This is an optimization exercise on Yosys and OpenROAD, whose aim is small area, not a production implementation. At most, simulation tests tie the RTL to the original design; equivalence was not proved. Not every run is shown, and edits may drop behaviour that the tests do not exercise. No functional check of the RTL was part of run 7. Power figures rest on the tool's default switching activity, not on a simulated workload.

Run 1, the clock tree on the layout:
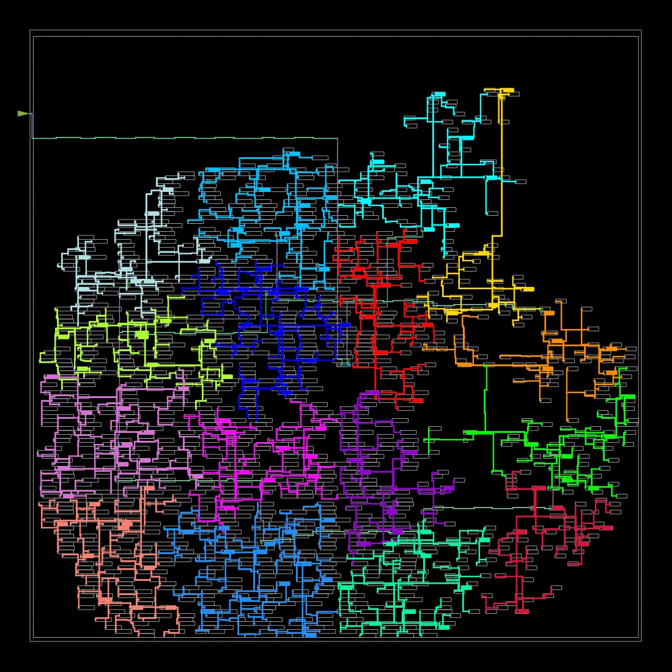
Run 1, register map, names as in the netlist:
(2 px per um) Other sequential cells in the stronger grey, the rest of the logic in the fainter grey.
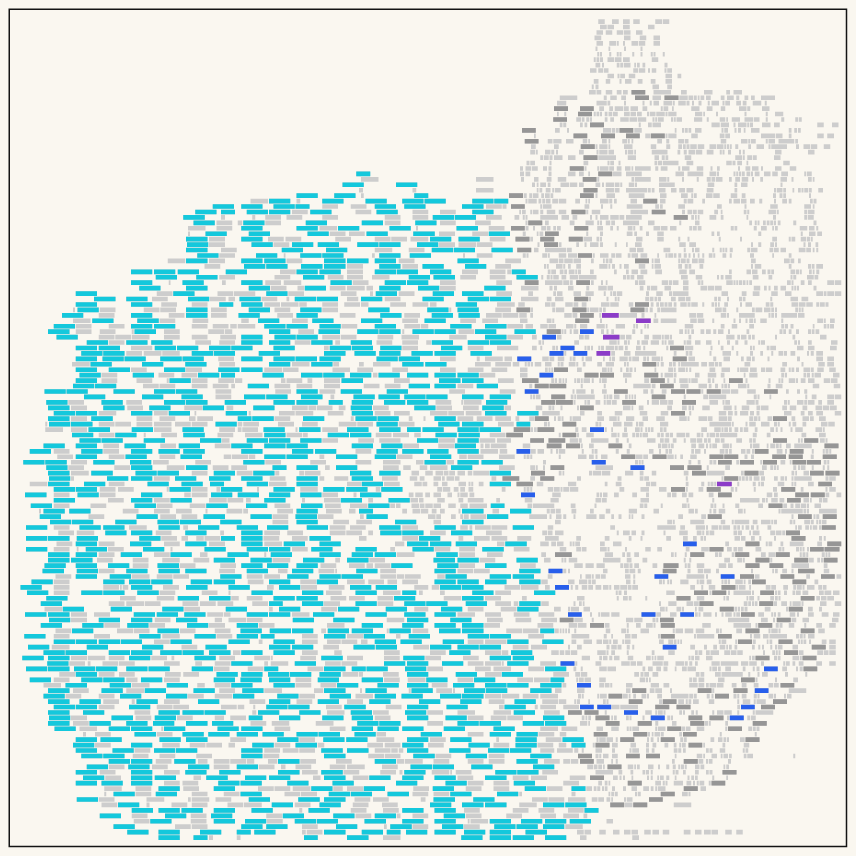
Run 1, wire density map:
(1 px per um) The die is cut into 21 by 21 equal tiles; dark blue is low, red is high, scaled to the fullest tile. Values are wire area over tile area, all layers added.
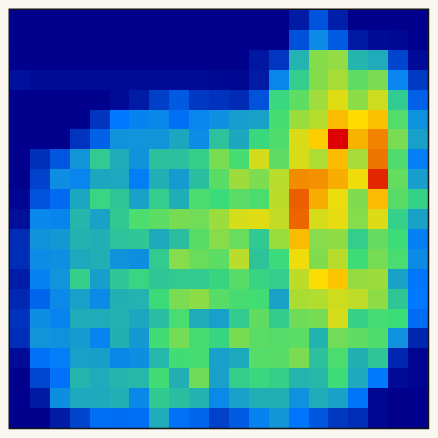
Run 1, signal wires by layer:
(1.5 px per um)
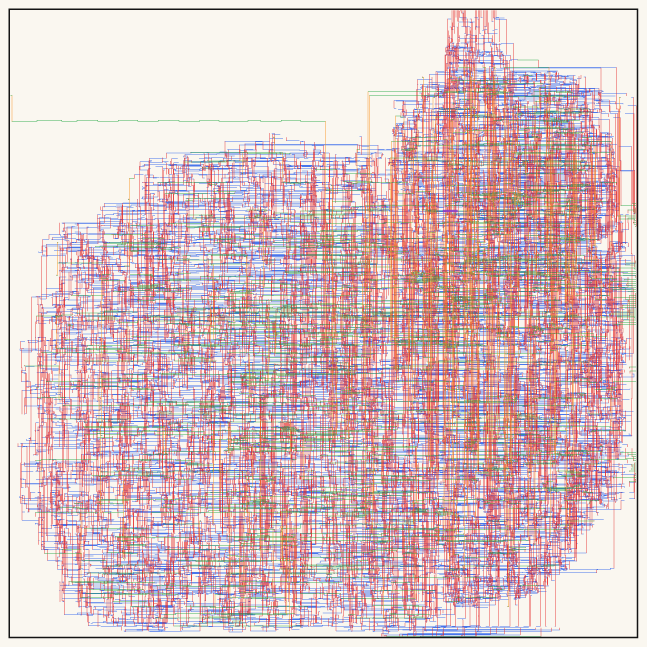
[flow/run.sh]
#!/bin/bash
# synth_recipe.tcl (not shown) runs the flow's synth.tcl, then flattens the netlist and writes it again
# the make line also repeats each setting of config.mk as NAME=value (left out here)
make -C /OpenROAD-flow-scripts/flow DESIGN_CONFIG=/design/flow/config.mk WORK_HOME=/design/flow/orfs CLKGATE_MAP_FILE= SYNTH_SCRIPT=/design/flow/synth_recipe.tcl finish
[flow/config.mk]
export PLATFORM = sky130hd
export DESIGN_NAME = weakcore
export DESIGN_NICKNAME = weakcore
export VERILOG_FILES = /design/flow/design.v
export SDC_FILE = /design/flow/constraint.sdc
export NUM_CORES = 4
export LEC_CHECK = 0
export CAP_MARGIN = 20
export CORE_MARGIN = 2
export CORE_UTILIZATION = 40
export SLEW_MARGIN = 20
[flow/constraint.sdc]
create_clock -name core_clock -period 10.0 [get_ports {clk}]
set_input_delay 2.0000 -clock core_clock [delete_from_list [all_inputs] [get_ports {clk}]]
set_output_delay 2.0000 -clock core_clock [all_outputs]
set_load 0.01 [all_outputs]
[flow/design.v]
module weakcore(
	input wire clk, input wire rst,
	input wire [31:0] bus_in,
	output wire [31:0] bus_out,
	output wire [31:0] bus_addr,
	output wire bus_req,
	input wire bus_ack,
	output wire bus_wr,
	output wire [3:0] bus_wr_mask);
	reg [31:0] regs [0:31];
	always @ (posedge clk) begin
		if (~rst)
			regs[0] <= 32'h0;
	end
	reg [4:0] stage_state;
	wire stage_if = stage_state[0];
	wire stage_id = stage_state[2];
	wire stage_exe = stage_state[3];
	wire stage_wb = stage_state[4];
	wire ready_if;
	wire ready_exe;
	wire [4:0] stage_ready = { 1'b1, ready_exe, 1'b1, 1'b1, ready_if };
	always @ (posedge clk) begin
		if (~rst)
			stage_state <= 5'b0001;
		else if (|(stage_ready & stage_state))
			stage_state <= { stage_state[3:0], stage_state[4] };
	end
	reg [31:0] pc;
	reg [31:0] instr_pc;
	reg [31:0] instr;
	always @ (posedge clk) begin
		if (~rst) begin
			instr_pc <= 32'h0;
			instr <= 32'h0;
		end else if (stage_if & bus_ack) begin
			instr_pc <= pc;
			instr <= bus_in;
		end
	end
	assign ready_if	= bus_ack;
	wire [6:0] instr_opcode = instr[6:0];
	wire [2:0] instr_func3 = instr[14:12];
	wire [6:0] instr_func7 = instr[31:25];
	wire is_cond_branch	= instr_opcode == 7'b1100011;
	wire is_load		= instr_opcode == 7'b0000011;
	wire is_store		= instr_opcode == 7'b0100011;
	wire is_imm_arith	= instr_opcode == 7'b0010011;
	wire is_reg_arith	= instr_opcode == 7'b0110011;
	wire is_lui		= instr_opcode == 7'b0110111;
	wire is_auipc		= instr_opcode == 7'b0010111;
	wire is_jal		= instr_opcode == 7'b1101111;
	wire is_jalr		= instr_opcode == 7'b1100111;
	wire is_beq	= is_cond_branch && instr_func3 == 3'b000;
	wire is_bne	= is_cond_branch && instr_func3 == 3'b001;
	wire is_blt	= is_cond_branch && instr_func3 == 3'b100;
	wire is_bge	= is_cond_branch && instr_func3 == 3'b101;
	wire is_bltu	= is_cond_branch && instr_func3 == 3'b110;
	wire is_bgeu	= is_cond_branch && instr_func3 == 3'b111;
	wire is_addi	= is_imm_arith && instr_func3 == 3'b000;
	wire is_slti	= is_imm_arith && instr_func3 == 3'b010;
	wire is_sltiu	= is_imm_arith && instr_func3 == 3'b011;
	wire is_xori	= is_imm_arith && instr_func3 == 3'b100;
	wire is_ori	= is_imm_arith && instr_func3 == 3'b110;
	wire is_andi	= is_imm_arith && instr_func3 == 3'b111;
	wire is_slli	= is_imm_arith && instr_func3 == 3'b001;
	wire is_srli	= is_imm_arith && instr_func3 == 3'b101 &&
			  instr_func7 == 7'b0000000;
	wire is_srai	= is_imm_arith && instr_func3 == 3'b101 &&
			  instr_func7 == 7'b0100000;
	wire is_imm_shift = is_slli | is_srli | is_srai;
	wire is_add	= is_reg_arith && instr_func3 == 3'b000 &&
			  instr_func7 == 7'b0000000;
	wire is_sub	= is_reg_arith && instr_func3 == 3'b000 &&
			  instr_func7 == 7'b0100000;
	wire is_sll	= is_reg_arith && instr_func3 == 3'b001 &&
			  instr_func7 == 7'b0000000;
	wire is_slt	= is_reg_arith && instr_func3 == 3'b010 &&
			  instr_func7 == 7'b0000000;
	wire is_sltu	= is_reg_arith && instr_func3 == 3'b011 &&
			  instr_func7 == 7'b0000000;
	wire is_xor	= is_reg_arith && instr_func3 == 3'b100 &&
			  instr_func7 == 7'b0000000;
	wire is_srl	= is_reg_arith && instr_func3 == 3'b101 &&
			  instr_func7 == 7'b0000000;
	wire is_sra	= is_reg_arith && instr_func3 == 3'b101 &&
			  instr_func7 == 7'b0100000;
	wire is_or	= is_reg_arith && instr_func3 == 3'b110 &&
			  instr_func7 == 7'b0000000;
	wire is_and	= is_reg_arith && instr_func3 == 3'b111 &&
			  instr_func7 == 7'b0000000;
	wire is_reg_shift = is_sll | is_srl | is_sra;
	wire is_lb	= is_load && instr_func3 == 3'b000;
	wire is_lh	= is_load && instr_func3 == 3'b001;
	wire is_lw	= is_load && instr_func3 == 3'b010;
	wire is_lbu	= is_load && instr_func3 == 3'b100;
	wire is_lhu	= is_load && instr_func3 == 3'b101;
	wire is_sb	= is_store && instr_func3 == 3'b000;
	wire is_sh	= is_store && instr_func3 == 3'b001;
	wire is_sw	= is_store && instr_func3 == 3'b010;
	wire [4:0] instr_rd	= instr[11:7];
	wire [4:0] instr_rs1	= instr[19:15];
	wire [4:0] instr_rs2	= instr[24:20];
	wire [31:0] instr_i_imm = {{20{instr[31]}}, instr[31:20]};
	wire [31:0] instr_s_imm = {{20{instr[31]}}, instr[31:25], instr_rd};
	wire [31:0] instr_b_imm =
		{{19{instr[31]}},
		 instr[31], instr[7], instr[30:25], instr[11:8],
		 1'b0 };
	wire [31:0] instr_u_imm = {instr[31:12], 12'b0};
	wire [31:0] instr_j_imm =
		{{11{instr[31]}},
		 instr[31], instr[19:12], instr[20], instr[30:21],
		 1'b0};
	wire [4:0] instr_shift_shamt = instr_rs2;
	wire is_r_type = is_reg_arith | is_imm_shift;
	wire is_s_type = is_store;
	wire is_b_type = is_cond_branch;
	wire is_i_type = (is_imm_arith & ~is_imm_shift) | is_load | is_jalr;
	wire is_u_type = is_lui | is_auipc;
	wire is_j_type = is_jal;
	wire is_reg_arg1 = is_r_type | is_s_type | is_b_type | is_i_type;
	wire is_reg_arg2 = is_r_type | is_s_type | is_b_type;
	wire is_with_imm = is_i_type | is_u_type | is_j_type;
	wire [31:0] instr_imm = ({32{is_s_type}} & instr_s_imm) |
				({32{is_b_type}} & instr_b_imm) |
				({32{is_i_type}} & instr_i_imm) |
				({32{is_u_type}} & instr_u_imm) |
				({32{is_j_type}} & instr_j_imm);
	wire op_add_tmp		= is_add | is_addi | is_lui | is_auipc;
	wire op_sub_tmp		= is_sub;
	wire op_load_tmp	= is_load;
	wire op_store_tmp	= is_store;
	wire op_cmp_less_tmp	= is_blt | is_slti | is_slt |
				  is_bge;
	wire op_cmp_less_u_tmp	= is_sltiu | is_sltu | is_bltu |
				  is_bgeu;
	wire op_cmp_eq_tmp	= is_beq |
				  is_bne;
	wire op_xor_tmp		= is_xori | is_xor;
	wire op_or_tmp		= is_ori | is_or;
	wire op_and_tmp		= is_andi | is_and;
	wire op_shift_left_tmp	= is_slli | is_sll;
	wire op_shift_right_l_tmp = is_srli | is_srl;
	wire op_shift_right_a_tmp = is_srai | is_sra;
	wire [31:0] op_arg1_tmp = ({32{is_reg_arg1}} & regs[instr_rs1]) |
				  ({32{is_auipc}} & instr_pc);
	wire [31:0] op_arg2_tmp = ({32{is_reg_arg2}} & regs[instr_rs2]) |
				  ({32{is_with_imm}} & instr_imm);
	wire [4:0] op_shamt_tmp = ({5{is_imm_shift}} & instr_shift_shamt) |
				  ({5{is_reg_shift}} & regs[instr_rs2][4:0]);
	wire op_mem_1b_tmp = is_lb | is_lbu | is_sb;
	wire op_mem_2b_tmp = is_lh | is_lhu | is_sh;
	wire op_mem_4b_tmp = is_lw | is_sw;
	wire op_mem_signext_tmp = is_lb | is_lh;
	wire [31:0] op_addr_base_tmp = ({32{is_load}} & regs[instr_rs1])  |
				       ({32{is_store}} & regs[instr_rs1]) |
				       ({32{is_jalr}} & regs[instr_rs1])  |
				       ({32{is_cond_branch}} & instr_pc)  |
				       ({32{is_jal}} & instr_pc);
	wire [31:0] op_addr_disp_tmp = instr_imm;
	wire [31:0] op_addr_tmp = op_addr_base_tmp + op_addr_disp_tmp;
	wire op_wb_tmp = is_imm_arith | is_reg_arith | is_load |
			 is_lui | is_auipc;
	wire op_cond_jump_tmp = is_cond_branch;
	wire op_expected_res_tmp = is_bne | is_bge | is_bgeu ? 1'b0 : 1'b1;
	wire op_jump_tmp = is_jal | is_jalr;
	reg op_add, op_sub;
	reg op_load, op_store;
	reg op_cmp_less, op_cmp_less_u, op_cmp_eq;
	reg op_xor, op_or, op_and;
	reg op_shift_left, op_shift_right_l, op_shift_right_a;
	reg [31:0] op_arg1;
	reg [31:0] op_arg2;
	reg [4:0] op_shamt;
	reg op_mem_1b, op_mem_2b, op_mem_4b;
	reg op_mem_signext;
	reg [31:0] op_addr;
	reg op_wb, op_cond_jump, op_expected_res, op_jump;
	always @ (posedge clk) begin
		if (~rst) begin
			op_add <= 1'b0;
			op_sub <= 1'b0;
			op_load <= 1'b0;
			op_store <= 1'b0;
			op_cmp_less <= 1'b0;
			op_cmp_less_u <= 1'b0;
			op_cmp_eq <= 1'b0;
			op_xor <= 1'b0;
			op_or <= 1'b0;
			op_and <= 1'b0;
			op_shift_left <= 1'b0;
			op_shift_right_l <= 1'b0;
			op_shift_right_a <= 1'b0;
			op_arg1 <= 32'b0;
			op_arg2 <= 32'b0;
			op_shamt <= 5'b0;
			op_mem_1b <= 1'b0;
			op_mem_2b <= 1'b0;
			op_mem_4b <= 1'b0;
			op_mem_signext <= 1'b0;
			op_addr <= 32'b0;
			op_wb <= 1'b0;
			op_cond_jump <= 1'b0;
			op_expected_res <= 1'b0;
			op_jump <= 1'b0;
		end else if (stage_id) begin
			op_add <= op_add_tmp;
			op_sub <= op_sub_tmp;
			op_load <= op_load_tmp;
			op_store <= op_store_tmp;
			op_cmp_less <= op_cmp_less_tmp;
			op_cmp_less_u <= op_cmp_less_u_tmp;
			op_cmp_eq <= op_cmp_eq_tmp;
			op_xor <= op_xor_tmp;
			op_or <= op_or_tmp;
			op_and <= op_and_tmp;
			op_shift_left <= op_shift_left_tmp;
			op_shift_right_l <= op_shift_right_l_tmp;
			op_shift_right_a <= op_shift_right_a_tmp;
			op_arg1 <= op_arg1_tmp;
			op_arg2 <= op_arg2_tmp;
			op_shamt <= op_shamt_tmp;
			op_mem_1b <= op_mem_1b_tmp;
			op_mem_2b <= op_mem_2b_tmp;
			op_mem_4b <= op_mem_4b_tmp;
			op_mem_signext <= op_mem_signext_tmp;
			op_addr <= op_addr_tmp;
			op_wb <= op_wb_tmp;
			op_cond_jump <= op_cond_jump_tmp;
			op_expected_res <= op_expected_res_tmp;
			op_jump <= op_jump_tmp;
		end
	end
	reg [31:0] op_result;
	wire exe_adder_submode = op_cmp_less | op_cmp_less_u | op_sub;
	wire [31:0] exe_adder_src1 = op_arg1;
	wire [31:0] exe_adder_src2 = ({32{op_add}} & op_arg2)		|
				     ({32{exe_adder_submode}} & ~op_arg2);
	wire exe_adder_cin = exe_adder_submode;
	wire exe_adder_cout;
	wire [31:0] exe_adder_res;
	assign {exe_adder_cout, exe_adder_res} =
		exe_adder_src1 + exe_adder_src2 + {{31'b0, exe_adder_cin}};
	wire exe_cmp_less =
		(op_arg1[31] & ~op_arg2[31])	|
		(~(op_arg1[31] ^ op_arg2[31]) & exe_adder_res[31]);
	wire exe_cmp_less_u = ~exe_adder_cout;
	wire exe_cmp_eq = op_arg1 == op_arg2;
	wire [31:0] exe_xor = op_arg1 ^ op_arg2;
	wire [31:0] exe_or = op_arg1 | op_arg2;
	wire [31:0] exe_and = op_arg1 & op_arg2;
	wire [31:0] exe_shift_left	= op_arg1 << op_shamt;
	wire [31:0] exe_shift_right_l	= op_arg1 >> op_shamt;
	wire [31:0] exe_shift_right_a	= $signed(op_arg1) >>> op_shamt;
	wire exe_bus_req = op_load | op_store;
	wire exe_bus_wr = op_store;
	wire [31:0] exe_load_mask = ({24'b0, {8{op_mem_1b}}})	|
				    ({16'b0, {16{op_mem_2b}}})	|
				    ({32{op_mem_4b}});
	wire [4:0] exe_mem_shift = {op_addr[1:0], 3'b000};
	wire [31:0] exe_load_data = (bus_in >> exe_mem_shift) & exe_load_mask;
	wire [31:0] exe_load_res = exe_load_data | (op_mem_signext ?
		{{24{op_mem_1b & exe_load_data[7]}}, 8'b0}	|
		{{16{op_mem_2b & exe_load_data[15]}}, 16'b0} : 0);
	wire [31:0] exe_bus_out = op_arg2 << exe_mem_shift;
	wire [3:0] exe_bus_wr_mask =
		({3'b0, op_mem_1b}		|
		 {2'b0, {2{op_mem_2b}}}		|
		 {4{op_mem_4b}}) << op_addr[1:0];
	wire [31:0] op_tmp_result =
		({32{op_add}} & exe_adder_res)				|
		({32{op_sub}} & exe_adder_res)				|
		({32{op_cmp_less}} & {{31'b0, exe_cmp_less}})		|
		({32{op_load}} & exe_load_res)				|
		({32{op_cmp_less_u}} & {{31'b0, exe_cmp_less_u}})	|
		({32{op_xor}} & exe_xor)				|
		({32{op_or}} & exe_or)					|
		({32{op_and}} & exe_and)				|
		({32{op_shift_left}} & exe_shift_left)			|
		({32{op_shift_right_l}} & exe_shift_right_l)		|
		({32{op_shift_right_a}} & exe_shift_right_a)		|
		({32{op_cmp_eq}} & {{31'b0, exe_cmp_eq}});
	assign ready_exe = (~op_load & ~op_store) | bus_ack;
	always @ (posedge clk) begin
		if (~rst)
			op_result <= 32'h0;
		else if (stage_exe)
			op_result <= op_tmp_result;
	end
	always @ (posedge clk) begin
		if (stage_wb & op_wb & (|instr_rd)) begin
			regs[instr_rd] <= op_result;
		end
	end
	always @ (posedge clk) begin
		if (~rst) begin
			pc <= 32'h0;
		end else if (stage_if & bus_ack) begin
			pc <= pc + 32'd4;
		end else if (stage_wb & op_cond_jump &
			 op_result[0] == op_expected_res) begin
			pc <= op_addr;
		end else if (stage_wb & op_jump) begin
			if (|instr_rd)
				regs[instr_rd] <= pc;	 
			pc <= op_addr;
		end
	end
	assign bus_req	= stage_if | (stage_exe & exe_bus_req);
	assign bus_addr	= ({32{stage_if}} & pc) |
			  ({32{stage_exe & exe_bus_req}} & op_addr & ~32'b11);
	assign bus_wr	= stage_exe & exe_bus_wr;
	assign bus_out	= {32{stage_exe & exe_bus_req}} & exe_bus_out;
	assign bus_wr_mask = exe_bus_wr_mask;
endmodule
==> impl_metrics.py, run 1 <==
metrics = {
    "layout": {
        "nets": 5003,
        "final_common_cell": "edfxtp_1",
        "final_cell_count_no_fill": 7172,
        "drive_gt1_frac": 0.244,
        "most-common-layout-cells": "992 x edfxtp_1, 658 x mux4_2, 327 x nor2_1",
        "final_util": 0.452,
        "fill_cells": 14900,
        "synthToLayoutAreaGrowth_pct": 12.1,
    },
    "run_status": {
        "status": "timing/DRC/antenna clean",
    },
    "pwr": {
        "comb_power_mw": 1.40,
        "p_leak_nw": 25.5,
        "power_leader": "registers",
        "p_seq_mw": 5.95,
        "p_clk_mw": 5.24,
        "p_int_mw": 9.24,
        "power.density_mw_per_mm2": 164,
        "p_switching_mw": 3.35,
        "p_clk_frac": 0.416,
        "ir_worst_vdd_mv": 0.154,
        "seqPwrFrac": 0.473,
        "switching_share": 0.266,
        "comb_power_share": 0.111,
    },
    "drt": {
        "drt_pass1_iterations": 9,
        "routed_via_density": 6.59,
        "post-route-drc-count": 0,
        "first_iter_violations": 6443,
        "antenna_left": 0,
    },
    "global_routing": {
        "grt_pass1_wl_um": 346000,
        "overflow": 0,
        "antenna_found_initial": 9,
        "grt_pass1_vias": 45300,
        "grt_max_degree": 103,
    },
    "timing": {
        "rsz0062_at_grt": "false",
        "setup_tns_ns": 0,
        "finalCritPeriodShare": 0.652,
        "finalSetupViolations": 0,
        "period_minus_slack_ns": 6.52,
        "max_freq_mhz": 153,
        "worst_pin_slew_ns": 1.21,
        "skew_ns": 0.0645,
        "slew_viol_final": 0,
        "slew_headroom": 0.195,
        "finalHoldViolations": 0,
    },
    "yosys": {
        "synth.distinct_cells": 84,
        "synthTopCellsByCount": "992 x edfxtp_1, 658 x mux4_2, 361 x nor2_1",
        "yosysWarnings": 1,
        "synthArstFlopShare": 0,
        "yosysMostFrequentCell": "edfxtp_1",
        "synth_area_per_cell_um2": 14.1,
        "netlist.area_leader.share": 0.435,
        "yosysSeqAreaShare": 0.522,
        "ys_ff_latch": 1289,
        "synth_edf_count": 992,
        "synth.largest_area_cell": "edfxtp_1",
        "synth_top_flop_cell": "edfxtp_1",
        "netlist_area_mm2": 0.0685,
        "yosys-top-cells-area": "edfxtp_1 43%, mux4_2 22%, dfxtp_1 8.7%, mux2i_1 2.8%, ha_1 2.3%",
        "synth_cells": 4856,
    },
    "setup_path": {
        "r2r_cells": 17,
        "required_ns": 10.66,
        "reg2reg_to": "op_addr[30]",
        "path_max_fanout": 45,
        "crit_arrival_ns": 7.18,
        "rrSetupSlack_ns": 3.48,
        "crit_path_end": "op_addr[30]",
        "critPathKind": "flop to flop",
        "end_kind": "flop",
        "start_kind": "flop",
    },
    "clock_network": {
        "insertion_delay_ns": 0.83,
        "clockBufferDepth": 3,
        "cts_sinks": 1289,
        "ctsResizeCount": 0,
        "cts_tree": "built",
        "cts_hold_buf": 0,
        "postCtsSetupBuffers": 0,
        "clk_pin_slew_ns": 0.06,
    },
    "die": {
        "dieArea_mm2": 0.175,
        "fp.dieH_um": 418,
        "die_w_um": 418,
        "initial_core_util": 0.403,
        "core_area_mm2": 0.170,
        "io_pins": 105,
        "rows": 151,
    },
    "min_path": {
        "hp-start": "op_or",
        "hold_class": "flop to flop",
    },
    "placed_design": {
        "gp_congestion": 1.03,
        "portBuffers": 104,
        "dp.cells": 6911,
        "hpwl_um": 160000,
    },
    "flow_run": {
        "cap_violations": 0,
    },
}
About 'the clock tree on the layout':
H-tree levels: 4
cts bufs inserted: 139
root buf cell: clkbuf_16

About 'register map, names as in the netlist':
- cyan: `regs` (flops 1024)
- purple: `op_shamt` (flops 5; where right middle)
- blue: `instr_pc` (flops 32)
- not coloured: 228
sequential share of cell area: 0.466
Sequential cell area: 0.0358 mm^2

About 'wire density map':
- densest ninth of the die: right middle
- nearly empty tiles: 17%
- mean over tiles: 0.24
- tiles over half the peak: 29%
overall routed net length: 246000 um
total track usage: 0.279
wire per inst: 34.3 um
DR vias: 47300

About 'signal wires by layer':
- green: M3 (wire length 24.2 mm)
- blue: M1 (wire length 98.3 mm)
- red: M2 (wire length 108 mm)
- orange: M4 (wire length 15100 um)
- purple: M5 (wire length 8.30 um)

-- run 1: how the worst min path moves through the flow --
stage                      end  slack (ns)  depth (start not counted)
floorplan                op_or        0.43                          2
global placement         op_or        0.45                          2
detailed placement       op_or        0.45                          2
CTS                      op_or        0.47                          2
global route        regs[0][1]        0.49                          1
finish                   op_or        0.47                          2
-- run 1: through the flow --
stage	total power [mW]	hold WS, ns	worst slack [ns]	area, um^2
floorplan	6.91	0.425	4.46	68500
CTS	12.6	0.466	3.15	76700
detailed placement	7.44	0.452	3.22	72100
finish	12.6	0.471	3.48	76800
global placement	7.43	0.447	3.09	72100
global route	12.9	0.493	3.25	76800
-- run 1: registers in the layout, indices dropped and copies added, names as in the netlist, 5 cells and up, named ones only --
signal and count:
op_arg2 32, instr_pc 32, instr 32, stage_state 5
op_shamt 5, op_addr 32, regs 1024, op_arg1 32
pc 32, op_result 32
-- run 1: routing by layer --
| metal | global-route usage | vias up | part of all wire |
|---|---|---|---|
| met2 | 0.408 | 2748 | 0.44 |
| met4 | 0.149 | 2 | 0.061 |
| li1 | - | 19400 | - |
| met1 | 0.391 | 24600 | 0.40 |
| met3 | 0.0588 | 506 | 0.099 |
| met5 | 0 | - | 0.000033 |
-- run 1: critical path, cell delays in order (launching register included) --
cell	delay, ns
dfxtp_4	0.71
buf_4	0.70
mux4_2	0.42
mux4_2	0.46
mux2_2	0.31
a32o_1	0.27
ha_1	0.24
fa_1	0.50
a211o_1	0.32
a2111oi_2	0.40
nor2_1	0.12
a2111oi_1	0.49
o21ai_1	0.22
a2111oi_2	0.40
o21bai_1	0.20
a31oi_1	0.23
xor2_1	0.19
o21ai_1	0.07
-- run 1: cell type report --
class / instances / area, um^2 / area share
flip-flops and latches: 1289 / 35800 / 0.466
multi-input cells: 3081 / 31200 / 0.406
clock buffers: 187 / 3890 / 0.0506
well taps: 2218 / 2780 / 0.0361
repair buffers: 223 / 2010 / 0.0261
clock inverters: 69 / 752 / 0.00979
inverters: 103 / 392 / 0.00510
diodes: 2 / 5.00 / 0.0000652
-- run 1: cell families (layout without fill, tap and decap cells) --
family          after synthesis  count (layout)  synth area share
compound gates              994             994            0.0969
xor+xnor                     49              49           0.00626
fa+ha+maj                   131             131            0.0243
buf+inv                     486             582            0.0277
flops                      1289            1289             0.522
mux                         955             955             0.262
other cells                   0               2                 0
simple gates                952             952            0.0617
## Run 2: files that changed since run 1, shown whole
==> flow/design.v <==
module weakcore(
	input wire clk, input wire rst,
	input wire [31:0] bus_in,
	output wire [31:0] bus_out,
	output wire [31:0] bus_addr,
	output wire bus_req,
	input wire bus_ack,
	output wire bus_wr,
	output wire [3:0] bus_wr_mask);
	reg s_if, s_idle, s_id, s_exe, s_wb;
	reg [31:2] ir;
	reg [31:2] pc;
	reg [31:0] A;
	reg tk;
	wire [2:0] f3 = ir[14:12];
	wire [4:0] rd = ir[11:7];
	wire [4:0] rs1 = ir[19:15];
	wire [4:0] rs2 = ir[24:20];
	wire is_u	= ir[4] & ir[2];		 
	wire is_auipc	= is_u & ~ir[5];
	wire is_alu	= ir[4] & ~ir[2];		 
	wire is_op	= is_alu & ir[5];
	wire is_jump	= ir[6] & ir[2];		 
	wire is_jal	= ir[3];
	wire is_jalr	= is_jump & ~ir[3];
	wire is_br	= ir[6] & ~ir[2];
	wire is_mem	= ~ir[6] & ~ir[4];		 
	wire is_ld	= is_mem & ~ir[5];
	wire is_st	= is_mem & ir[5];
	wire no_wb	= ir[5] & ~ir[4] & ~ir[2];	 
	wire [4:0] ra = s_id ? rs1 : rs2;
	wire [31:0] wdata;
	wire exe_done = ~is_mem | bus_ack;
	wire we = s_exe & ~no_wb & exe_done;
	wire [31:0] rfq [1:31];
	genvar g;
	generate
		for (g = 1; g < 32; g = g + 1) begin : R
			reg [31:0] q;
			always @ (posedge clk)
				if (we && rd == g)
					q <= wdata;
			assign rfq[g] = q;
		end
	endgenerate
	reg [31:0] port;
	integer k;
	always @ (*) begin
		port = 32'b0;
		for (k = 1; k < 32; k = k + 1)
			port = port | (rfq[k] & {32{ra == k}});
	end
	wire [31:0] imm_i = {{21{ir[31]}}, ir[30:20]};
	wire [31:0] imm_s = {{21{ir[31]}}, ir[30:25], ir[11:7]};
	wire [31:0] imm_b = {{20{ir[31]}}, ir[7], ir[30:25], ir[11:8], 1'b0};
	wire [31:0] imm_u = {ir[31:12], 12'b0};
	wire [31:0] imm_j = {{12{ir[31]}}, ir[19:12], ir[20], ir[30:21], 1'b0};
	wire sel_i = (s_exe & ((is_alu & ~is_op) | is_ld)) |
		     (s_wb & is_jalr);
	wire sel_s = s_exe & is_st;
	wire sel_b = s_wb & is_br & tk;
	wire sel_u = s_exe & is_u;
	wire sel_j = s_wb & is_jal;
	wire sel_4 = (s_exe & is_jump) |
		     (s_wb & ~is_jump & ~(is_br & tk));
	wire sel_p = s_exe & (is_op | is_br);
	wire [31:0] imm = ({32{sel_i}} & imm_i) |
			  ({32{sel_s}} & imm_s) |
			  ({32{sel_b}} & imm_b) |
			  ({32{sel_u}} & imm_u) |
			  ({32{sel_j}} & imm_j) |
			  {29'b0, sel_4, 2'b0};
	wire [31:0] opb = ({32{sel_p}} & port) | imm;
	wire sub = s_exe & (is_br |
		(is_alu & ((f3[2:1] == 2'b01) |
			   (is_op & ir[30] & f3 == 3'b000))));
	wire sel_a = (s_exe & ~is_u & ~is_jump) | (s_wb & is_jalr);
	wire sel_pc = s_if | (s_exe & (is_auipc | is_jump)) |
		      (s_wb & ~is_jalr);
	wire [31:0] op1 = ({32{sel_a}} & A) | ({32{sel_pc}} & {pc, 2'b00});
	wire [31:0] op2 = opb ^ {32{sub}};
	wire [32:0] sum = {1'b0, op1} + {1'b0, op2} + {32'b0, sub};
	wire lt = (A[31] ^ opb[31]) ? A[31] : sum[31];
	wire ltu = ~sum[32];
	wire [31:0] x_xor = A ^ opb;
	wire eq = ~|x_xor;
	wire br_cond = f3[2] ? (f3[1] ? ltu : lt) : eq;
	wire taken = br_cond ^ f3[0];
	wire sh_left = ~f3[2];
	wire [31:0] a_rev;
	generate
		for (g = 0; g < 32; g = g + 1) begin : REV
			assign a_rev[g] = A[31 - g];
		end
	endgenerate
	wire [31:0] sh_in = sh_left ? a_rev : A;
	wire sh_fill = ~sh_left & ir[30] & A[31];
	wire [32:0] sh_ext = {sh_fill, sh_in};
	wire [32:0] sh_out = $signed(sh_ext) >>> opb[4:0];
	wire [31:0] sh_rev;
	generate
		for (g = 0; g < 32; g = g + 1) begin : REV2
			assign sh_rev[g] = sh_out[31 - g];
		end
	endgenerate
	reg [31:0] alu;
	always @ (*) begin
		case (f3)
		3'b000: alu = sum[31:0];
		3'b001: alu = sh_rev;
		3'b010: alu = {31'b0, lt};
		3'b011: alu = {31'b0, ltu};
		3'b100: alu = x_xor;
		3'b101: alu = sh_out[31:0];
		3'b110: alu = A | opb;
		default: alu = A & opb;
		endcase
	end
	wire [1:0] ea = sum[1:0];
	wire [15:0] ld_h = ea[1] ? bus_in[31:16] : bus_in[15:0];
	wire [7:0] ld_b = ea[0] ? ld_h[15:8] : ld_h[7:0];
	wire ld_sign = ~f3[2] & (f3[0] ? ld_h[15] : ld_b[7]);
	wire [31:0] ld = {f3[1] ? bus_in[31:16] : {16{ld_sign}},
			  (f3[1:0] == 2'b00) ? {8{ld_sign}} : ld_h[15:8],
			  (f3[1:0] == 2'b00) ? ld_b : ld_h[7:0]};
	assign wdata = is_ld ? ld : (is_alu ? alu : sum[31:0]);
	always @ (posedge clk) begin
		if (~rst) begin
			s_if <= 1'b1;
			s_idle <= 1'b0;
			s_id <= 1'b0;
			s_exe <= 1'b0;
			s_wb <= 1'b0;
		end else begin
			s_if <= s_wb | (s_if & ~bus_ack);
			s_idle <= s_if & bus_ack;
			s_id <= s_idle;
			s_exe <= s_id | (s_exe & ~exe_done);
			s_wb <= s_exe & exe_done;
		end
	end
	always @ (posedge clk) begin
		if (~rst)
			pc <= 30'b0;
		else if (s_wb)
			pc <= sum[31:2];
	end
	always @ (posedge clk) begin
		if (s_if)
			ir <= bus_in[31:2];
		if (s_id)
			A <= port;
		tk <= taken;
	end
	assign bus_req = s_if | (s_exe & is_mem);
	assign bus_wr = s_exe & is_st;
	assign bus_addr = {sum[31:2], 2'b00};
	assign bus_out = {f3[1] ? port[31:24] : (f3[0] ? port[15:8] : port[7:0]),
			  f3[1] ? port[23:16] : port[7:0],
			  (f3[1] | f3[0]) ? port[15:8] : port[7:0],
			  port[7:0]};
	assign bus_wr_mask = f3[1] ? 4'b1111 :
			     f3[0] ? (ea[1] ? 4'b1100 : 4'b0011) :
			     (4'b0001 << ea);
endmodule
==> flow/config.mk <==
export PLATFORM = sky130hd
export DESIGN_NAME = weakcore
export DESIGN_NICKNAME = weakcore
export VERILOG_FILES = /design/flow/design.v
export SDC_FILE = /design/flow/constraint.sdc
export NUM_CORES = 4
export LEC_CHECK = 0
export CAP_MARGIN = 20
export CORE_MARGIN = 2
export CORE_UTILIZATION = 40
export CTS_BUF_LIST = sky130_fd_sc_hd__clkbuf_4 sky130_fd_sc_hd__clkbuf_8
export SLEW_MARGIN = 20
Run 2, register map, names as in the netlist:
(2 px per um) Other sequential cells in the stronger grey, the rest of the logic in the fainter grey.
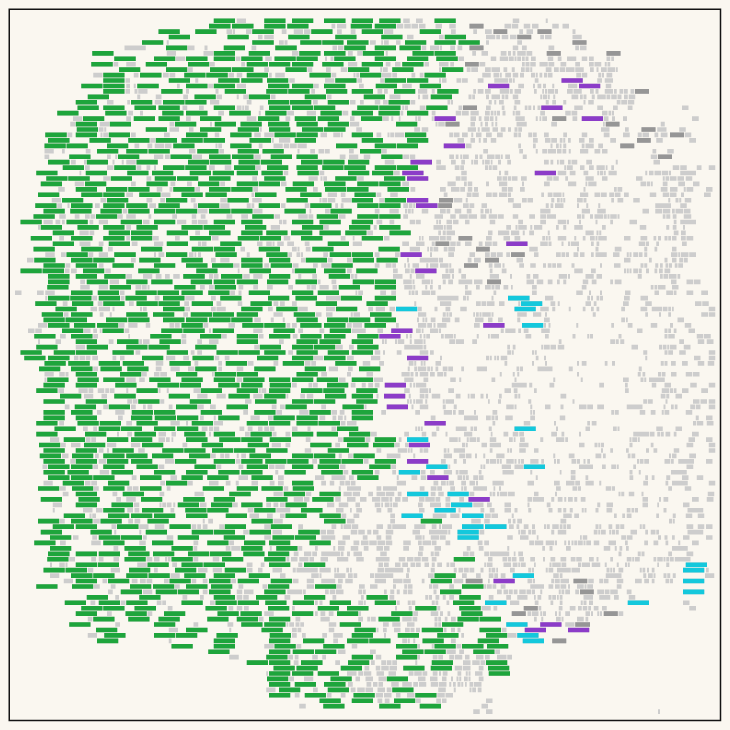
- cyan: `ir` (flops 30)
- purple: `A` (flops 32; where a column down the middle)
- green: `R.q` (flops 992)
- not coloured: 36
final core occ: 0.473
sequential power: 5.19 mW
Sequential cell area: 0.0324 mm^2
sequential share of cell area: 0.561

==> impl_metrics.py, run 2 <==
metrics = {
    "global_routing": {
        "grt_pass1_wl_um": 299000,
        "grt.total_usage": 0.345,
        "antenna_found_initial": 8,
        "grt_pass1_vias": 35500,
        "overflow": 0,
    },
    "setup_path": {
        "start_kind": "flop",
        "r2r_cells": 24,
        "critical_path_depth": 25,
        "path_buf_inv": 4,
        "crit_path_end": "bus_addr[30]",
        "crit_arrival_ns": 7.77,
        "path_delay_family": "compound AO/OA/AOI/OAI gates",
        "path_common_cell": "a21o_1",
        "path_max_fanout": 21,
        "reg2reg_to": "R[28].q[0]",
        "max_stage_delay_ns": 0.73,
        "required_ns": 8.00,
    },
    "yosys": {
        "yosysWarnings": 1,
        "synth_cells": 3641,
        "yosysSeqAreaShare": 0.657,
        "netlist.area_leader.share": 0.643,
        "yosys-top-cells-area": "edfxtp_1 64%, a22oi_1 4.3%, ha_1 2.4%, a22o_1 1.9%, mux2i_1 1.8%",
        "synth_top_flop_cell": "edfxtp_1",
        "synthTopCellsByCount": "1054 x edfxtp_1, 285 x a22oi_1, 196 x nand2_1",
        "ys_ff_latch": 1090,
        "netlist_area_mm2": 0.0492,
        "yosysMostFrequentCell": "edfxtp_1",
    },
    "timing": {
        "period_minus_slack_ns": 9.77,
        "max_freq_mhz": 102,
        "worst_pin_slew_ns": 1.16,
        "skew_ns": 0.0611,
        "slew_viol_final": 0,
    },
    "layout": {
        "final_common_cell": "edfxtp_1",
        "top_regs": "R.q: 992 flops, A: 32 flops",
        "top_register": "R.q",
        "final_cell_count_no_fill": 5683,
        "nets": 4054,
        "fill_cells": 10800,
        "most-common-layout-cells": "1054 x edfxtp_1, 273 x a22oi_1, 234 x buf_4",
        "synthToLayoutAreaGrowth_pct": 17.1,
        "final_area_mm2": 0.0577,
    },
    "die": {
        "die_w_um": 355,
        "io_pins": 105,
        "core_area_mm2": 0.122,
        "rows": 128,
        "dieArea_mm2": 0.126,
    },
    "drt": {
        "antenna_left": 0,
        "wl_per_cell_um": 39.3,
        "routed_wl_um": 223000,
        "routed_via_density": 6.69,
        "num_vias": 38000,
        "post-route-drc-count": 0,
        "drt_pass1_iterations": 6,
    },
    "pwr": {
        "switching_share": 0.280,
        "seqPwrFrac": 0.498,
        "p_switching_mw": 2.92,
        "comb_power_share": 0.135,
        "power.density_mw_per_mm2": 181,
    },
    "clock_network": {
        "clk_pin_slew_ns": 0.06,
        "clockBufferDepth": 3,
        "insertion_delay_ns": 0.90,
    },
    "placed_design": {
        "pre_cts_ws_ns": 0.616,
        "post_dp_cell_area_mm2": 0.0536,
        "gp_congestion": 1.02,
    },
    "min_path": {
        "hold_class": "flop to flop",
    },
    "flow_run": {
        "cap_violations": 0,
    },
    "run_status": {
        "status": "timing/DRC/antenna clean",
    },
}
Run 2, the clock tree on the layout:
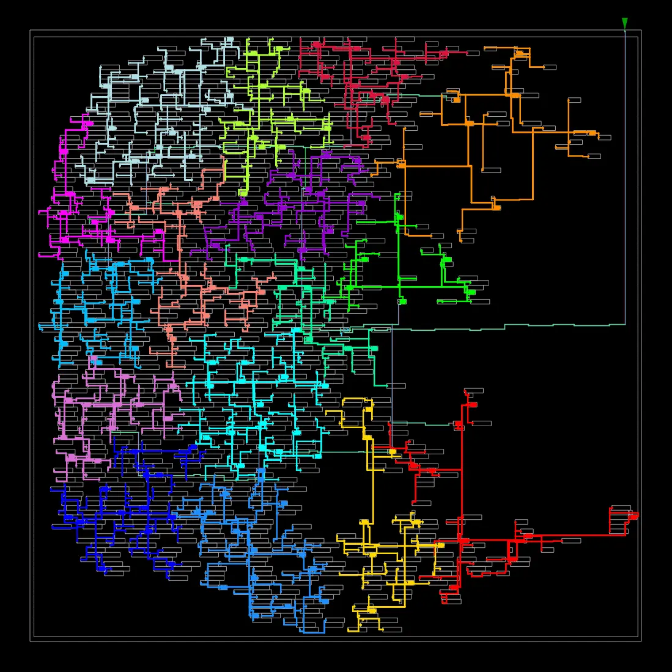
root buf cell: clkbuf_8
clock sink total: 1090
cts bufs inserted: 178
seq_cells: 1090

[run 2: worst min path at each step]
stage                      start  endpoint  slack (ns)  cells after the start
after floorplan           s_idle      s_id        0.41                      1
after global placement     pc[2]     pc[2]        0.46                      1
after detailed placement  s_idle      s_id        0.46                      1
after CTS                  pc[2]     pc[2]        0.48                      1
after global routing       pc[2]     pc[2]        0.50                      1
final                      pc[2]     pc[2]        0.48                      1
[run 2: logic make-up after synthesis]
group                    after synthesis  share of synthesized area
AO/OA/AOI/OAI                       1124                      0.167
flip-flops                          1090                      0.657
AND/OR/NAND/NOR                      804                     0.0832
buffers and inverters                346                     0.0291
multiplexers                         122                     0.0288
adder cells (fa/ha/maj)               96                     0.0245
XOR/XNOR                              58                     0.0103
other                                  1                  0.0000762
[run 2: layer usage]
metal / track usage / share of wire / wire length, um
met5: 0 / 0.00029 / 64
met4: 0.208 / 0.072 / 16000
met3: 0.0724 / 0.10 / 22900
met2: 0.541 / 0.45 / 101000
met1: 0.441 / 0.37 / 83300
[run 2: cell type report]
| type | instances | area, um^2 | area share |
|---|---|---|---|
| sequential | 1090 | 32400 | 0.561 |
| multi-input combinational | 2210 | 16400 | 0.284 |
| timing repair buffer | 353 | 3100 | 0.0538 |
| clock buffer | 239 | 2920 | 0.0506 |
| tap | 1625 | 2030 | 0.0352 |
| clock inverter | 72 | 509 | 0.00883 |
| inverter | 90 | 352 | 0.00610 |
| antenna | 4 | 10.0 | 0.000174 |
[run 2: metrics by stage]
step / power (mW) / TNS [ns]
6_report: 10.4 / 0
5_1_grt: 10.7 / -0.0246
4_1_cts: 10.4 / 0
3_5_place_dp: 6.59 / 0
3_3_place_gp: 6.59 / 0
2_1_floorplan: 5.86 / 0
[run 2: repair_timing]
item,in CTS,in global routing
buffers inserted,8,33
pin swaps,5,13
cloned,2,2
gates resized for setup,15,24
setup endpoints to repair,7,8
hold buffers,0,0
[run 2: power groups by stage]
| stage | Combinational [mW] | Sequential [mW] | Clock (mW) |
|---|---|---|---|
| after floorplan | 0.589 | 5.27 | 0 |
| after global placement | 1.30 | 5.29 | 0 |
| after detailed placement | 1.30 | 5.29 | 0 |
| after CTS | 1.32 | 5.19 | 3.86 |
| after global routing | 1.43 | 5.19 | 4.06 |
| final | 1.40 | 5.19 | 3.83 |
==> run 3: changes to the inputs <==
--- a/flow/config.mk
+++ b/flow/config.mk
@@ -8,5 +8,4 @@
 export CAP_MARGIN = 20
 export CORE_MARGIN = 2
 export CORE_UTILIZATION = 40
-export CTS_BUF_LIST = sky130_fd_sc_hd__clkbuf_4 sky130_fd_sc_hd__clkbuf_8
 export SLEW_MARGIN = 20
Run 3, wire density map:
(1 px per um) The die is cut into 35 by 35 equal tiles; dark blue is low, red is high, scaled to the fullest tile. Values are wire area over tile area, all layers added.
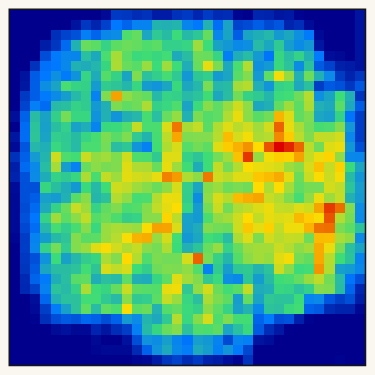
- fullest tile: 0.76
- mean over tiles: 0.30
- nearly empty tiles: 13%
- densest ninth of the die: right middle
total track usage: 0.341
DR vias: 37600

==> impl_metrics.py, run 3 <==
metrics = {
    "pwr": {
        "switching_share": 0.272,
        "p_int_mw": 7.73,
        "p_switching_mw": 2.89,
        "comb_power_share": 0.132,
        "p_clk_frac": 0.380,
        "ir_worst_vdd_mv": 0.170,
        "seqPwrFrac": 0.489,
        "power.density_mw_per_mm2": 184,
        "power_mw": 10.6,
        "p_leak_nw": 19.5,
    },
    "timing": {
        "rsz0062_at_grt": "false",
        "slew_viol_final": 0,
        "max_freq_mhz": 103,
        "finalCritPeriodShare": 0.972,
        "skew_ns": 0.0632,
        "worst_pin_slew_ns": 1.24,
        "period_minus_slack_ns": 9.72,
        "setup_tns_ns": 0,
        "slew_headroom": 0.169,
        "holdWs_ns": 0.481,
        "finalSetupViolations": 0,
        "final.setup.worst_slack_ns": 0.280,
        "finalHoldViolations": 0,
    },
    "global_routing": {
        "antenna_found_initial": 8,
        "grt_pass1_vias": 34800,
        "overflow": 0,
        "grt_pass1_wl_um": 295000,
        "grt_max_degree": 66,
    },
    "setup_path": {
        "path_common_cell": "buf_4",
        "crit_path_start": "ir[18]",
        "crit_path_end": "bus_addr[30]",
        "path_delay_family": "compound AO/OA/AOI/OAI gates",
        "start_kind": "flop",
        "required_ns": 8.00,
        "max_stage_delay_ns": 0.54,
        "slowest_stage": "or3_1",
        "reg2reg_to": "R[28].q[0]",
        "end_kind": "primary output",
        "crit_arrival_ns": 7.72,
        "reg2reg_from": "ir[18]",
        "critPathKind": "flop to primary output",
        "rrSetupSlack_ns": 1.82,
        "path_max_fanout": 19,
        "critical_path_depth": 25,
        "r2r_cells": 26,
        "path_buf_inv": 5,
    },
    "drt": {
        "wl_met2_um": 101000,
        "wl_per_cell_um": 39.9,
        "top_layer": "met5",
        "post-route-drc-count": 0,
        "routed_via_density": 6.77,
        "routed_wl_um": 222000,
        "antenna_left": 0,
        "wl_met3_um": 22800,
        "met1_length_um": 82400,
        "drt_pass1_iterations": 8,
        "first_iter_violations": 6170,
    },
    "yosys": {
        "ys_ff_latch": 1090,
        "synthTopCellsByCount": "1054 x edfxtp_1, 285 x a22oi_1, 196 x nand2_1",
        "synth_top_flop_cell": "edfxtp_1",
        "netlist_area_mm2": 0.0492,
        "synth_area_per_cell_um2": 13.5,
        "yosysSeqAreaShare": 0.657,
        "yosysMostFrequentCell": "edfxtp_1",
        "synth_cells": 3641,
        "synth.largest_area_cell": "edfxtp_1",
        "synthArstFlopShare": 0,
        "synth.distinct_cells": 104,
        "yosysWarnings": 1,
        "netlist.area_leader.share": 0.643,
        "synth_edf_count": 1054,
        "yosys-top-cells-area": "edfxtp_1 64%, a22oi_1 4.3%, ha_1 2.4%, a22o_1 1.9%, mux2i_1 1.8%",
    },
    "min_path": {
        "hold_depth": 1,
        "hold_class": "flop to flop",
        "hp-start": "pc[2]",
        "min_to": "pc[2]",
    },
    "placed_design": {
        "pre_cts_ws_ns": 0.616,
        "portBuffers": 102,
        "hpwl_um": 144000,
        "dp.cells": 5320,
        "post_dp_cell_area_mm2": 0.0536,
        "gp_congestion": 1.02,
    },
    "die": {
        "fp.dieH_um": 355,
        "io_pins": 105,
        "rows": 128,
        "die_w_um": 355,
        "initial_core_util": 0.404,
        "core_area_mm2": 0.122,
        "dieArea_mm2": 0.126,
    },
    "layout": {
        "final_common_cell": "edfxtp_1",
        "synthToLayoutAreaGrowth_pct": 17.0,
        "final_area_mm2": 0.0576,
        "top_register": "R.q",
        "nets": 3972,
        "most-common-layout-cells": "1054 x edfxtp_1, 274 x a22oi_1, 219 x buf_4",
        "fill_cells": 10800,
        "drive_gt1_frac": 0.152,
        "largest_reg_flops": 992,
        "final_cell_count_no_fill": 5562,
        "top_regs": "R.q: 992 flops, A: 32 flops",
    },
    "clock_network": {
        "cts_tree": "built",
        "insertion_delay_ns": 0.75,
        "htreeDepth": 3,
        "clk_pin_slew_ns": 0.06,
        "root_buffer": "clkbuf_16",
        "cts_made_buffers": 109,
        "cts_sinks": 1090,
        "clockBufferDepth": 3,
    },
    "flow_run": {
        "cap_violations": 0,
    },
    "run_status": {
        "status": "timing/DRC/antenna clean",
    },
}
Run 3, register map, names as in the netlist:
(2 px per um) Other sequential cells in the stronger grey, the rest of the logic in the fainter grey.
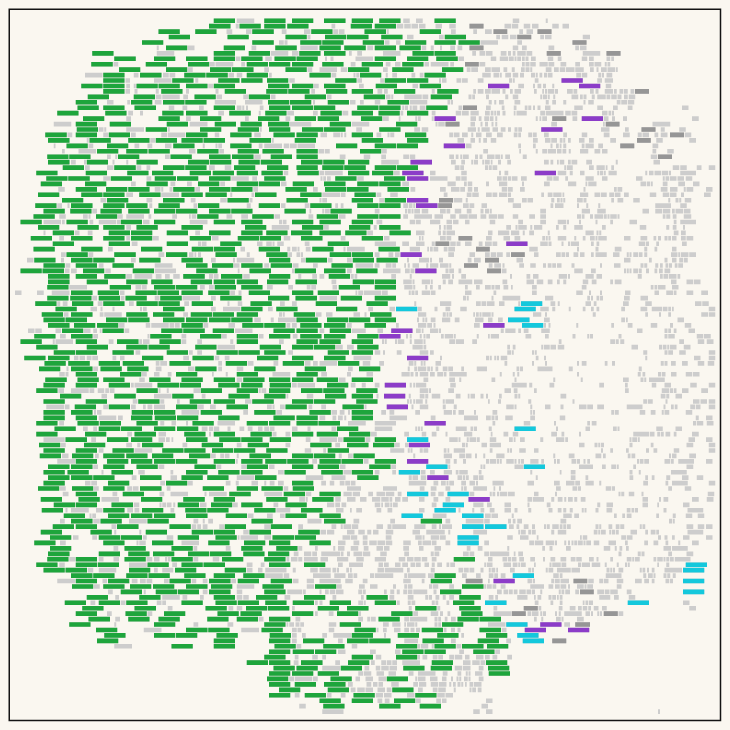
- green: `R.q` (flops 992)
- cyan: `ir` (flops 30)
- purple: `A` (flops 32; where a column down the middle)
- not coloured: 36
final core occ: 0.472
sequential share of cell area: 0.562

[run 3: cell counts after synthesis]
No cell type changed its count.
[run 3: cell type report]
| type | instances | area, um^2 | share of cell area |
|---|---|---|---|
| Sequential cell | 1090 | 32400 | 0.562 |
| Multi-Input combinational cell | 2210 | 16300 | 0.283 |
| Inverter | 90 | 352 | 0.00610 |
| Timing Repair Buffer | 340 | 3030 | 0.0525 |
| Antenna cell | 5 | 12.5 | 0.000217 |
| Clock buffer | 119 | 2770 | 0.0480 |
| Clock inverter | 83 | 713 | 0.0124 |
| Tap cell | 1625 | 2030 | 0.0353 |
[run 3: routing by layer]
metal  up-vias  track usage
li1      15000            -
met1     19200        0.439
met2      2765        0.538
met3       623       0.0666
met4         4        0.198
met5         -            0
[run 3: what timing repair did]
action,in CTS,in global routing
buffers inserted,0,29
pin swaps,0,10
resized for setup,2,27
endpoints found under the setup margin,2,8
hold buffers,0,0
cloned,0,4
endpoints found under the hold margin,0,0
[run 3: worst reg2reg max path, stage by stage, from the launching register on]
cell and delay, ns:
edfxtp_1 0.51, buf_4 0.25, and3b_1 0.36, nor2_4 0.18
buf_12 0.15, a21oi_4 0.09, buf_4 0.31, a22o_1 0.25
a221o_1 0.32, nor3_1 0.42, nand2_2 0.30, a22oi_2 0.31
xnor2_1 0.13, ha_1 0.39, a21oi_1 0.24, o221ai_1 0.16
a21o_1 0.21, a21o_1 0.17, a31oi_1 0.24, nand3_1 0.12
a311oi_1 0.33, nor2_1 0.24, nor4b_2 0.22, buf_4 0.16
nor3_1 0.71, o31ai_1 0.25, a21oi_4 0.79
[run 3: kinds of logic after synthesis]
kind of cell             count (synthesis)  synth area share
flip-flops                            1090             0.657
buffers and inverters                  346            0.0291
XOR/XNOR                                58            0.0103
other                                    1         0.0000762
adder cells (fa/ha/maj)                 96            0.0245
multiplexers                           122            0.0288
AND/OR/NAND/NOR                        804            0.0832
AO/OA/AOI/OAI                         1124             0.167
[run 3: power groups by stage]
stage / combinational [mW] / sequential [mW] / clock, mW
2_1_floorplan: 0.589 / 5.27 / 0
3_3_place_gp: 1.30 / 5.29 / 0
3_5_place_dp: 1.30 / 5.29 / 0
4_1_cts: 1.31 / 5.19 / 4.06
5_1_grt: 1.42 / 5.19 / 4.23
6_report: 1.40 / 5.19 / 4.03
==> run 4: changes to the inputs <==
--- a/flow/design.v
+++ b/flow/design.v
@@ -74,10 +74,19 @@
 	wire sub = s_exe & (is_br |
 		(is_alu & ((f3[2:1] == 2'b01) |
 			   (is_op & ir[30] & f3 == 3'b000))));
-	wire sel_a = (s_exe & ~is_u & ~is_jump) | (s_wb & is_jalr);
+	wire sh_left = ~f3[2];
+	wire sel_r = s_exe & is_alu & (f3[1:0] == 2'b01) & sh_left;
+	wire sel_a = (s_exe & ~is_u & ~is_jump & ~sel_r) | (s_wb & is_jalr);
+	wire [31:0] a_rev;
+	generate
+		for (g = 0; g < 32; g = g + 1) begin : REV
+			assign a_rev[g] = A[31 - g];
+		end
+	endgenerate
 	wire sel_pc = s_if | (s_exe & (is_auipc | is_jump)) |
 		      (s_wb & ~is_jalr);
-	wire [31:0] op1 = ({32{sel_a}} & A) | ({32{sel_pc}} & {pc, 2'b00});
+	wire [31:0] op1 = ({32{sel_a}} & A) | ({32{sel_pc}} & {pc, 2'b00}) |
+			  ({32{sel_r}} & a_rev);
 	wire [31:0] op2 = opb ^ {32{sub}};
 	wire [32:0] sum = {1'b0, op1} + {1'b0, op2} + {32'b0, sub};
 	wire lt = (A[31] ^ opb[31]) ? A[31] : sum[31];
@@ -86,14 +95,7 @@
 	wire eq = ~|x_xor;
 	wire br_cond = f3[2] ? (f3[1] ? ltu : lt) : eq;
 	wire taken = br_cond ^ f3[0];
-	wire sh_left = ~f3[2];
-	wire [31:0] a_rev;
-	generate
-		for (g = 0; g < 32; g = g + 1) begin : REV
-			assign a_rev[g] = A[31 - g];
-		end
-	endgenerate
-	wire [31:0] sh_in = sh_left ? a_rev : A;
+	wire [31:0] sh_in = op1;
 	wire sh_fill = ~sh_left & ir[30] & A[31];
 	wire [32:0] sh_ext = {sh_fill, sh_in};
 	wire [32:0] sh_out = $signed(sh_ext) >>> opb[4:0];
==> flow/flow/run.sh (new file) <==
#!/bin/bash
# Layout flow: the standard ORFS flow (standard.sh) with these changes:
#  - synthesis: the standard script (synth_recipe.tcl) with only ABC's script
#    replaced by flow/area.abc, and no pre-mapped adder cells / Kogge-Stone
#    adder map, so ABC maps the adder logic itself (registers are unchanged);
#  - port buffers use sky130_fd_sc_hd__buf_1;
#  - CTS: clkbuf_16 leaf clusters of up to 25 sinks, no dummy loads.
# Each tool's log is in orfs/logs/; make's output is in flow_make.log.
set -euo pipefail
here=$(pwd)

# synthesis script = synth_recipe.tcl plus an override of the abc command
{
  head -n 1 synth_recipe.tcl
  cat <<'EOT'
proc abc {args} {
  set i [lsearch -exact $args -script]
  if {$i >= 0} { lset args [expr {$i + 1}] $::env(MY_ABC_SCRIPT) }
  yosys abc {*}$args
}
EOT
  tail -n +2 synth_recipe.tcl
} > my_synth.tcl

export MY_ABC_SCRIPT=$here/flow/area.abc
export BUFFER_PORTS_ARGS="-buffer_cell sky130_fd_sc_hd__buf_1"
export CTS_ARGS="-sink_clustering_enable -repair_clock_nets -dont_use_dummy_load -buf_list sky130_fd_sc_hd__clkbuf_16 -sink_clustering_size 25 -sink_clustering_max_diameter 80"

sed -e "s#SYNTH_SCRIPT=[^ ]*#SYNTH_SCRIPT=$here/my_synth.tcl ADDER_MAP_FILE= SYNTH_OPERATIONS_ARGS=-nofsm#" standard.sh > my_standard.sh
bash my_standard.sh finish > flow_make.log 2>&1
==> flow/flow/area.abc (new file) <==
strash
&get -n
&st
&dch -f
&nf
&put
buffer -c
topo
stime -c
upsize -c
dnsize -c
==> flow/standard.sh (new file) <==
#!/bin/bash
# synth_recipe.tcl (not shown) runs the flow's synth.tcl, then flattens the netlist and writes it again
# the make line also repeats each setting of config.mk as NAME=value (left out here)
make -C /OpenROAD-flow-scripts/flow DESIGN_CONFIG=/design/flow/config.mk WORK_HOME=/design/flow/orfs CLKGATE_MAP_FILE= SYNTH_SCRIPT=/design/flow/synth_recipe.tcl "${@:-finish}"
==> flow/config.mk (replaced) <==
export PLATFORM = sky130hd
export DESIGN_NAME = weakcore
export DESIGN_NICKNAME = weakcore
export VERILOG_FILES = /design/flow/design.v
export SDC_FILE = /design/flow/constraint.sdc
export NUM_CORES = 4
export LEC_CHECK = 0
export CAP_MARGIN = 5
export CORE_MARGIN = 2
export CORE_UTILIZATION = 60
export SLEW_MARGIN = 5
removed: flow/run.sh
Run 4, register map, names as in the netlist:
(3 px per um) Other sequential cells in the stronger grey, the rest of the logic in the fainter grey.
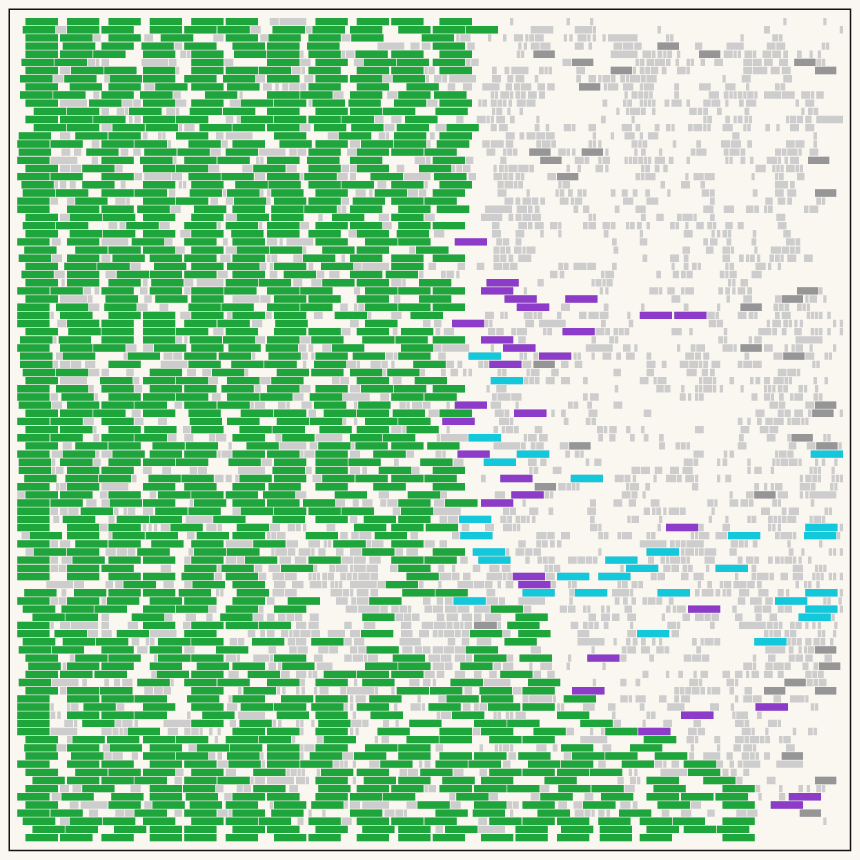
- green: `R.q` (flops 992)
- purple: `A` (flops 32)
- cyan: `ir` (flops 30)
sequential power: 5.16 mW
sequential share of cell area: 0.652

==> impl_metrics.py, run 4 <==
metrics = {
    "global_routing": {
        "grt_max_degree": 54,
        "overflow": 0,
        "antenna_found_initial": 9,
        "grt_pass1_wl_um": 236000,
        "grt_pass1_vias": 31200,
    },
    "placed_design": {
        "dp.cells": 4329,
        "post_dp_cell_area_mm2": 0.0482,
        "pre_cts_ws_ns": 1.50,
        "hpwl_um": 113000,
        "portBuffers": 102,
        "gp_congestion": 1.10,
    },
    "clock_network": {
        "ctsResizeCount": 0,
        "clockBufferDepth": 3,
        "htreeDepth": 2,
        "cts_sinks": 1090,
        "insertion_delay_ns": 0.72,
        "clk_pin_slew_ns": 0.05,
        "root_buffer": "clkbuf_16",
        "postCtsSetupBuffers": 0,
        "cts_hold_buf": 0,
        "cts_made_buffers": 57,
        "cts_tree": "built",
    },
    "yosys": {
        "yosysSeqAreaShare": 0.709,
        "synth.distinct_cells": 84,
        "synth_edf_count": 1054,
        "synth.largest_area_cell": "edfxtp_1",
        "synthArstFlopShare": 0,
        "yosysWarnings": 1,
        "synth_cells": 3307,
        "synth_top_flop_cell": "edfxtp_1",
        "ys_ff_latch": 1090,
        "netlist.area_leader.share": 0.693,
        "synthTopCellsByCount": "1054 x edfxtp_1, 362 x nand2_1, 206 x nor2_1",
        "netlist_area_mm2": 0.0457,
        "synth_area_per_cell_um2": 13.8,
        "yosys-top-cells-area": "edfxtp_1 69%, a222oi_1 3.3%, nand2_1 3.0%, a22oi_1 2.5%, o21ai_0 1.9%",
        "yosysMostFrequentCell": "edfxtp_1",
    },
    "pwr": {
        "ir_worst_vdd_mv": 0.170,
        "p_clk_frac": 0.277,
        "p_int_mw": 6.35,
        "p_leak_nw": 16.0,
        "seqPwrFrac": 0.605,
        "p_switching_mw": 2.19,
        "power_mw": 8.54,
        "switching_share": 0.257,
        "power.density_mw_per_mm2": 172,
        "comb_power_share": 0.118,
    },
    "timing": {
        "setup_tns_ns": 0,
        "slew_headroom": 0.0882,
        "final.setup.worst_slack_ns": 0.545,
        "period_minus_slack_ns": 9.46,
        "finalCritPeriodShare": 0.946,
        "finalHoldViolations": 0,
        "holdWs_ns": 0.456,
        "worst_pin_slew_ns": 1.37,
        "rsz0062_at_grt": "false",
        "max_freq_mhz": 106,
        "slew_viol_final": 0,
        "finalSetupViolations": 0,
        "skew_ns": 0.119,
    },
    "layout": {
        "final_cell_count_no_fill": 4392,
        "largest_reg_flops": 992,
        "top_regs": "R.q: 992 flops, A: 32 flops",
        "final_util": 0.656,
        "top_register": "R.q",
        "fill_cells": 5217,
        "synthToLayoutAreaGrowth_pct": 8.70,
        "drive_gt1_frac": 0.105,
        "nets": 3445,
        "final_area_mm2": 0.0497,
        "final_common_cell": "edfxtp_1",
        "most-common-layout-cells": "1054 x edfxtp_1, 361 x nand2_1, 172 x a21oi_1",
    },
    "die": {
        "initial_core_util": 0.604,
        "dieArea_mm2": 0.0784,
        "fp.dieH_um": 280,
        "core_area_mm2": 0.0757,
        "die_w_um": 280,
        "io_pins": 105,
        "rows": 101,
    },
    "setup_path": {
        "end_kind": "primary output",
        "start_kind": "flop",
        "max_stage_delay_ns": 0.98,
        "path_max_fanout": 21,
        "required_ns": 8.00,
        "crit_arrival_ns": 7.46,
        "path_cells": "mux2_4, nand2b_1, nor3_2, buf_4, buf_4, a22oi_1, nand3_1, a21oi_1, nand3_1, nor2_1, buf_4, o21ai_0, xnor2_1, xnor2_1, and2_1, a21oi_1, o21ai_0, a21o_2, a21oi_4, inv_2, a31oi_1, o21ai_1, xor2_1, buf_1",
        "critPathKind": "flop to primary output",
        "slowest_stage": "xnor2_1",
        "path_common_cell": "buf_4",
    },
    "min_path": {
        "hold_class": "flop to flop",
    },
    "run_status": {
        "status": "timing/DRC/antenna clean",
    },
    "drt": {
        "routed_via_density": 7.52,
        "drt_pass1_iterations": 10,
        "post-route-drc-count": 0,
        "antenna_left": 0,
        "first_iter_violations": 5767,
    },
    "flow_run": {
        "cap_violations": 0,
    },
}
Run 4, wire density map:
(1.5 px per um) The die is cut into 28 by 28 equal tiles; dark blue is low, red is high, scaled to the fullest tile. Values are wire area over tile area, all layers added.
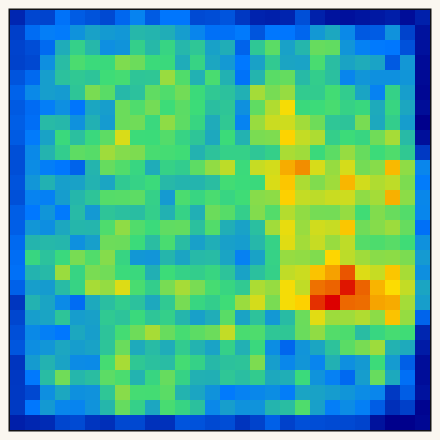
- tiles over half the peak: 32%
- fullest tile: 0.93
- mean over tiles: 0.39
- densest ninth of the die: right middle
total track usage: 0.432
DR vias: 33000
wire per inst: 38.6 um
overall routed net length: 169000 um

## run 4: cell count changes after synthesis, moves of 44 or more
| cell | previous run | this run |
|---|---|---|
| a222oi_1 | 46 | 152 |
| a22o_1 | 108 | 57 |
| a22oi_1 | 285 | 153 |
| ha_1 | 95 | 0 |
| mux2i_1 | 89 | 45 |
| nand2_1 | 196 | 362 |
| nand3_1 | 121 | 50 |
| o21ai_0 | 112 | 176 |
## run 4: final cells by class
class | instances | area (um^2) | area share
well taps | 978 | 1220 | 0.0246
clock buffers | 57 | 1430 | 0.0287
flip-flops and latches | 1090 | 32400 | 0.652
repair buffers | 252 | 1530 | 0.0309
inverters | 63 | 236 | 0.00476
diodes | 6 | 15.0 | 0.000302
multi-input cells | 1946 | 12900 | 0.259
## run 4: worst paths after layout
kind                                endpoint  depth (start not counted)    from  slack (ns)
worst max-delay path            bus_addr[27]                         24  ir[22]        0.54
worst min-delay path                  pc[18]                          2  pc[18]        0.46
worst max register to register   R[26].q[28]                         24  ir[22]        1.51
worst min register to register        pc[18]                          2  pc[18]        0.46
## run 4: critical path, delay by kind of cell (launching register included)
family	cells	cell delay [ns]
AO/OA/AOI/OAI	9	1.98
XOR/XNOR	3	1.58
buffers and inverters	5	1.04
flip-flops	1	0.55
multiplexers	1	0.36
AND/OR/NAND/NOR	6	1.23
## run 4: logic make-up (layout without fill, tap and decap cells)
logic type / Yosys count / after routing / synth area share
other cells: 1 / 8 / 0.0000821
xor+xnor: 107 / 107 / 0.0211
compound gates: 919 / 919 / 0.146
mux: 58 / 58 / 0.0133
flops: 1090 / 1090 / 0.709
buf+inv: 272 / 372 / 0.0237
fa+ha+maj: 9 / 9 / 0.00208
simple gates: 851 / 851 / 0.0849
## run 4: metal layers
layer / up-vias / global-route usage / share of wire
li1: 13300 / - / -
met1: 16200 / 0.566 / 0.34
met2: 3057 / 0.658 / 0.44
met3: 543 / 0.111 / 0.14
met4: 4 / 0.256 / 0.073
met5: - / 0 / 0.00019
## run 4: power groups by stage
stage | clock [mW] | combinational, mW | sequential (mW)
after floorplan | 0 | 0.469 | 5.25
after global placement | 0 | 0.929 | 5.26
after detailed placement | 0 | 0.946 | 5.26
after CTS | 2.35 | 0.950 | 5.16
after global routing | 2.48 | 1.03 | 5.16
final | 2.37 | 1.01 | 5.16
==> run 5: changes to the inputs <==
==> flow/flow/area.abc (replaced) <==
strash
&get -n
&st
&dch -f
&nf
&put
topo
stime -c
dnsize -c
==> flow/config.mk (replaced) <==
export PLATFORM = sky130hd
export DESIGN_NAME = weakcore
export DESIGN_NICKNAME = weakcore
export VERILOG_FILES = /design/flow/design.v
export SDC_FILE = /design/flow/constraint.sdc
export NUM_CORES = 4
export LEC_CHECK = 0
export CAP_MARGIN = 20
export CORE_MARGIN = 2
export CORE_UTILIZATION = 40
export SLEW_MARGIN = 20
Run 5, register map, names as in the netlist:
(2 px per um) Other sequential cells in the stronger grey, the rest of the logic in the fainter grey.
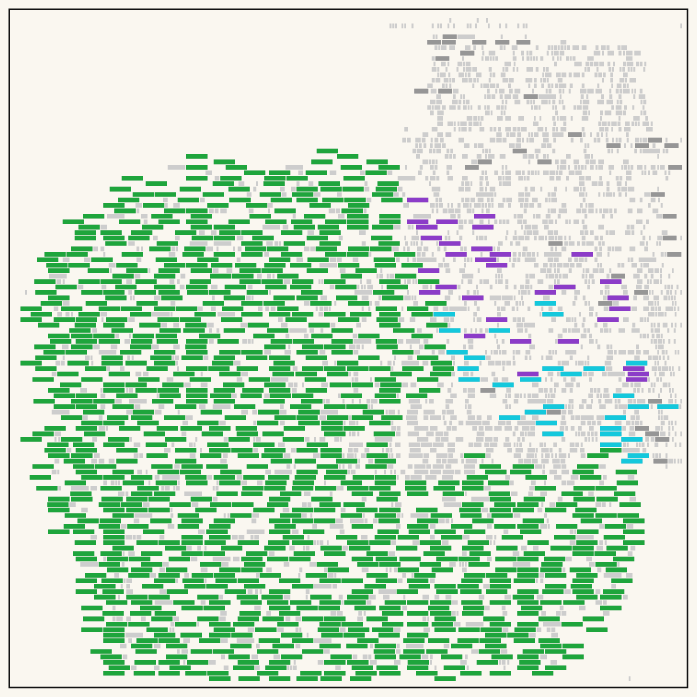
- cyan: `ir` (flops 30; where right middle)
- green: `R.q` (flops 992)
- purple: `A` (flops 32)
- not coloured: 36
sequential share of cell area: 0.641
Sequential cell area: 0.0324 mm^2
final core occ: 0.456

==> impl_metrics.py, run 5 <==
metrics = {
    "clock_network": {
        "cts_tree": "built",
        "cts_sinks": 1090,
        "cts_made_buffers": 56,
        "clk_pin_slew_ns": 0.09,
        "root_buffer": "clkbuf_16",
        "insertion_delay_ns": 0.74,
        "cts_hold_buf": 0,
        "htreeDepth": 2,
        "clockBufferDepth": 3,
    },
    "global_routing": {
        "grt_max_degree": 53,
        "gr-usage-met3": 0.0529,
        "grtUsageMet1": 0.385,
        "grt_util_met2": 0.427,
        "grt_pass1_vias": 29300,
        "overflow": 0,
        "grt-busiest-layer": "met2",
        "antenna_found_initial": 3,
        "grt_pass1_wl_um": 227000,
    },
    "timing": {
        "worst_pin_slew_ns": 1.19,
        "finalSetupViolations": 0,
        "slew_viol_final": 0,
        "finalCritPeriodShare": 0.966,
        "final.setup.worst_slack_ns": 0.335,
        "slew_headroom": 0.198,
        "setup_tns_ns": 0,
        "finalHoldViolations": 0,
        "period_minus_slack_ns": 9.66,
        "max_freq_mhz": 103,
        "rsz0062_at_grt": "false",
        "skew_ns": 0.151,
    },
    "pwr": {
        "power_mw": 8.55,
        "power.density_mw_per_mm2": 169,
        "ir_worst_vdd_mv": 0.158,
        "p_leak_nw": 15.8,
    },
    "min_path": {
        "hp-start": "pc[17]",
        "hold_class": "flop to flop",
        "hold_depth": 2,
        "min_to": "pc[17]",
    },
    "die": {
        "rows": 122,
        "fp.dieH_um": 338,
        "dieArea_mm2": 0.115,
        "die_w_um": 338,
        "core_area_mm2": 0.111,
        "initial_core_util": 0.404,
        "io_pins": 105,
    },
    "yosys": {
        "synth_mux_area_frac": 0.0133,
        "synthArstFlopShare": 0,
        "netlist_area_mm2": 0.0447,
        "yosysWarnings": 1,
        "synth_top_family_by_area": "compound AO/OA/AOI/OAI gates",
        "synth_compound_area_frac": 0.147,
        "synth_simple_gate_area_frac": 0.0858,
        "yosysSeqAreaShare": 0.724,
        "netlist.area_leader.share": 0.708,
        "synthAdderAreaFrac": 0.00201,
        "synth.largest_area_cell": "edfxtp_1",
        "yosys-top-cells-area": "edfxtp_1 71%, a222oi_1 3.4%, nand2_1 3.1%, a22oi_1 2.6%, o21ai_0 2.1%",
        "synth_edf_count": 1054,
        "synth_area_per_cell_um2": 14.4,
        "synthTopCellsByCount": "1054 x edfxtp_1, 365 x nand2_1, 206 x nor2_1",
        "synth_cells": 3108,
        "yosysMostFrequentCell": "edfxtp_1",
        "synthXorXnorAreaFrac": 0.0209,
        "ys_ff_latch": 1090,
        "synth.distinct_cells": 58,
        "synth_top_flop_cell": "edfxtp_1",
    },
    "layout": {
        "top_regs": "R.q: 992 flops, A: 32 flops",
        "top_register": "R.q",
        "largest_reg_flops": 992,
        "synthToLayoutAreaGrowth_pct": 12.9,
        "final_area_mm2": 0.0505,
        "final_common_cell": "edfxtp_1",
        "nets": 3463,
        "drive_gt1_frac": 0.0981,
        "most-common-layout-cells": "1054 x edfxtp_1, 363 x nand2_1, 173 x a21oi_1",
    },
    "placed_design": {
        "portBuffers": 102,
        "post_dp_cell_area_mm2": 0.0491,
        "gp_congestion": 1.02,
        "pre_cts_ws_ns": 0.446,
        "hpwl_um": 107000,
    },
    "flow_run": {
        "cap_violations": 0,
    },
    "drt": {
        "antenna_left": 0,
        "drt_pass1_iterations": 9,
        "routed_via_density": 6.45,
        "post-route-drc-count": 0,
        "first_iter_violations": 5034,
    },
    "setup_path": {
        "r2r_cells": 30,
        "rrSetupSlack_ns": 1.56,
        "reg2reg_to": "R[20].q[27]",
        "required_ns": 8.00,
        "path_max_fanout": 23,
        "crit_arrival_ns": 7.66,
        "end_kind": "primary output",
        "reg2reg_from": "s_id",
        "critPathKind": "flop to primary output",
        "start_kind": "flop",
    },
    "run_status": {
        "status": "timing/DRC/antenna clean",
    },
}
Run 5, wire density map:
(1 px per um) The die is cut into 34 by 34 equal tiles; dark blue is low, red is high, scaled to the fullest tile. Values are wire area over tile area, all layers added.
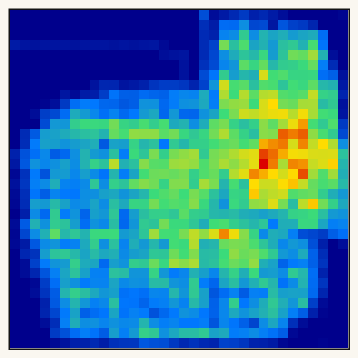
- tiles over half the peak: 19%
- nearly empty tiles: 19%
- emptiest ninth of the die: top left
overall routed net length: 163000 um
total track usage: 0.276
wire per inst: 33.1 um
DR vias: 31700

[run 5: cell types whose count changed after synthesis, sizes merged]
cell,change
buf,-33
clkbuf,-166
inv,-63
clkinv,+63
[run 5: how the worst max path moves through the flow]
stage | slack (ns) | cells after the start | startpoint | endpoint
after CTS | 0.1 | 26 | s_id | bus_addr[23]
after detailed placement | 0.45 | 26 | s_id | bus_addr[23]
final | 0.34 | 25 | s_id | bus_addr[22]
after global routing | 0.02 | 21 | ir[22] | bus_addr[23]
after global placement | 0.65 | 26 | s_id | bus_addr[23]
after floorplan | 0.06 | 21 | s_id | bus_addr[31]
[run 5: critical path: stages, from the launching register on]
cell and delay, ns:
dfxtp_2 0.38, buf_6 0.26, mux2_1 0.39, nand2_2 0.24, buf_4 0.25, nor3_4 0.12
buf_4 0.26, a222oi_1 0.31, nand3_1 0.13, a21oi_1 0.20, nand4_1 0.30, nor2_1 0.73
o21ai_0 0.16, buf_4 0.20, xnor2_1 0.13, and2_0 0.21, maj3_1 0.39, a31oi_1 0.22
o21ai_0 0.13, a21oi_1 0.22, o31ai_1 0.16, and2_0 0.20, o21ai_0 0.32, xor2_1 0.55
clkinv_1 0.27, buf_1 0.19
[run 5: layer usage]
| layer | routed length [um] | up-vias | share of wire |
|---|---|---|---|
| met5 | 0 | - | 0 |
| met3 | 17000 | 333 | 0.10 |
| met4 | 7860 | 0 | 0.048 |
| li1 | - | 13300 | - |
| met1 | 64400 | 16100 | 0.40 |
| met2 | 73400 | 1928 | 0.45 |
[run 5: through the flow]
step,std cells,hold WS (ns)
6_report,4916,0.454
5_1_grt,4914,0.482
4_1_cts,4914,0.455
3_5_place_dp,4858,0.443
3_3_place_gp,4858,0.437
2_1_floorplan,3109,0.413
[run 5: power by group]
part | leakage (nW) | switching (mW) | internal (mW) | total [mW]
clock network | 0.690 | 1.39 | 0.992 | 2.38
registers | 10.1 | 0.0270 | 5.12 | 5.15
logic | 5.04 | 0.797 | 0.227 | 1.02
[run 5: repair_timing]
item	in CTS	in global routing
setup endpoints to repair	6	9
endpoints found under the hold margin	0	0
gates resized for setup	2	14
buffers inserted	0	0
[run 5: area by class of cell]
class,count,area [um^2]
timing repair buffer,271,1760
inverter,63,236
sequential,1090,32400
clock buffer,56,1400
antenna,2,5.00
fill,9932,60300
tap,1488,1860
multi-input combinational,1946,12900
==> run 6: changes to the inputs <==
==> flow/flow/area.abc (replaced) <==
strash
&get -n
&st
&dch -f
&nf
&put
buffer -c
topo
stime -c
upsize -c
dnsize -c
Run 6, wire density map:
(1 px per um) The die is cut into 34 by 34 equal tiles; dark blue is low, red is high, scaled to the fullest tile. Values are wire area over tile area, all layers added.
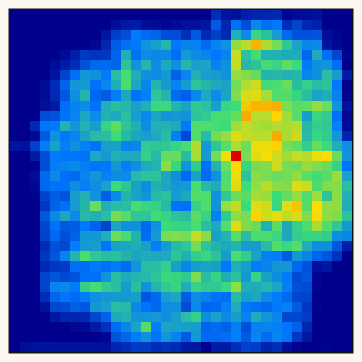
- nearly empty tiles: 18%
- emptiest ninth of the die: top left
- tiles over half the peak: 17%
DR vias: 31800
total track usage: 0.289
wire per inst: 34.9 um
overall routed net length: 172000 um

==> impl_metrics.py, run 6 <==
metrics = {
    "setup_path": {
        "critPathKind": "flop to primary output",
        "critical_path_depth": 21,
        "crit_arrival_ns": 7.63,
        "crit_path_end": "bus_addr[22]",
        "slowest_stage": "nor2_4",
        "start_kind": "flop",
        "reg2reg_from": "s_id",
        "rrSetupSlack_ns": 1.35,
        "path_buf_inv": 4,
    },
    "pwr": {
        "p_leak_nw": 16.1,
        "comb_power_share": 0.117,
        "p_switching_mw": 2.20,
        "power_leader": "registers",
        "p_clk_frac": 0.277,
        "power.density_mw_per_mm2": 169,
        "ir_worst_vdd_mv": 0.125,
    },
    "clock_network": {
        "insertion_delay_ns": 0.72,
        "cts_hold_buf": 0,
        "ctsResizeCount": 0,
        "cts_made_buffers": 55,
        "clk_pin_slew_ns": 0.06,
        "cts_sinks": 1090,
        "root_buffer": "clkbuf_16",
    },
    "drt": {
        "antenna_left": 0,
        "first_iter_violations": 5062,
        "post-route-drc-count": 0,
        "wl_met3_um": 17600,
    },
    "timing": {
        "skew_ns": 0.104,
        "finalSetupViolations": 0,
        "max_freq_mhz": 104,
        "slew_viol_final": 0,
        "rsz0062_at_grt": "false",
        "final.setup.worst_slack_ns": 0.371,
        "finalCritPeriodShare": 0.963,
        "slew_headroom": 0.208,
    },
    "die": {
        "rows": 123,
        "core_area_mm2": 0.113,
        "initial_core_util": 0.404,
        "io_pins": 105,
    },
    "yosys": {
        "yosysMostFrequentCell": "edfxtp_1",
        "synth_top_flop_cell": "edfxtp_1",
        "synth_cells": 3307,
        "yosys-top-cells-area": "edfxtp_1 69%, a222oi_1 3.3%, nand2_1 3.0%, a22oi_1 2.5%, o21ai_0 1.9%",
        "ys_ff_latch": 1090,
        "synth.distinct_cells": 84,
        "yosysWarnings": 1,
        "netlist_area_mm2": 0.0457,
        "synth_mux_area_frac": 0.0133,
        "synth_compound_area_frac": 0.146,
    },
    "global_routing": {
        "antenna_found_initial": 11,
        "grt_pass1_wl_um": 238000,
        "overflow": 0,
        "grt_max_degree": 58,
        "grt_pass1_vias": 30000,
    },
    "placed_design": {
        "portBuffers": 102,
        "pre_cts_ws_ns": 1.26,
        "hpwl_um": 116000,
    },
    "layout": {
        "synthToLayoutAreaGrowth_pct": 10.2,
        "top_register": "R.q",
        "top_regs": "R.q: 992 flops, A: 32 flops",
        "drive_gt1_frac": 0.109,
    },
    "run_status": {
        "status": "timing/DRC/antenna clean",
    },
}
Run 6, the metal 4 layer:
(1 px per um) Supply wires on this layer in grey.
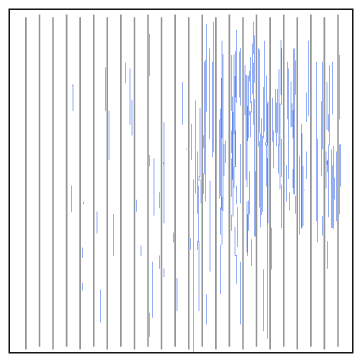
- share of all routed wire: 5.4%
- nets with wire on the layer: 130
- main direction: vertical
- wire length on this layer: 9240 um
- longest straight run: 180 um

==> run 6: cell types whose count changed after synthesis, moves of 4 or more <==
| cell | delta |
|---|---|
| and2_0 | -29 |
| and2_1 | +28 |
| buf_1 | +25 |
| buf_2 | +5 |
| clkbuf_1 | +166 |
| clkinv_1 | -63 |
| inv_1 | +61 |
| mux2_1 | -13 |
| mux2_2 | +10 |
| o21ai_0 | -8 |
| o21ai_1 | +4 |
| or2_0 | -6 |
| or2_2 | +6 |
==> run 6: area by class of cell <==
class | count | area, um^2 | share of cell area
Antenna cell | 1 | 2.50 | 0.0000497
Clock buffer | 55 | 1380 | 0.0273
Inverter | 63 | 236 | 0.00470
Multi-Input combinational cell | 1946 | 12900 | 0.255
Sequential cell | 1090 | 32400 | 0.643
Tap cell | 1500 | 1880 | 0.0373
Timing Repair Buffer | 269 | 1640 | 0.0326
==> run 6: how the worst min path moves through the flow <==
stage	end	startpoint	cells after the start	slack, ns
finish	pc[31]	pc[31]	2	0.46
global route	pc[13]	pc[13]	2	0.50
CTS	pc[10]	pc[10]	2	0.47
detailed placement	pc[10]	pc[10]	2	0.45
global placement	pc[17]	pc[17]	2	0.44
floorplan	s_id	s_idle	1	0.41
==> run 6: kinds of logic (layout without fill, tap and decap cells) <==
| family | after synthesis | in the layout |
|---|---|---|
| AOI/OAI and AO/OA | 919 | 919 |
| other | 1 | 3 |
| buffers and inverters | 272 | 387 |
| adders and majority gates | 9 | 9 |
| DFF | 1090 | 1090 |
| xor gates and xnor gates | 107 | 107 |
| muxes | 58 | 58 |
| and+or+nand+nor | 851 | 851 |
==> run 6: layer usage <==
metal	global-route usage	vias to the layer above
met3	0.0591	362
met4	0.135	8
li1	-	13300
met5	0	-
met2	0.449	1958
met1	0.391	16200
==> run 6: per-stage QoR <==
stage / cell area [um^2] / power, mW / hold WS (ns) / util
finish: 50400 / 8.51 / 0.462 / 0.446
floorplan: 45700 / 5.72 / 0.412 / -
detailed placement: 49000 / 6.22 / 0.448 / 0.433
CTS: 50300 / 8.51 / 0.466 / 0.446
global placement: 48900 / 6.22 / 0.441 / 0.433
global route: 50400 / 8.72 / 0.502 / 0.446
==> run 6: tightest hold or removal path, stage by stage (launching register included) <==
cell	delay [ns]
dfxtp_1	0.33
nand2_1	0.04
o21ai_0	0.06
==> run 7: changes to the inputs <==
--- a/flow/design.v
+++ b/flow/design.v
@@ -31,25 +31,56 @@
 	wire [4:0] ra = s_id ? rs1 : rs2;
 	wire [31:0] wdata;
 	wire exe_done = ~is_mem | bus_ack;
-	wire we = s_exe & ~no_wb & exe_done;
+	wire wstart = s_exe & ~no_wb & exe_done;
+	reg [1:0] phi;
+	reg [31:0] W;
+	reg [4:0] wrd;
+	reg [3:0] wsh;
+	wire wact = |wsh;
+	always @ (posedge clk) begin
+		if (~rst)
+			phi <= 2'b00;
+		else
+			phi <= phi + 2'b01;
+		wsh <= {wsh[2:0], wstart};
+		if (wstart) begin
+			W <= wdata;
+			wrd <= rd;
+		end
+	end
+	wire [7:0] inj;
 	wire [31:0] rfq [1:31];
-	genvar g;
+	genvar g, j;
 	generate
+		for (j = 0; j < 8; j = j + 1) begin : INJ
+			assign inj[j] = W[4 * j + {~phi[1], ~phi[0]}];
+		end
 		for (g = 1; g < 32; g = g + 1) begin : R
 			reg [31:0] q;
+			wire wsel = wact & (wrd == g);
+			wire [31:0] q_next;
+			for (j = 0; j < 8; j = j + 1) begin : RING
+				assign q_next[4 * j + 3 -: 4] =
+					{q[4 * j + 2 -: 3], wsel ? inj[j] : q[4 * j + 3]};
+			end
 			always @ (posedge clk)
-				if (we && rd == g)
-					q <= wdata;
+				q <= q_next;
 			assign rfq[g] = q;
 		end
 	endgenerate
-	reg [31:0] port;
+	reg [31:0] port_phys;
 	integer k;
 	always @ (*) begin
-		port = 32'b0;
+		port_phys = 32'b0;
 		for (k = 1; k < 32; k = k + 1)
-			port = port | (rfq[k] & {32{ra == k}});
+			port_phys = port_phys | (rfq[k] & {32{ra == k}});
 	end
+	wire [31:0] port;
+	generate
+		for (j = 0; j < 32; j = j + 1) begin : UNROT
+			assign port[j] = port_phys[(j & ~3) + ((j + phi) & 3)];
+		end
+	endgenerate
 	wire [31:0] imm_i = {{21{ir[31]}}, ir[30:20]};
 	wire [31:0] imm_s = {{21{ir[31]}}, ir[30:25], ir[11:7]};
 	wire [31:0] imm_b = {{20{ir[31]}}, ir[7], ir[30:25], ir[11:8], 1'b0};
==> flow/config.mk (replaced) <==
export PLATFORM = sky130hd
export DESIGN_NAME = weakcore
export DESIGN_NICKNAME = weakcore
export VERILOG_FILES = /design/flow/design.v
export SDC_FILE = /design/flow/constraint.sdc
export NUM_CORES = 4
export LEC_CHECK = 0
export CAP_MARGIN = 5
export CORE_MARGIN = 2
export CORE_UTILIZATION = 60
export SLEW_MARGIN = 5
Run 7, the clock tree on the layout:
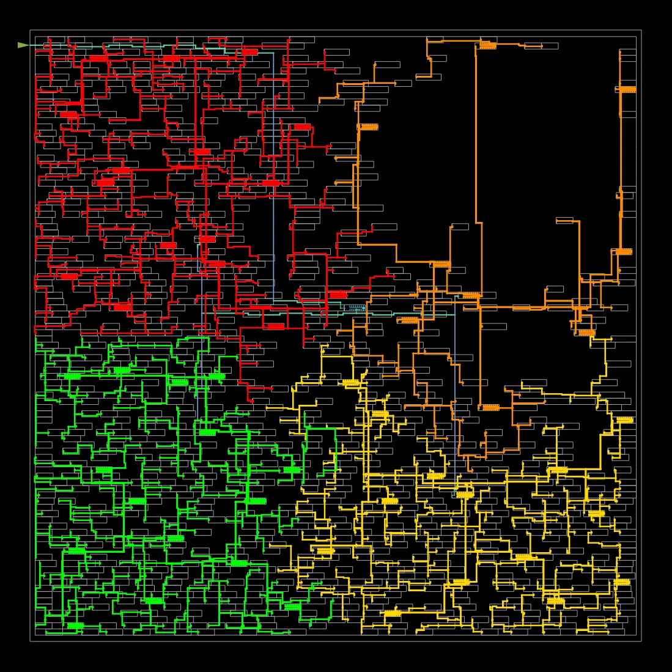
H-tree levels: 2
cts bufs inserted: 55
seq_cells: 1133
clock sink total: 1133
root buf cell: clkbuf_16

==> impl_metrics.py, run 7 <==
metrics = {
    "setup_path": {
        "start_kind": "flop",
        "max_stage_delay_ns": 0.47,
        "critPathKind": "flop to primary output",
        "end_kind": "primary output",
        "reg2reg_to": "W[0]",
        "path_delay_family": "simple AND/OR/NAND/NOR gates",
        "path_buf_inv": 5,
        "path_common_cell": "nand4_1",
        "crit_path_end": "bus_addr[31]",
        "reg2reg_from": "s_id",
        "r2r_cells": 44,
        "required_ns": 8.00,
        "crit_arrival_ns": 7.88,
        "path_max_fanout": 8,
        "slowest_stage": "a2111oi_2",
        "crit_path_start": "s_id",
        "critical_path_depth": 29,
        "rrSetupSlack_ns": 0.87,
    },
    "timing": {
        "finalHoldViolations": 0,
        "slew_headroom": 0.0787,
        "finalCritPeriodShare": 0.988,
        "period_minus_slack_ns": 9.88,
        "worst_pin_slew_ns": 1.38,
        "skew_ns": 0.103,
        "final.setup.worst_slack_ns": 0.117,
        "max_freq_mhz": 101,
        "finalSetupViolations": 0,
        "setup_tns_ns": 0,
        "slew_viol_final": 0,
    },
    "clock_network": {
        "clk_pin_slew_ns": 0.10,
        "cts_hold_buf": 0,
        "cts_tree": "built",
        "clockBufferDepth": 3,
        "insertion_delay_ns": 0.68,
    },
    "layout": {
        "final_cell_count_no_fill": 5405,
        "final_area_mm2": 0.0464,
        "synthToLayoutAreaGrowth_pct": 12.0,
        "top_regs": "R.q: 992 flops, A: 32 flops, W: 32 flops",
        "nets": 4560,
        "final_common_cell": "dfxtp_1",
        "drive_gt1_frac": 0.120,
        "fill_cells": 5580,
        "most-common-layout-cells": "1033 x dfxtp_1, 884 x nand2_1, 323 x nor2_1",
        "antenna_cells": 0,
        "largest_reg_flops": 992,
        "top_register": "R.q",
    },
    "drt": {
        "antenna_left": 0,
        "top_layer": "met5",
        "post-route-drc-count": 0,
        "routed_via_density": 6.40,
        "wl_met3_um": 14000,
        "first_iter_violations": 4571,
        "met1_length_um": 57000,
        "drt_pass1_iterations": 7,
        "wl_met2_um": 61200,
    },
    "die": {
        "rows": 96,
        "fp.dieH_um": 267,
        "die_w_um": 267,
        "initial_core_util": 0.605,
        "dieArea_mm2": 0.0711,
        "core_area_mm2": 0.0685,
        "io_pins": 105,
    },
    "run_status": {
        "status": "timing/DRC/antenna clean",
    },
    "pwr": {
        "power_mw": 7.86,
        "power.density_mw_per_mm2": 169,
        "ir_worst_vdd_mv": 0.171,
        "p_leak_nw": 17.5,
    },
    "placed_design": {
        "post_dp_cell_area_mm2": 0.0436,
        "portBuffers": 102,
        "dp.cells": 5278,
        "pre_cts_ws_ns": 0.0757,
        "gp_congestion": 1.09,
        "hpwl_um": 102000,
    },
    "flow_run": {
        "cap_violations": 0,
    },
    "global_routing": {
        "grt_pass1_vias": 31600,
        "gr-usage-met3": 0.0686,
        "grt_pass1_wl_um": 203000,
        "grtUsageMet1": 0.524,
        "grt_util_met2": 0.584,
        "grt_max_degree": 55,
        "grt-busiest-layer": "met2",
        "antenna_found_initial": 3,
        "overflow": 0,
    },
    "yosys": {
        "synth_cells": 4385,
        "yosys-top-cells-area": "dfxtp_1 50%, nand2_1 8.0%, edfxtp_1 7.2%, a21oi_1 3.6%, o21ai_0 3.5%",
        "synthArstFlopShare": 0,
        "synth_area_per_cell_um2": 9.45,
        "synthTopCellsByCount": "1034 x dfxtp_1, 886 x nand2_1, 347 x nor2_1",
        "ys_ff_latch": 1133,
        "yosysWarnings": 1,
        "synth_top_flop_cell": "dfxtp_1",
        "yosysSeqAreaShare": 0.572,
        "synth.largest_area_cell": "dfxtp_1",
        "netlist_area_mm2": 0.0414,
        "synth_edf_count": 99,
        "synth.distinct_cells": 84,
        "netlist.area_leader.share": 0.500,
        "yosysMostFrequentCell": "dfxtp_1",
    },
    "min_path": {
        "hold_class": "flop to flop",
    },
}
Run 7, wire density map:
(1.5 px per um) The die is cut into 27 by 27 equal tiles; dark blue is low, red is high, scaled to the fullest tile. Values are wire area over tile area, all layers added.
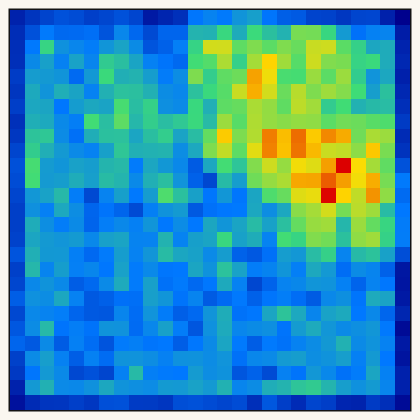
- tiles over half the peak: 19%
- fullest tile: 0.97
- mean over tiles: 0.34
- nearly empty tiles: 0.10%
- densest ninth of the die: right middle
DR vias: 34600
wire per inst: 26.1 um
overall routed net length: 141000 um
total track usage: 0.383

run 7: cell count changes after synthesis, moves of 45 or more:
cell / delta
a21oi_1: +126
a222oi_1: -99
a22oi_1: -74
and4b_1: +66
clkbuf_1: +53
dfxtp_1: +998
edfxtp_1: -955
mux2i_1: +46
nand2_1: +524
nand4_1: +45
nor2_1: +141
o21ai_0: +110
run 7: per-stage QoR:
| step | hold WS (ns) | utilization |
|---|---|---|
| floorplan | 0.323 | - |
| global placement | 0.325 | 0.636 |
| detailed placement | 0.332 | 0.636 |
| CTS | 0.305 | 0.663 |
| global route | 0.292 | 0.677 |
| finish | 0.316 | 0.677 |
run 7: what timing repair did:
action | CTS | global route
buffers inserted | 32 | 39
endpoints found under the setup margin | 12 | 16
gates cloned | 0 | 1
hold endpoints to repair | 0 | 0
resized for setup | 47 | 144
pin swaps | 11 | 83
run 7: worst min-delay path by stage:
| stage | start | end | slack (ns) | cells past startpoint |
|---|---|---|---|---|
| final | R[26].q[0] | R[26].q[1] | 0.32 | 0 |
| after global routing | R[26].q[0] | R[26].q[1] | 0.29 | 0 |
| after CTS | R[26].q[0] | R[26].q[1] | 0.31 | 0 |
| after detailed placement | R[2].q[10] | R[2].q[11] | 0.33 | 0 |
| after global placement | R[6].q[20] | R[6].q[21] | 0.33 | 0 |
| after floorplan | R[29].q[10] | R[29].q[11] | 0.32 | 0 |
run 7: final cells by class:
| class | count | area (um^2) | share of cell area |
|---|---|---|---|
| Clock buffer | 55 | 1380 | 0.0297 |
| Inverter | 59 | 221 | 0.00477 |
| Timing Repair Buffer | 357 | 2370 | 0.0511 |
| Sequential cell | 1133 | 23700 | 0.510 |
| Multi-Input combinational cell | 2919 | 17600 | 0.380 |
| Tap cell | 882 | 1100 | 0.0238 |
run 7: kinds of logic after synthesis:
kind of cell,count (synthesis),share of synthesized area
adders and majority gates,5,0.00121
and+or+nand+nor,1699,0.188
other,1,0.0000905
AOI/OAI and AO/OA,988,0.153
muxes,115,0.0310
buffers and inverters,335,0.0322
DFF,1133,0.572
xor gates and xnor gates,109,0.0230
run 7: where the power goes:
group          internal [mW]  switching (mW)
registers               4.71          0.0953
logic                  0.213           0.472
clock network          0.978            1.38
==> run 8: changes to the inputs <==
--- a/flow/design.v
+++ b/flow/design.v
@@ -28,32 +28,30 @@
 	wire is_ld	= is_mem & ~ir[5];
 	wire is_st	= is_mem & ir[5];
 	wire no_wb	= ir[5] & ~ir[4] & ~ir[2];	 
-	wire [4:0] ra = s_id ? rs1 : rs2;
+	reg [4:0] ra;
 	wire [31:0] wdata;
 	wire exe_done = ~is_mem | bus_ack;
 	wire wstart = s_exe & ~no_wb & exe_done;
 	reg [1:0] phi;
-	reg [31:0] W;
 	reg [4:0] wrd;
 	reg [3:0] wsh;
 	wire wact = |wsh;
 	always @ (posedge clk) begin
+		ra <= (s_idle | (s_exe & exe_done)) ? rs1 : rs2;
 		if (~rst)
 			phi <= 2'b00;
 		else
 			phi <= phi + 2'b01;
 		wsh <= {wsh[2:0], wstart};
-		if (wstart) begin
-			W <= wdata;
+		if (wstart)
 			wrd <= rd;
-		end
 	end
 	wire [7:0] inj;
 	wire [31:0] rfq [1:31];
 	genvar g, j;
 	generate
 		for (j = 0; j < 8; j = j + 1) begin : INJ
-			assign inj[j] = W[4 * j + {~phi[1], ~phi[0]}];
+			assign inj[j] = A[4 * j + {~phi[1], ~phi[0]}];
 		end
 		for (g = 1; g < 32; g = g + 1) begin : R
 			reg [31:0] q;
@@ -68,13 +66,25 @@
 			assign rfq[g] = q;
 		end
 	endgenerate
-	reg [31:0] port_phys;
-	integer k;
-	always @ (*) begin
-		port_phys = 32'b0;
-		for (k = 1; k < 32; k = k + 1)
-			port_phys = port_phys | (rfq[k] & {32{ra == k}});
-	end
+	wire [31:0] rsel;
+	assign rsel[0] = 1'b0;
+	generate
+		for (g = 1; g < 32; g = g + 1) begin : RSEL
+			assign rsel[g] = (ra == g);
+		end
+	endgenerate
+	wire [31:0] t3 [0:10];
+	generate
+		for (g = 0; g < 10; g = g + 1) begin : G3
+			assign t3[g] = (rfq[3 * g + 1] & {32{rsel[3 * g + 1]}}) |
+				       (rfq[3 * g + 2] & {32{rsel[3 * g + 2]}}) |
+				       (rfq[3 * g + 3] & {32{rsel[3 * g + 3]}});
+		end
+	endgenerate
+	assign t3[10] = rfq[31] & {32{rsel[31]}};
+	wire [31:0] port_phys = ((t3[0] | t3[1]) | (t3[2] | t3[3])) |
+				((t3[4] | t3[5]) | (t3[6] | t3[7])) |
+				((t3[8] | t3[9]) | t3[10]);
 	wire [31:0] port;
 	generate
 		for (j = 0; j < 32; j = j + 1) begin : UNROT
@@ -107,7 +117,8 @@
 			   (is_op & ir[30] & f3 == 3'b000))));
 	wire sh_left = ~f3[2];
 	wire sel_r = s_exe & is_alu & (f3[1:0] == 2'b01) & sh_left;
-	wire sel_a = (s_exe & ~is_u & ~is_jump & ~sel_r) | (s_wb & is_jalr);
+	wire sel_a = s_exe & ~is_u & ~is_jump & ~sel_r;
+	wire sel_q = s_wb & is_jalr;	 
 	wire [31:0] a_rev;
 	generate
 		for (g = 0; g < 32; g = g + 1) begin : REV
@@ -117,7 +128,7 @@
 	wire sel_pc = s_if | (s_exe & (is_auipc | is_jump)) |
 		      (s_wb & ~is_jalr);
 	wire [31:0] op1 = ({32{sel_a}} & A) | ({32{sel_pc}} & {pc, 2'b00}) |
-			  ({32{sel_r}} & a_rev);
+			  ({32{sel_r}} & a_rev) | ({32{sel_q}} & port);
 	wire [31:0] op2 = opb ^ {32{sub}};
 	wire [32:0] sum = {1'b0, op1} + {1'b0, op2} + {32'b0, sub};
 	wire lt = (A[31] ^ opb[31]) ? A[31] : sum[31];
@@ -183,6 +194,8 @@
 			ir <= bus_in[31:2];
 		if (s_id)
 			A <= port;
+		else if (wstart)
+			A <= wdata;
 		tk <= taken;
 	end
 	assign bus_req = s_if | (s_exe & is_mem);
==> flow/flow/area.abc (replaced) <==
strash
&get -n
&st
&dch -f
&nf
&put
buffer -c
topo
stime -c
dnsize -c
==> flow/config.mk (replaced) <==
export PLATFORM = sky130hd
export DESIGN_NAME = weakcore
export DESIGN_NICKNAME = weakcore
export VERILOG_FILES = /design/flow/design.v
export SDC_FILE = /design/flow/constraint.sdc
export NUM_CORES = 4
export LEC_CHECK = 0
export CAP_MARGIN = 20
export CORE_MARGIN = 2
export CORE_UTILIZATION = 45
export SLEW_MARGIN = 20
Run 8, wire density map:
(1 px per um) The die is cut into 30 by 30 equal tiles; dark blue is low, red is high, scaled to the fullest tile. Values are wire area over tile area, all layers added.
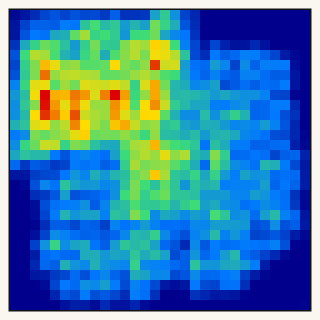
- tiles over half the peak: 19%
- fullest tile: 0.93
- mean over tiles: 0.28
- emptiest ninth of the die: top right
- nearly empty tiles: 15%
wire per inst: 29.1 um
DR vias: 32400
total track usage: 0.314

==> impl_metrics.py, run 8 <==
metrics = {
    "global_routing": {
        "antenna_found_initial": 11,
        "grt_pass1_vias": 30400,
        "grt_max_degree": 65,
        "grt_pass1_wl_um": 209000,
        "overflow": 0,
    },
    "setup_path": {
        "start_kind": "flop",
        "reg2reg_to": "A[31]",
        "path_common_cell": "buf_4",
        "rrSetupSlack_ns": 1.98,
        "path_delay_family": "compound AO/OA/AOI/OAI gates",
        "crit_arrival_ns": 7.72,
        "path_max_fanout": 17,
        "path_buf_inv": 5,
        "max_stage_delay_ns": 0.66,
        "critical_path_depth": 22,
        "r2r_cells": 26,
        "required_ns": 8.00,
        "reg2reg_from": "ra[1]",
        "end_kind": "primary output",
        "path_cells": "and4b_1, and2_1, buf_4, a222oi_1, nand4_1, or3_1, o21ai_0, mux2i_1, buf_4, a221oi_1, xnor2_1, o31ai_2, a311oi_1, buf_4, o31a_1, o21ai_1, buf_4, a31oi_1, o31ai_2, a21oi_1, xnor2_2, buf_1",
        "slowest_stage": "dfxtp_1",
        "crit_path_end": "bus_addr[31]",
        "critPathKind": "flop to primary output",
        "crit_path_start": "ra[1]",
    },
    "die": {
        "rows": 108,
        "die_w_um": 300,
        "initial_core_util": 0.454,
        "core_area_mm2": 0.0868,
        "io_pins": 105,
        "fp.dieH_um": 300,
        "dieArea_mm2": 0.0900,
    },
    "yosys": {
        "synth.largest_area_cell": "dfxtp_1",
        "ys_ff_latch": 1106,
        "synthArstFlopShare": 0,
        "yosysMostFrequentCell": "dfxtp_1",
        "synthTopCellsByCount": "1039 x dfxtp_1, 312 x nand2_1, 304 x a222oi_1",
        "synth.distinct_cells": 67,
        "netlist_area_mm2": 0.0394,
        "synth_area_per_cell_um2": 10.3,
        "netlist.area_leader.share": 0.528,
        "yosys-top-cells-area": "dfxtp_1 53%, a222oi_1 7.7%, edfxtp_1 5.1%, a21oi_1 3.8%, mux2i_1 3.4%",
        "synth_top_flop_cell": "dfxtp_1",
        "yosysSeqAreaShare": 0.579,
        "synth_cells": 3809,
        "synth_edf_count": 67,
        "yosysWarnings": 1,
    },
    "clock_network": {
        "htreeDepth": 2,
        "root_buffer": "clkbuf_16",
        "cts_sinks": 1106,
        "insertion_delay_ns": 0.66,
        "cts_made_buffers": 56,
        "clockBufferDepth": 3,
        "cts_hold_buf": 0,
        "clk_pin_slew_ns": 0.10,
        "cts_tree": "built",
    },
    "placed_design": {
        "hpwl_um": 105000,
        "portBuffers": 102,
        "gp_congestion": 1.06,
    },
    "timing": {
        "finalCritPeriodShare": 0.972,
        "rsz0062_at_grt": "false",
        "slew_headroom": 0.246,
        "skew_ns": 0.0795,
        "finalSetupViolations": 0,
        "period_minus_slack_ns": 9.72,
        "slew_viol_final": 0,
        "setup_tns_ns": 0,
        "worst_pin_slew_ns": 1.10,
        "finalHoldViolations": 0,
        "max_freq_mhz": 103,
    },
    "layout": {
        "synthToLayoutAreaGrowth_pct": 9.12,
        "multi_input_comb_area_mm2": 0.0156,
        "top_register": "R.q",
        "drive_gt1_frac": 0.0784,
        "top_regs": "R.q: 992 flops, A: 32 flops",
        "largest_reg_flops": 992,
        "seqCellArea_mm2": 0.0228,
        "nets": 3874,
        "most-common-layout-cells": "1036 x dfxtp_1, 312 x nand2_1, 304 x a222oi_1",
        "final_util": 0.496,
        "final_common_cell": "dfxtp_1",
        "fill_cells": 8161,
    },
    "run_status": {
        "status": "timing/DRC/antenna clean",
    },
    "flow_run": {
        "cap_violations": 0,
    },
    "pwr": {
        "ir_worst_vdd_mv": 0.146,
        "power.density_mw_per_mm2": 179,
        "p_leak_nw": 15.9,
    },
    "drt": {
        "post-route-drc-count": 0,
        "drt_pass1_iterations": 10,
        "first_iter_violations": 5227,
        "antenna_left": 0,
        "routed_via_density": 6.49,
    },
    "min_path": {
        "hold_class": "flop to flop",
    },
}
Run 8, signal wires by layer:
(2 px per um)
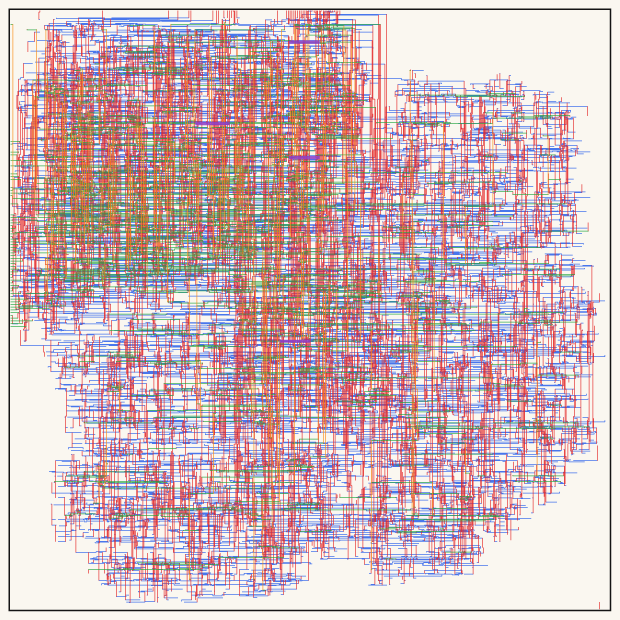
- purple: M5 (wire length 57.0 um)
- orange: M4 (wire length 8610 um)
- blue: M1 (wire length 61.1 mm)
- red: M2 (wire length 59.3 mm)
- green: M3 (wire length 16500 um)
overall routed net length: 146000 um

-- run 8: changes by cell type after synthesis, sizes merged, moves of 32 or more --
| cell | delta |
|---|---|
| nand2 | -576 |
| a222oi | +251 |
| and4b | -69 |
| a22oi | -60 |
| nor2 | -60 |
| o21ai | -60 |
| clkbuf | +42 |
| mux2i | +41 |
| nand4 | -36 |
| buf | -35 |
| edfxtp | -32 |
-- run 8: cells by family after synthesis --
family          share of synthesized area
other cells                     0.0000952
xor+xnor                           0.0253
flops                               0.579
mux                                0.0452
compound gates                      0.197
fa+ha+maj                         0.00330
buf+inv                            0.0320
simple gates                        0.118
-- run 8: power breakdown --
group | leakage (nW) | switching [mW] | internal [mW]
Clock | 0.690 | 1.36 | 0.994
Combinational | 6.16 | 0.469 | 0.178
Sequential | 9.07 | 0.105 | 4.59
Total | 15.9 | 1.94 | 5.76
-- run 8: area by class of cell --
cell class | count | area share
Sequential cell | 1106 | 0.531
Multi-Input combinational cell | 2370 | 0.363
Timing Repair Buffer | 254 | 0.0355
Tap cell | 1155 | 0.0336
Clock buffer | 56 | 0.0326
Inverter | 51 | 0.00445
Antenna cell | 2 | 0.000116
-- run 8: repair_timing --
action,CTS,global route
pin swaps,0,2
buffers inserted,0,2
endpoints found under the setup margin,2,4
gates resized for setup,7,10
-- run 8: through the flow --
stage               instances  total power [mW]  instance area, um^2  hold slack, ns  worst slack (ns)
floorplan                3810              5.10                39400           0.323              2.10
global placement         4933              5.39                41500           0.331             0.422
detailed placement       4934              5.40                41500           0.335             0.285
CTS                      4990              7.68                42900           0.307            0.0507
global route             4992              7.91                43000           0.307           0.00374
finish                   4994              7.70                43000           0.306             0.283
-- run 8: worst min path at each step --
| stage | startpoint | endpoint | slack, ns | cells after the start |
|---|---|---|---|---|
| final | R[13].q[29] | R[13].q[30] | 0.31 | 0 |
| after global routing | R[9].q[13] | R[9].q[14] | 0.31 | 0 |
| after CTS | R[9].q[13] | R[9].q[14] | 0.31 | 0 |
| after detailed placement | R[12].q[12] | R[12].q[13] | 0.34 | 0 |
| after global placement | R[31].q[20] | R[31].q[21] | 0.33 | 0 |
| after floorplan | R[16].q[0] | R[16].q[1] | 0.32 | 0 |
-- run 8: layer usage --
metal,track usage,vias to the layer above,routed length [um]
met1,0.439,15600,61100
met2,0.444,2050,59300
met4,0.160,8,8610
met3,0.0830,493,16500
li1,-,14200,-
met5,0,-,57
==> run 9: changes to the inputs <==
==> flow/flow/area.abc (replaced) <==
strash
&get -n
&st
&dch -f
&nf
&put
buffer -c
topo
stime -c
upsize -c
dnsize -c
--- a/flow/config.mk
+++ b/flow/config.mk
@@ -7,5 +7,5 @@
 export LEC_CHECK = 0
 export CAP_MARGIN = 20
 export CORE_MARGIN = 2
-export CORE_UTILIZATION = 45
+export CORE_UTILIZATION = 40
 export SLEW_MARGIN = 20
Run 9, register map, names as in the netlist:
(2 px per um) Other sequential cells in the stronger grey, the rest of the logic in the fainter grey.
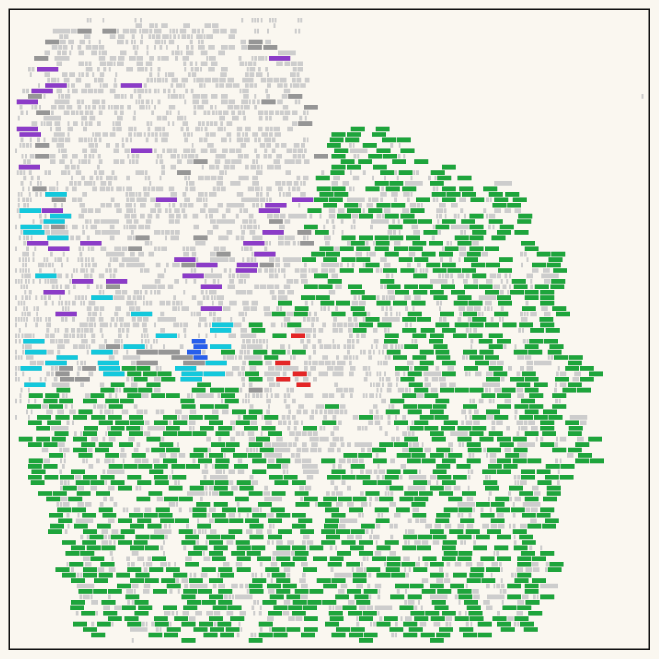
- cyan: `ir` (flops 30; where left middle)
- red: `ra` (flops 5; where middle)
- green: `R.q` (flops 992)
- blue: `wsh` (flops 4)
- purple: `A` (flops 32)
- not coloured: 43
sequential power: 4.69 mW
final core occ: 0.437
Sequential cell area: 0.0228 mm^2
sequential share of cell area: 0.530

==> impl_metrics.py, run 9 <==
metrics = {
    "placed_design": {
        "gp_congestion": 0.997,
        "hpwl_um": 104000,
        "dp.cells": 5034,
        "portBuffers": 102,
        "pre_cts_ws_ns": 0.865,
        "post_dp_cell_area_mm2": 0.0416,
    },
    "timing": {
        "finalHoldViolations": 0,
        "final.setup.worst_slack_ns": 0.217,
        "worst_pin_slew_ns": 1.24,
        "period_minus_slack_ns": 9.78,
        "setup_tns_ns": 0,
        "max_freq_mhz": 102,
        "rsz0062_at_grt": "false",
        "finalCritPeriodShare": 0.978,
        "skew_ns": 0.0899,
        "slew_viol_final": 0,
        "finalSetupViolations": 0,
        "slew_headroom": 0.153,
    },
    "yosys": {
        "yosysMostFrequentCell": "dfxtp_1",
        "yosysWarnings": 1,
        "synth_top_flop_cell": "dfxtp_1",
        "synth_simple_gate_area_frac": 0.118,
        "synthAdderAreaFrac": 0.00337,
        "synth.largest_area_cell": "dfxtp_1",
        "synth_area_per_cell_um2": 10.4,
        "synthArstFlopShare": 0,
        "netlist.area_leader.share": 0.523,
        "synth_edf_count": 67,
        "synthTopCellsByCount": "1039 x dfxtp_1, 312 x nand2_1, 304 x a222oi_1",
        "synth_mux_area_frac": 0.0450,
        "synth.distinct_cells": 88,
        "synth_cells": 3809,
        "synth_top_family_by_area": "compound AO/OA/AOI/OAI gates",
        "yosysSeqAreaShare": 0.574,
        "synthXorXnorAreaFrac": 0.0253,
        "netlist_area_mm2": 0.0398,
        "yosys-top-cells-area": "dfxtp_1 52%, a222oi_1 7.7%, edfxtp_1 5.1%, a21oi_1 3.7%, mux2i_1 3.3%",
        "ys_ff_latch": 1106,
        "synth_compound_area_frac": 0.199,
    },
    "pwr": {
        "power.density_mw_per_mm2": 178,
        "p_leak_nw": 15.8,
        "ir_worst_vdd_mv": 0.150,
    },
    "layout": {
        "top_regs": "R.q: 992 flops, A: 32 flops",
        "drive_gt1_frac": 0.0784,
        "most-common-layout-cells": "1037 x dfxtp_1, 312 x nand2_1, 304 x a222oi_1",
        "synthToLayoutAreaGrowth_pct": 8.28,
        "final_common_cell": "dfxtp_1",
        "final_cell_count_no_fill": 5090,
        "top_register": "R.q",
        "largest_reg_flops": 992,
        "final_area_mm2": 0.0431,
        "nets": 3839,
    },
    "setup_path": {
        "end_kind": "primary output",
        "crit_arrival_ns": 7.78,
        "start_kind": "flop",
        "critPathKind": "flop to primary output",
        "crit_path_start": "ra[2]",
        "r2r_cells": 20,
        "reg2reg_from": "ra[3]",
        "required_ns": 8.00,
        "path_max_fanout": 17,
    },
    "die": {
        "fp.dieH_um": 319,
        "rows": 115,
        "core_area_mm2": 0.0984,
        "dieArea_mm2": 0.102,
        "die_w_um": 319,
        "io_pins": 105,
        "initial_core_util": 0.404,
    },
    "clock_network": {
        "cts_sinks": 1106,
        "cts_tree": "built",
        "htreeDepth": 2,
        "insertion_delay_ns": 0.68,
        "root_buffer": "clkbuf_16",
        "clk_pin_slew_ns": 0.10,
        "clockBufferDepth": 3,
        "cts_made_buffers": 55,
    },
    "drt": {
        "antenna_left": 0,
        "wl_per_cell_um": 28.6,
        "post-route-drc-count": 0,
        "routed_via_density": 6.33,
        "first_iter_violations": 5656,
        "drt_pass1_iterations": 14,
    },
    "flow_run": {
        "cap_violations": 0,
    },
    "global_routing": {
        "antenna_found_initial": 3,
        "grt.total_usage": 0.275,
        "grt_max_degree": 65,
        "overflow": 0,
        "grt_pass1_wl_um": 209000,
        "grt_pass1_vias": 30000,
    },
    "min_path": {
        "hold_class": "flop to flop",
        "hp-start": "R[2].q[2]",
        "hold_depth": 0,
    },
    "run_status": {
        "status": "timing/DRC/antenna clean",
    },
}
Run 9, the metal 4 layer:
(1 px per um) Supply wires on this layer in grey.
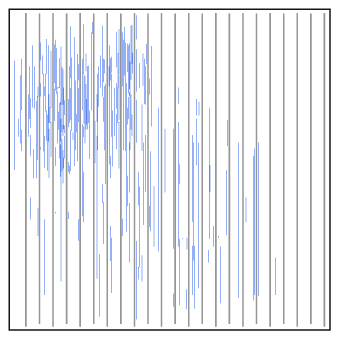
- nets with wire on the layer: 143
- wire length on this layer: 9420 um
- main direction: vertical
overall routed net length: 146000 um
DR vias: 32200

run 9: worst paths after layout:
path	to	slack, ns
min	R[2].q[3]	0.29
max reg2reg	A[15]	1.91
min reg2reg	R[2].q[3]	0.29
max	bus_addr[31]	0.22
run 9: cell type report:
type	instances	area [um^2]
inverter	51	191
tap	1287	1610
clock buffer	55	1380
timing repair buffer	220	1270
fill	9473	55400
antenna	1	2.50
sequential	1106	22800
multi-input combinational	2370	15800
run 9: per-layer routing:
layer / wire (um) / vias to the layer above / track usage
met5: 39 / - / 0
met4: 9420 / 6 / 0.151
met3: 15100 / 426 / 0.0592
met2: 59800 / 1978 / 0.400
met1: 61300 / 15700 / 0.380
li1: - / 14200 / -
run 9: repair_timing:
item                       in CTS  in global routing
buffers inserted                0                  0
setup endpoints to repair       0                  9
hold buffers                    0                  0
gates resized for setup         0                  9
run 9: cell families after synthesis:
group	Yosys count
AO/OA/AOI/OAI	1086
XOR/XNOR	114
adder cells (fa/ha/maj)	13
buffers and inverters	334
flip-flops	1106
multiplexers	165
other	1
AND/OR/NAND/NOR	990
run 9: power breakdown:
group / total [mW] / leakage [nW] / switching, mW / internal [mW]
logic: 0.648 / 6.03 / 0.471 / 0.177
registers: 4.69 / 9.07 / 0.102 / 4.59
clock network: 2.35 / 0.678 / 1.37 / 0.977
total: 7.68 / 15.8 / 1.94 / 5.74
run 9: worst max-delay path, cell delays in order, from the launching register on:
cell	delay, ns
dfxtp_1	0.61
nor4b_1	0.65
and2_1	0.87
buf_4	0.38
a222oi_1	0.12
nand4_1	0.20
or3_1	0.19
mux2i_1	0.12
mux2i_2	0.71
a22oi_1	0.32
xnor2_1	0.34
xor2_1	0.24
nand2_1	0.10
or3_1	0.38
o31a_2	0.38
o21ai_4	0.32
a31oi_4	0.17
o31ai_4	0.33
a21oi_2	0.12
xnor2_2	0.37
buf_1	0.20
run 9: metrics by stage:
stage	power (mW)	hold slack, ns
after floorplan	5.11	0.323
final	7.68	0.293
after global routing	7.89	0.306
after CTS	7.67	0.294
after detailed placement	5.40	0.330
after global placement	5.40	0.327
==> run 10: changes to the inputs <==
==> flow/flow/area.abc (replaced) <==
strash
&get -n
&st
&dch -f
&nf -R 1000
&put
buffer -c
topo
stime -c
dnsize -c
Run 10, the metal 4 layer:
(1 px per um) Supply wires on this layer in grey.
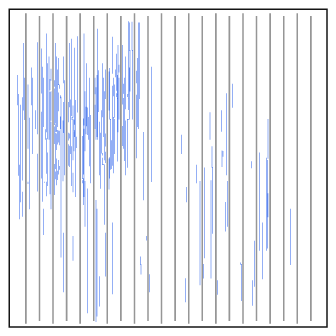
- nets with wire on the layer: 144
- main direction: vertical
- longest straight run: 161 um
overall routed net length: 137000 um
DR vias: 31500

==> impl_metrics.py, run 10 <==
metrics = {
    "timing": {
        "worst_pin_slew_ns": 1.25,
        "period_minus_slack_ns": 9.67,
        "setup_tns_ns": 0,
        "finalSetupViolations": 0,
        "holdWs_ns": 0.294,
        "max_freq_mhz": 103,
        "finalCritPeriodShare": 0.967,
        "rsz0062_at_grt": "false",
        "finalHoldViolations": 0,
        "skew_ns": 0.0962,
        "slew_viol_final": 0,
        "slew_headroom": 0.160,
    },
    "flow_run": {
        "cap_violations": 0,
    },
    "layout": {
        "fill_cells": 9238,
        "final_util": 0.440,
        "nets": 3792,
        "largest_reg_flops": 992,
        "antenna_cells": 0,
        "final_cell_count_no_fill": 5031,
        "final_area_mm2": 0.0425,
        "top_regs": "R.q: 992 flops, A: 32 flops",
        "drive_gt1_frac": 0.0716,
        "synthToLayoutAreaGrowth_pct": 9.03,
        "top_register": "R.q",
        "final_common_cell": "dfxtp_1",
        "most-common-layout-cells": "1034 x dfxtp_1, 324 x a222oi_1, 319 x nor2_1",
    },
    "clock_network": {
        "ctsResizeCount": 0,
        "cts_tree": "built",
        "clockBufferDepth": 3,
        "clk_pin_slew_ns": 0.10,
        "insertion_delay_ns": 0.67,
        "htreeDepth": 2,
        "postCtsSetupBuffers": 0,
        "root_buffer": "clkbuf_16",
        "cts_hold_buf": 0,
    },
    "setup_path": {
        "reg2reg_from": "ra[4]",
        "end_kind": "primary output",
        "rrSetupSlack_ns": 1.81,
        "start_kind": "flop",
        "critPathKind": "flop to primary output",
        "path_max_fanout": 21,
        "crit_arrival_ns": 7.67,
        "crit_path_start": "ra[4]",
        "required_ns": 8.00,
        "r2r_cells": 33,
    },
    "yosys": {
        "ys_ff_latch": 1106,
        "synthTopCellsByCount": "1039 x dfxtp_1, 329 x nor2_1, 324 x a222oi_1",
        "yosys-top-cells-area": "dfxtp_1 53%, a222oi_1 8.3%, edfxtp_1 5.2%, mux2i_1 4.0%, a21oi_1 3.7%",
        "netlist_area_mm2": 0.0390,
        "synthArstFlopShare": 0,
        "yosysWarnings": 1,
        "yosysSeqAreaShare": 0.585,
        "netlist.area_leader.share": 0.533,
        "synth_edf_count": 67,
        "synth_area_per_cell_um2": 10.4,
        "synth_cells": 3754,
        "synth.distinct_cells": 63,
        "synth_top_flop_cell": "dfxtp_1",
        "synth.largest_area_cell": "dfxtp_1",
        "yosysMostFrequentCell": "dfxtp_1",
    },
    "drt": {
        "post-route-drc-count": 0,
        "first_iter_violations": 5519,
        "drt_pass1_iterations": 13,
        "wl_per_cell_um": 27.3,
        "antenna_left": 0,
        "routed_via_density": 6.27,
    },
    "die": {
        "core_area_mm2": 0.0967,
        "fp.dieH_um": 316,
        "die_w_um": 316,
        "initial_core_util": 0.403,
        "rows": 114,
        "dieArea_mm2": 0.100,
        "io_pins": 105,
    },
    "pwr": {
        "p_leak_nw": 15.7,
        "ir_worst_vdd_mv": 0.132,
        "power.density_mw_per_mm2": 178,
    },
    "global_routing": {
        "grt_pass1_vias": 29700,
        "grt_pass1_wl_um": 199000,
        "grt.total_usage": 0.266,
        "overflow": 0,
        "antenna_found_initial": 3,
        "grt_max_degree": 65,
    },
    "placed_design": {
        "hpwl_um": 99100,
        "dp.cells": 4978,
        "portBuffers": 102,
        "gp_congestion": 0.992,
        "post_dp_cell_area_mm2": 0.0412,
    },
    "min_path": {
        "hold_class": "flop to flop",
        "hp-start": "R[11].q[21]",
        "hold_depth": 0,
    },
    "run_status": {
        "status": "timing/DRC/antenna clean",
    },
}
Run 10, the clock tree on the layout:
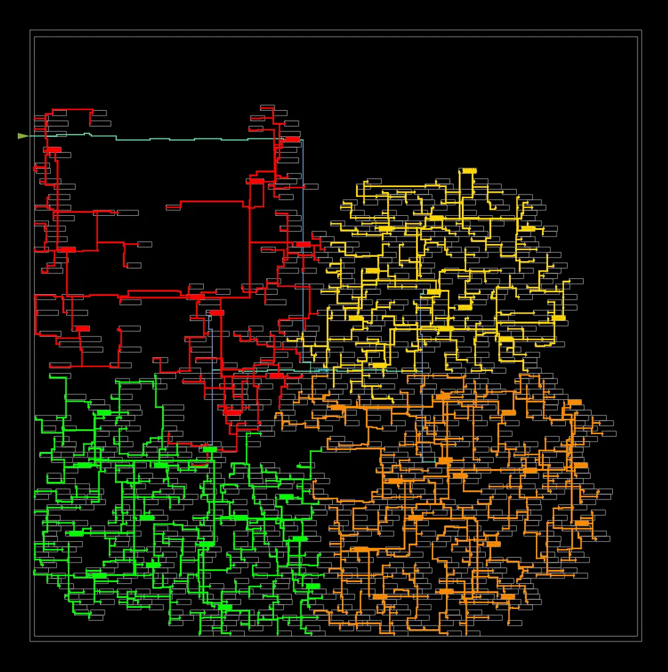
cts bufs inserted: 53
clock sink total: 1106
seq_cells: 1106

==> run 10: where the power goes <==
group / leakage (nW) / switching [mW] / internal [mW]
Sequential: 9.07 / 0.103 / 4.59
Clock: 0.653 / 1.35 / 0.945
Combinational: 6.02 / 0.438 / 0.170
==> run 10: layout make-up <==
| class | instances | area [um^2] | area share |
|---|---|---|---|
| sequential | 1106 | 22800 | 0.536 |
| clock buffer | 53 | 1330 | 0.0312 |
| multi-input combinational | 2330 | 15300 | 0.360 |
| tap | 1276 | 1600 | 0.0375 |
| timing repair buffer | 233 | 1380 | 0.0324 |
| inverter | 33 | 124 | 0.00291 |
==> run 10: final timing paths <==
path	end
worst max-delay path	bus_addr[31]
worst min-delay path	R[11].q[22]
worst max register to register	A[0]
worst min register to register	R[11].q[22]
==> run 10: cells by family (layout without fill, tap and decap cells) <==
kind of cell,Yosys count,count (layout),share of synthesized area
XOR/XNOR,111,111,0.0249
multiplexers,183,183,0.0478
buffers and inverters,319,319,0.0309
AND/OR/NAND/NOR,943,943,0.109
other,1,2,0.0000961
AO/OA/AOI/OAI,1080,1080,0.200
flip-flops,1106,1106,0.585
adder cells (fa/ha/maj),11,11,0.00282
==> run 10: stage by stage <==
stage	setup WS, ns	power (mW)
5_1_grt	0.147	7.81
6_report	0.326	7.59
4_1_cts	0.490	7.59
2_1_floorplan	2.50	5.08
3_5_place_dp	1.21	5.37
3_3_place_gp	1.32	5.37
==> run 10: worst max-delay path: stages, from the launching register on <==
cell and delay (ns):
dfxtp_2 0.42, or3_1 0.48, nor2_2 0.61, buf_4 0.39, a22o_1 0.19, a21oi_1 0.05
nand4_1 0.27, nor2_1 0.15, nand4_1 0.14, mux2i_1 0.10, mux2i_1 0.75, a22oi_1 0.30
xnor2_1 0.31, nand2_1 0.11, maj3_1 0.35, o31ai_1 0.07, a21oi_1 0.14, o2111ai_2 0.35
nand4b_1 0.14, nand2_1 0.26, a31oi_1 0.19, or3_1 0.39, o211ai_1 0.15, a21oi_1 0.15
xnor2_1 0.18, buf_4 0.16, buf_1 0.16
==> run 10: per-layer routing <==
| metal | GRT usage | wire length, um | vias to the layer above |
|---|---|---|---|
| met5 | 0 | 27 | - |
| met3 | 0.0485 | 14000 | 409 |
| met1 | 0.357 | 55800 | 15100 |
| li1 | - | - | 14000 |
| met4 | 0.143 | 8720 | 4 |
| met2 | 0.408 | 58800 | 1949 |
==> run 11: changes to the inputs <==
--- a/flow/flow/run.sh
+++ b/flow/flow/run.sh
@@ -4,7 +4,7 @@
 #    replaced by flow/area.abc, and no pre-mapped adder cells / Kogge-Stone
 #    adder map, so ABC maps the adder logic itself (registers are unchanged);
 #  - port buffers use sky130_fd_sc_hd__buf_1;
-#  - CTS: clkbuf_16 leaf clusters of up to 25 sinks, no dummy loads.
+#  - CTS: clkbuf_16 leaf clusters of up to 28 sinks, no dummy loads.
 # Each tool's log is in orfs/logs/; make's output is in flow_make.log.
 set -euo pipefail
 here=$(pwd)
@@ -24,7 +24,7 @@
 
 export MY_ABC_SCRIPT=$here/flow/area.abc
 export BUFFER_PORTS_ARGS="-buffer_cell sky130_fd_sc_hd__buf_1"
-export CTS_ARGS="-sink_clustering_enable -repair_clock_nets -dont_use_dummy_load -buf_list sky130_fd_sc_hd__clkbuf_16 -sink_clustering_size 25 -sink_clustering_max_diameter 80"
+export CTS_ARGS="-sink_clustering_enable -repair_clock_nets -dont_use_dummy_load -buf_list sky130_fd_sc_hd__clkbuf_16 -sink_clustering_size 28 -sink_clustering_max_diameter 85"
 
 sed -e "s#SYNTH_SCRIPT=[^ ]*#SYNTH_SCRIPT=$here/my_synth.tcl ADDER_MAP_FILE= SYNTH_OPERATIONS_ARGS=-nofsm#" standard.sh > my_standard.sh
 bash my_standard.sh finish > flow_make.log 2>&1
==> flow/flow/area.abc (replaced) <==
strash
&get -n
&st
&dch -f
&nf
&put
buffer -c
topo
stime -c
dnsize -c
Run 11, register map, names as in the netlist:
(2 px per um) Other sequential cells in the stronger grey, the rest of the logic in the fainter grey.
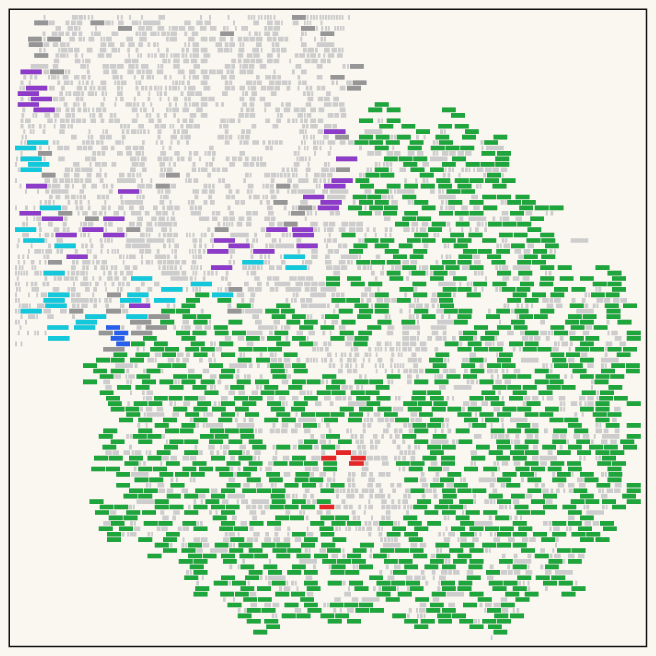
- cyan: `ir` (flops 30)
- purple: `A` (flops 32)
- green: `R.q` (flops 992)
- blue: `wsh` (flops 4; where left middle)
- red: `ra` (flops 5)
final core occ: 0.439
sequential share of cell area: 0.530
Sequential cell area: 0.0228 mm^2

==> impl_metrics.py, run 11 <==
metrics = {
    "setup_path": {
        "crit_arrival_ns": 7.78,
        "path_cells": "and4b_1, and2_1, buf_4, a222oi_1, nand4_1, or3_4, mux2i_2, mux2i_1, buf_4, a221oi_1, buf_4, xnor2_1, xnor2_1, or2_2, or3_1, o31a_1, o21ai_2, buf_4, a31oi_1, o31ai_1, a21oi_1, xnor2_2, buf_1",
        "slowest_stage": "a222oi_1",
        "start_kind": "flop",
        "critPathKind": "flop to primary output",
        "path_max_fanout": 25,
        "path_common_cell": "buf_4",
        "max_stage_delay_ns": 0.60,
        "end_kind": "primary output",
        "r2r_cells": 27,
        "required_ns": 8.00,
    },
    "layout": {
        "final_common_cell": "dfxtp_1",
        "top_register": "R.q",
        "final_cell_count_no_fill": 5116,
        "most-common-layout-cells": "1033 x dfxtp_1, 312 x nand2_1, 304 x a222oi_1",
        "multi_input_comb_area_mm2": 0.0156,
        "fill_cells": 9375,
        "nets": 3865,
        "drive_gt1_frac": 0.0789,
        "largest_reg_flops": 992,
        "synthToLayoutAreaGrowth_pct": 9.20,
        "top_regs": "R.q: 992 flops, A: 32 flops",
    },
    "placed_design": {
        "portBuffers": 102,
        "dp.cells": 5062,
        "gp_congestion": 1.03,
        "hpwl_um": 105000,
    },
    "timing": {
        "slew_headroom": 0.193,
        "finalCritPeriodShare": 0.978,
        "finalHoldViolations": 0,
        "skew_ns": 0.108,
        "setup_tns_ns": 0,
        "period_minus_slack_ns": 9.78,
        "rsz0062_at_grt": "false",
        "holdWs_ns": 0.275,
        "worst_pin_slew_ns": 1.21,
        "finalSetupViolations": 0,
        "slew_viol_final": 0,
        "max_freq_mhz": 102,
    },
    "drt": {
        "antenna_left": 0,
        "num_vias": 32000,
        "wl_per_cell_um": 28.1,
        "first_iter_violations": 5647,
        "drt_pass1_iterations": 12,
        "post-route-drc-count": 0,
        "routed_via_density": 6.26,
        "routed_wl_um": 144000,
    },
    "die": {
        "rows": 115,
        "core_area_mm2": 0.0980,
        "io_pins": 105,
        "dieArea_mm2": 0.101,
        "initial_core_util": 0.402,
        "die_w_um": 318,
        "fp.dieH_um": 318,
    },
    "clock_network": {
        "clockBufferDepth": 3,
        "cts_tree": "built",
        "cts_sinks": 1106,
        "clk_pin_slew_ns": 0.11,
        "insertion_delay_ns": 0.72,
        "root_buffer": "clkbuf_16",
        "htreeDepth": 2,
    },
    "pwr": {
        "power_mw": 7.60,
        "p_leak_nw": 15.8,
        "ir_worst_vdd_mv": 0.124,
        "power.density_mw_per_mm2": 177,
    },
    "yosys": {
        "netlist_area_mm2": 0.0394,
        "ys_ff_latch": 1106,
        "synthTopCellsByCount": "1039 x dfxtp_1, 312 x nand2_1, 304 x a222oi_1",
        "synth_top_flop_cell": "dfxtp_1",
        "yosysWarnings": 1,
        "synth_area_per_cell_um2": 10.3,
        "netlist.area_leader.share": 0.528,
        "yosysMostFrequentCell": "dfxtp_1",
        "synthArstFlopShare": 0,
        "synth_cells": 3809,
        "synth.distinct_cells": 67,
        "yosys-top-cells-area": "dfxtp_1 53%, a222oi_1 7.7%, edfxtp_1 5.1%, a21oi_1 3.8%, mux2i_1 3.4%",
        "synth.largest_area_cell": "dfxtp_1",
        "synth_edf_count": 67,
        "yosysSeqAreaShare": 0.579,
    },
    "flow_run": {
        "cap_violations": 0,
    },
    "global_routing": {
        "grt.total_usage": 0.274,
        "antenna_found_initial": 6,
        "grt_pass1_vias": 30000,
        "grt_max_degree": 65,
        "overflow": 0,
        "grt_pass1_wl_um": 206000,
    },
    "min_path": {
        "hold_class": "flop to flop",
        "hold_depth": 0,
    },
    "run_status": {
        "status": "timing/DRC/antenna clean",
    },
}
Run 11, the clock tree on the layout:
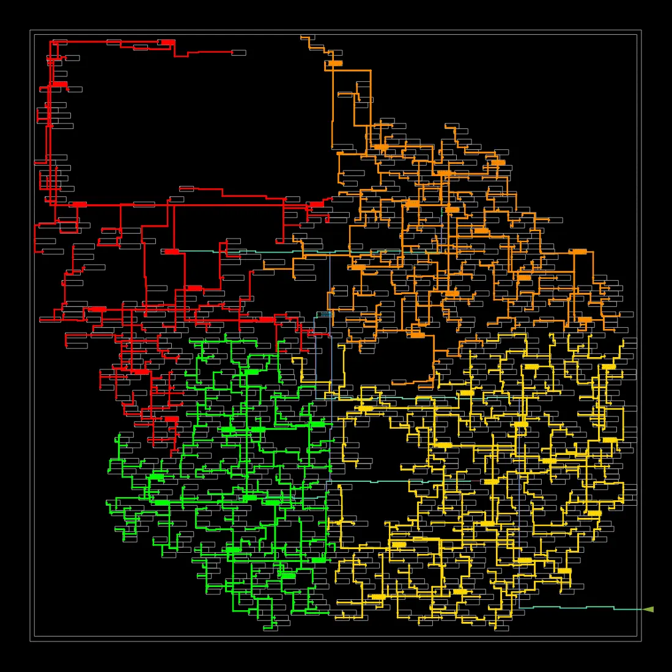
cts bufs inserted: 51

-- run 11: cell count changes after synthesis, sizes merged, moves of 20 or more --
cell | before | now
nor2 | 329 | 288
xor2 | 56 | 35
or3 | 7 | 28
xnor2 | 55 | 79
a222oi | 324 | 304
nand3 | 28 | 81
and2 | 13 | 38
mux2i | 156 | 133
-- run 11: power by group --
part | total [mW] | switching [mW] | internal (mW)
sequential | 4.69 | 0.102 | 4.59
clock | 2.27 | 1.36 | 0.912
combinational | 0.642 | 0.465 | 0.177
total | 7.60 | 1.92 | 5.68
-- run 11: area by class of cell --
cell class	count	share of cell area
inverter	51	0.00445
clock buffer	51	0.0297
tap	1287	0.0374
sequential	1106	0.530
antenna	1	0.0000582
timing repair buffer	250	0.0347
multi-input combinational	2370	0.363
-- run 11: worst max-delay path, delay by kind of cell, from the launching register on --
| family | cells | cell delay [ns] |
|---|---|---|
| AOI/OAI and AO/OA | 7 | 2.24 |
| xor gates and xnor gates | 3 | 0.61 |
| buffers and inverters | 5 | 1.05 |
| muxes | 2 | 0.44 |
| DFF | 1 | 0.50 |
| and+or+nand+nor | 6 | 2.20 |
-- run 11: what timing repair did --
item / in CTS / in global routing
setup buffers: 0 / 2
gates resized for setup: 10 / 20
endpoints found under the setup margin: 5 / 5
hold buffers: 0 / 0
pin swaps: 0 / 5
-- run 11: worst paths after layout --
check,startpoint,to,slack [ns]
hold / removal,R[14].q[10],R[14].q[11],0.27
hold reg to reg,R[14].q[10],R[14].q[11],0.27
setup / recovery,ra[0],bus_addr[31],0.22
setup reg to reg,ra[0],A[31],1.96
-- run 11: layer usage --
metal	wire length, um	track usage	vias to the layer above
li1	-	-	14200
met1	60100	0.377	15500
met2	61800	0.418	1920
met3	14500	0.0541	353
met4	7070	0.118	4
met5	25	0	-
-- run 11: through the flow --
stage	area (um^2)	setup WS (ns)
6_report	43000	0.224
5_1_grt	43000	0.0126
4_1_cts	43000	0.0100
3_5_place_dp	41600	0.0941
3_3_place_gp	41600	0.225
2_1_floorplan	39400	2.10
-- run 11: cells by family after synthesis --
logic type,after synthesis,share of synthesized area
AND/OR/NAND/NOR,990,0.118
adder cells (fa/ha/maj),13,0.00330
flip-flops,1106,0.579
AO/OA/AOI/OAI,1086,0.197
other,1,0.0000952
XOR/XNOR,114,0.0253
buffers and inverters,334,0.0320
multiplexers,165,0.0452

## static timing again, ports no longer ideal
The flow's constraints put no driver on any port. The routed layouts listed below were extracted and timed again, unchanged, in two steps. Step 1 (the two cells are an assumption about what drives the block):
set clk [get_ports {clk}]
set_driving_cell -lib_cell sky130_fd_sc_hd__clkbuf_16 $clk
set_driving_cell -lib_cell sky130_fd_sc_hd__buf_2 [delete_from_list [all_inputs] $clk]
Step 2 moves the port delays by t, midway between the first and last clock arrival at a register: inputs arrive t later, outputs are due t later. That takes back most of the time a late clock gives input paths. Slacks: ideal / step 1 / step 2; pairs: ideal / step 1.
run | t (ns) | slack for setup (ns) | worst slew at a driven data input, ns | pins driven straight from the clock port
run 1 | 0.875 | 3.481 / 3.481 / 3.275 | 0.04 | 1
run 2 | 0.953 | 0.234 / 0.153 / 1.106 | 0.07 | 1
run 3 | 0.807 | 0.280 / 0.195 / 1.002 | 0.07 | 1
run 4 | 0.729 | 0.545 / 0.476 / 1.204 | 0.05 | 1
run 5 | 0.729 | 0.335 / 0.269 / 0.997 | 0.04 | 1
run 6 | 0.742 | 0.371 / 0.300 / 1.042 | 0.17 | 1
run 7 | 0.695 | 0.117 / 0.050 / 0.745 | 0.11 | 1
run 8 | 0.692 | 0.283 / 0.210 / 0.902 | 0.07 | 1
run 9 | 0.710 | 0.217 / 0.146 / 0.856 | 0.04 | 1
run 10 | 0.699 | 0.326 / 0.252 / 0.951 | 0.04 | 1
run 11 | 0.739 | 0.224 / 0.146 / 0.885 | 0.04 | 1
After both steps setup and hold are still met in every run listed. The setup slack of run 1, which loses most, moves by 0.000 ns with the drivers and by -0.206 ns with both steps.
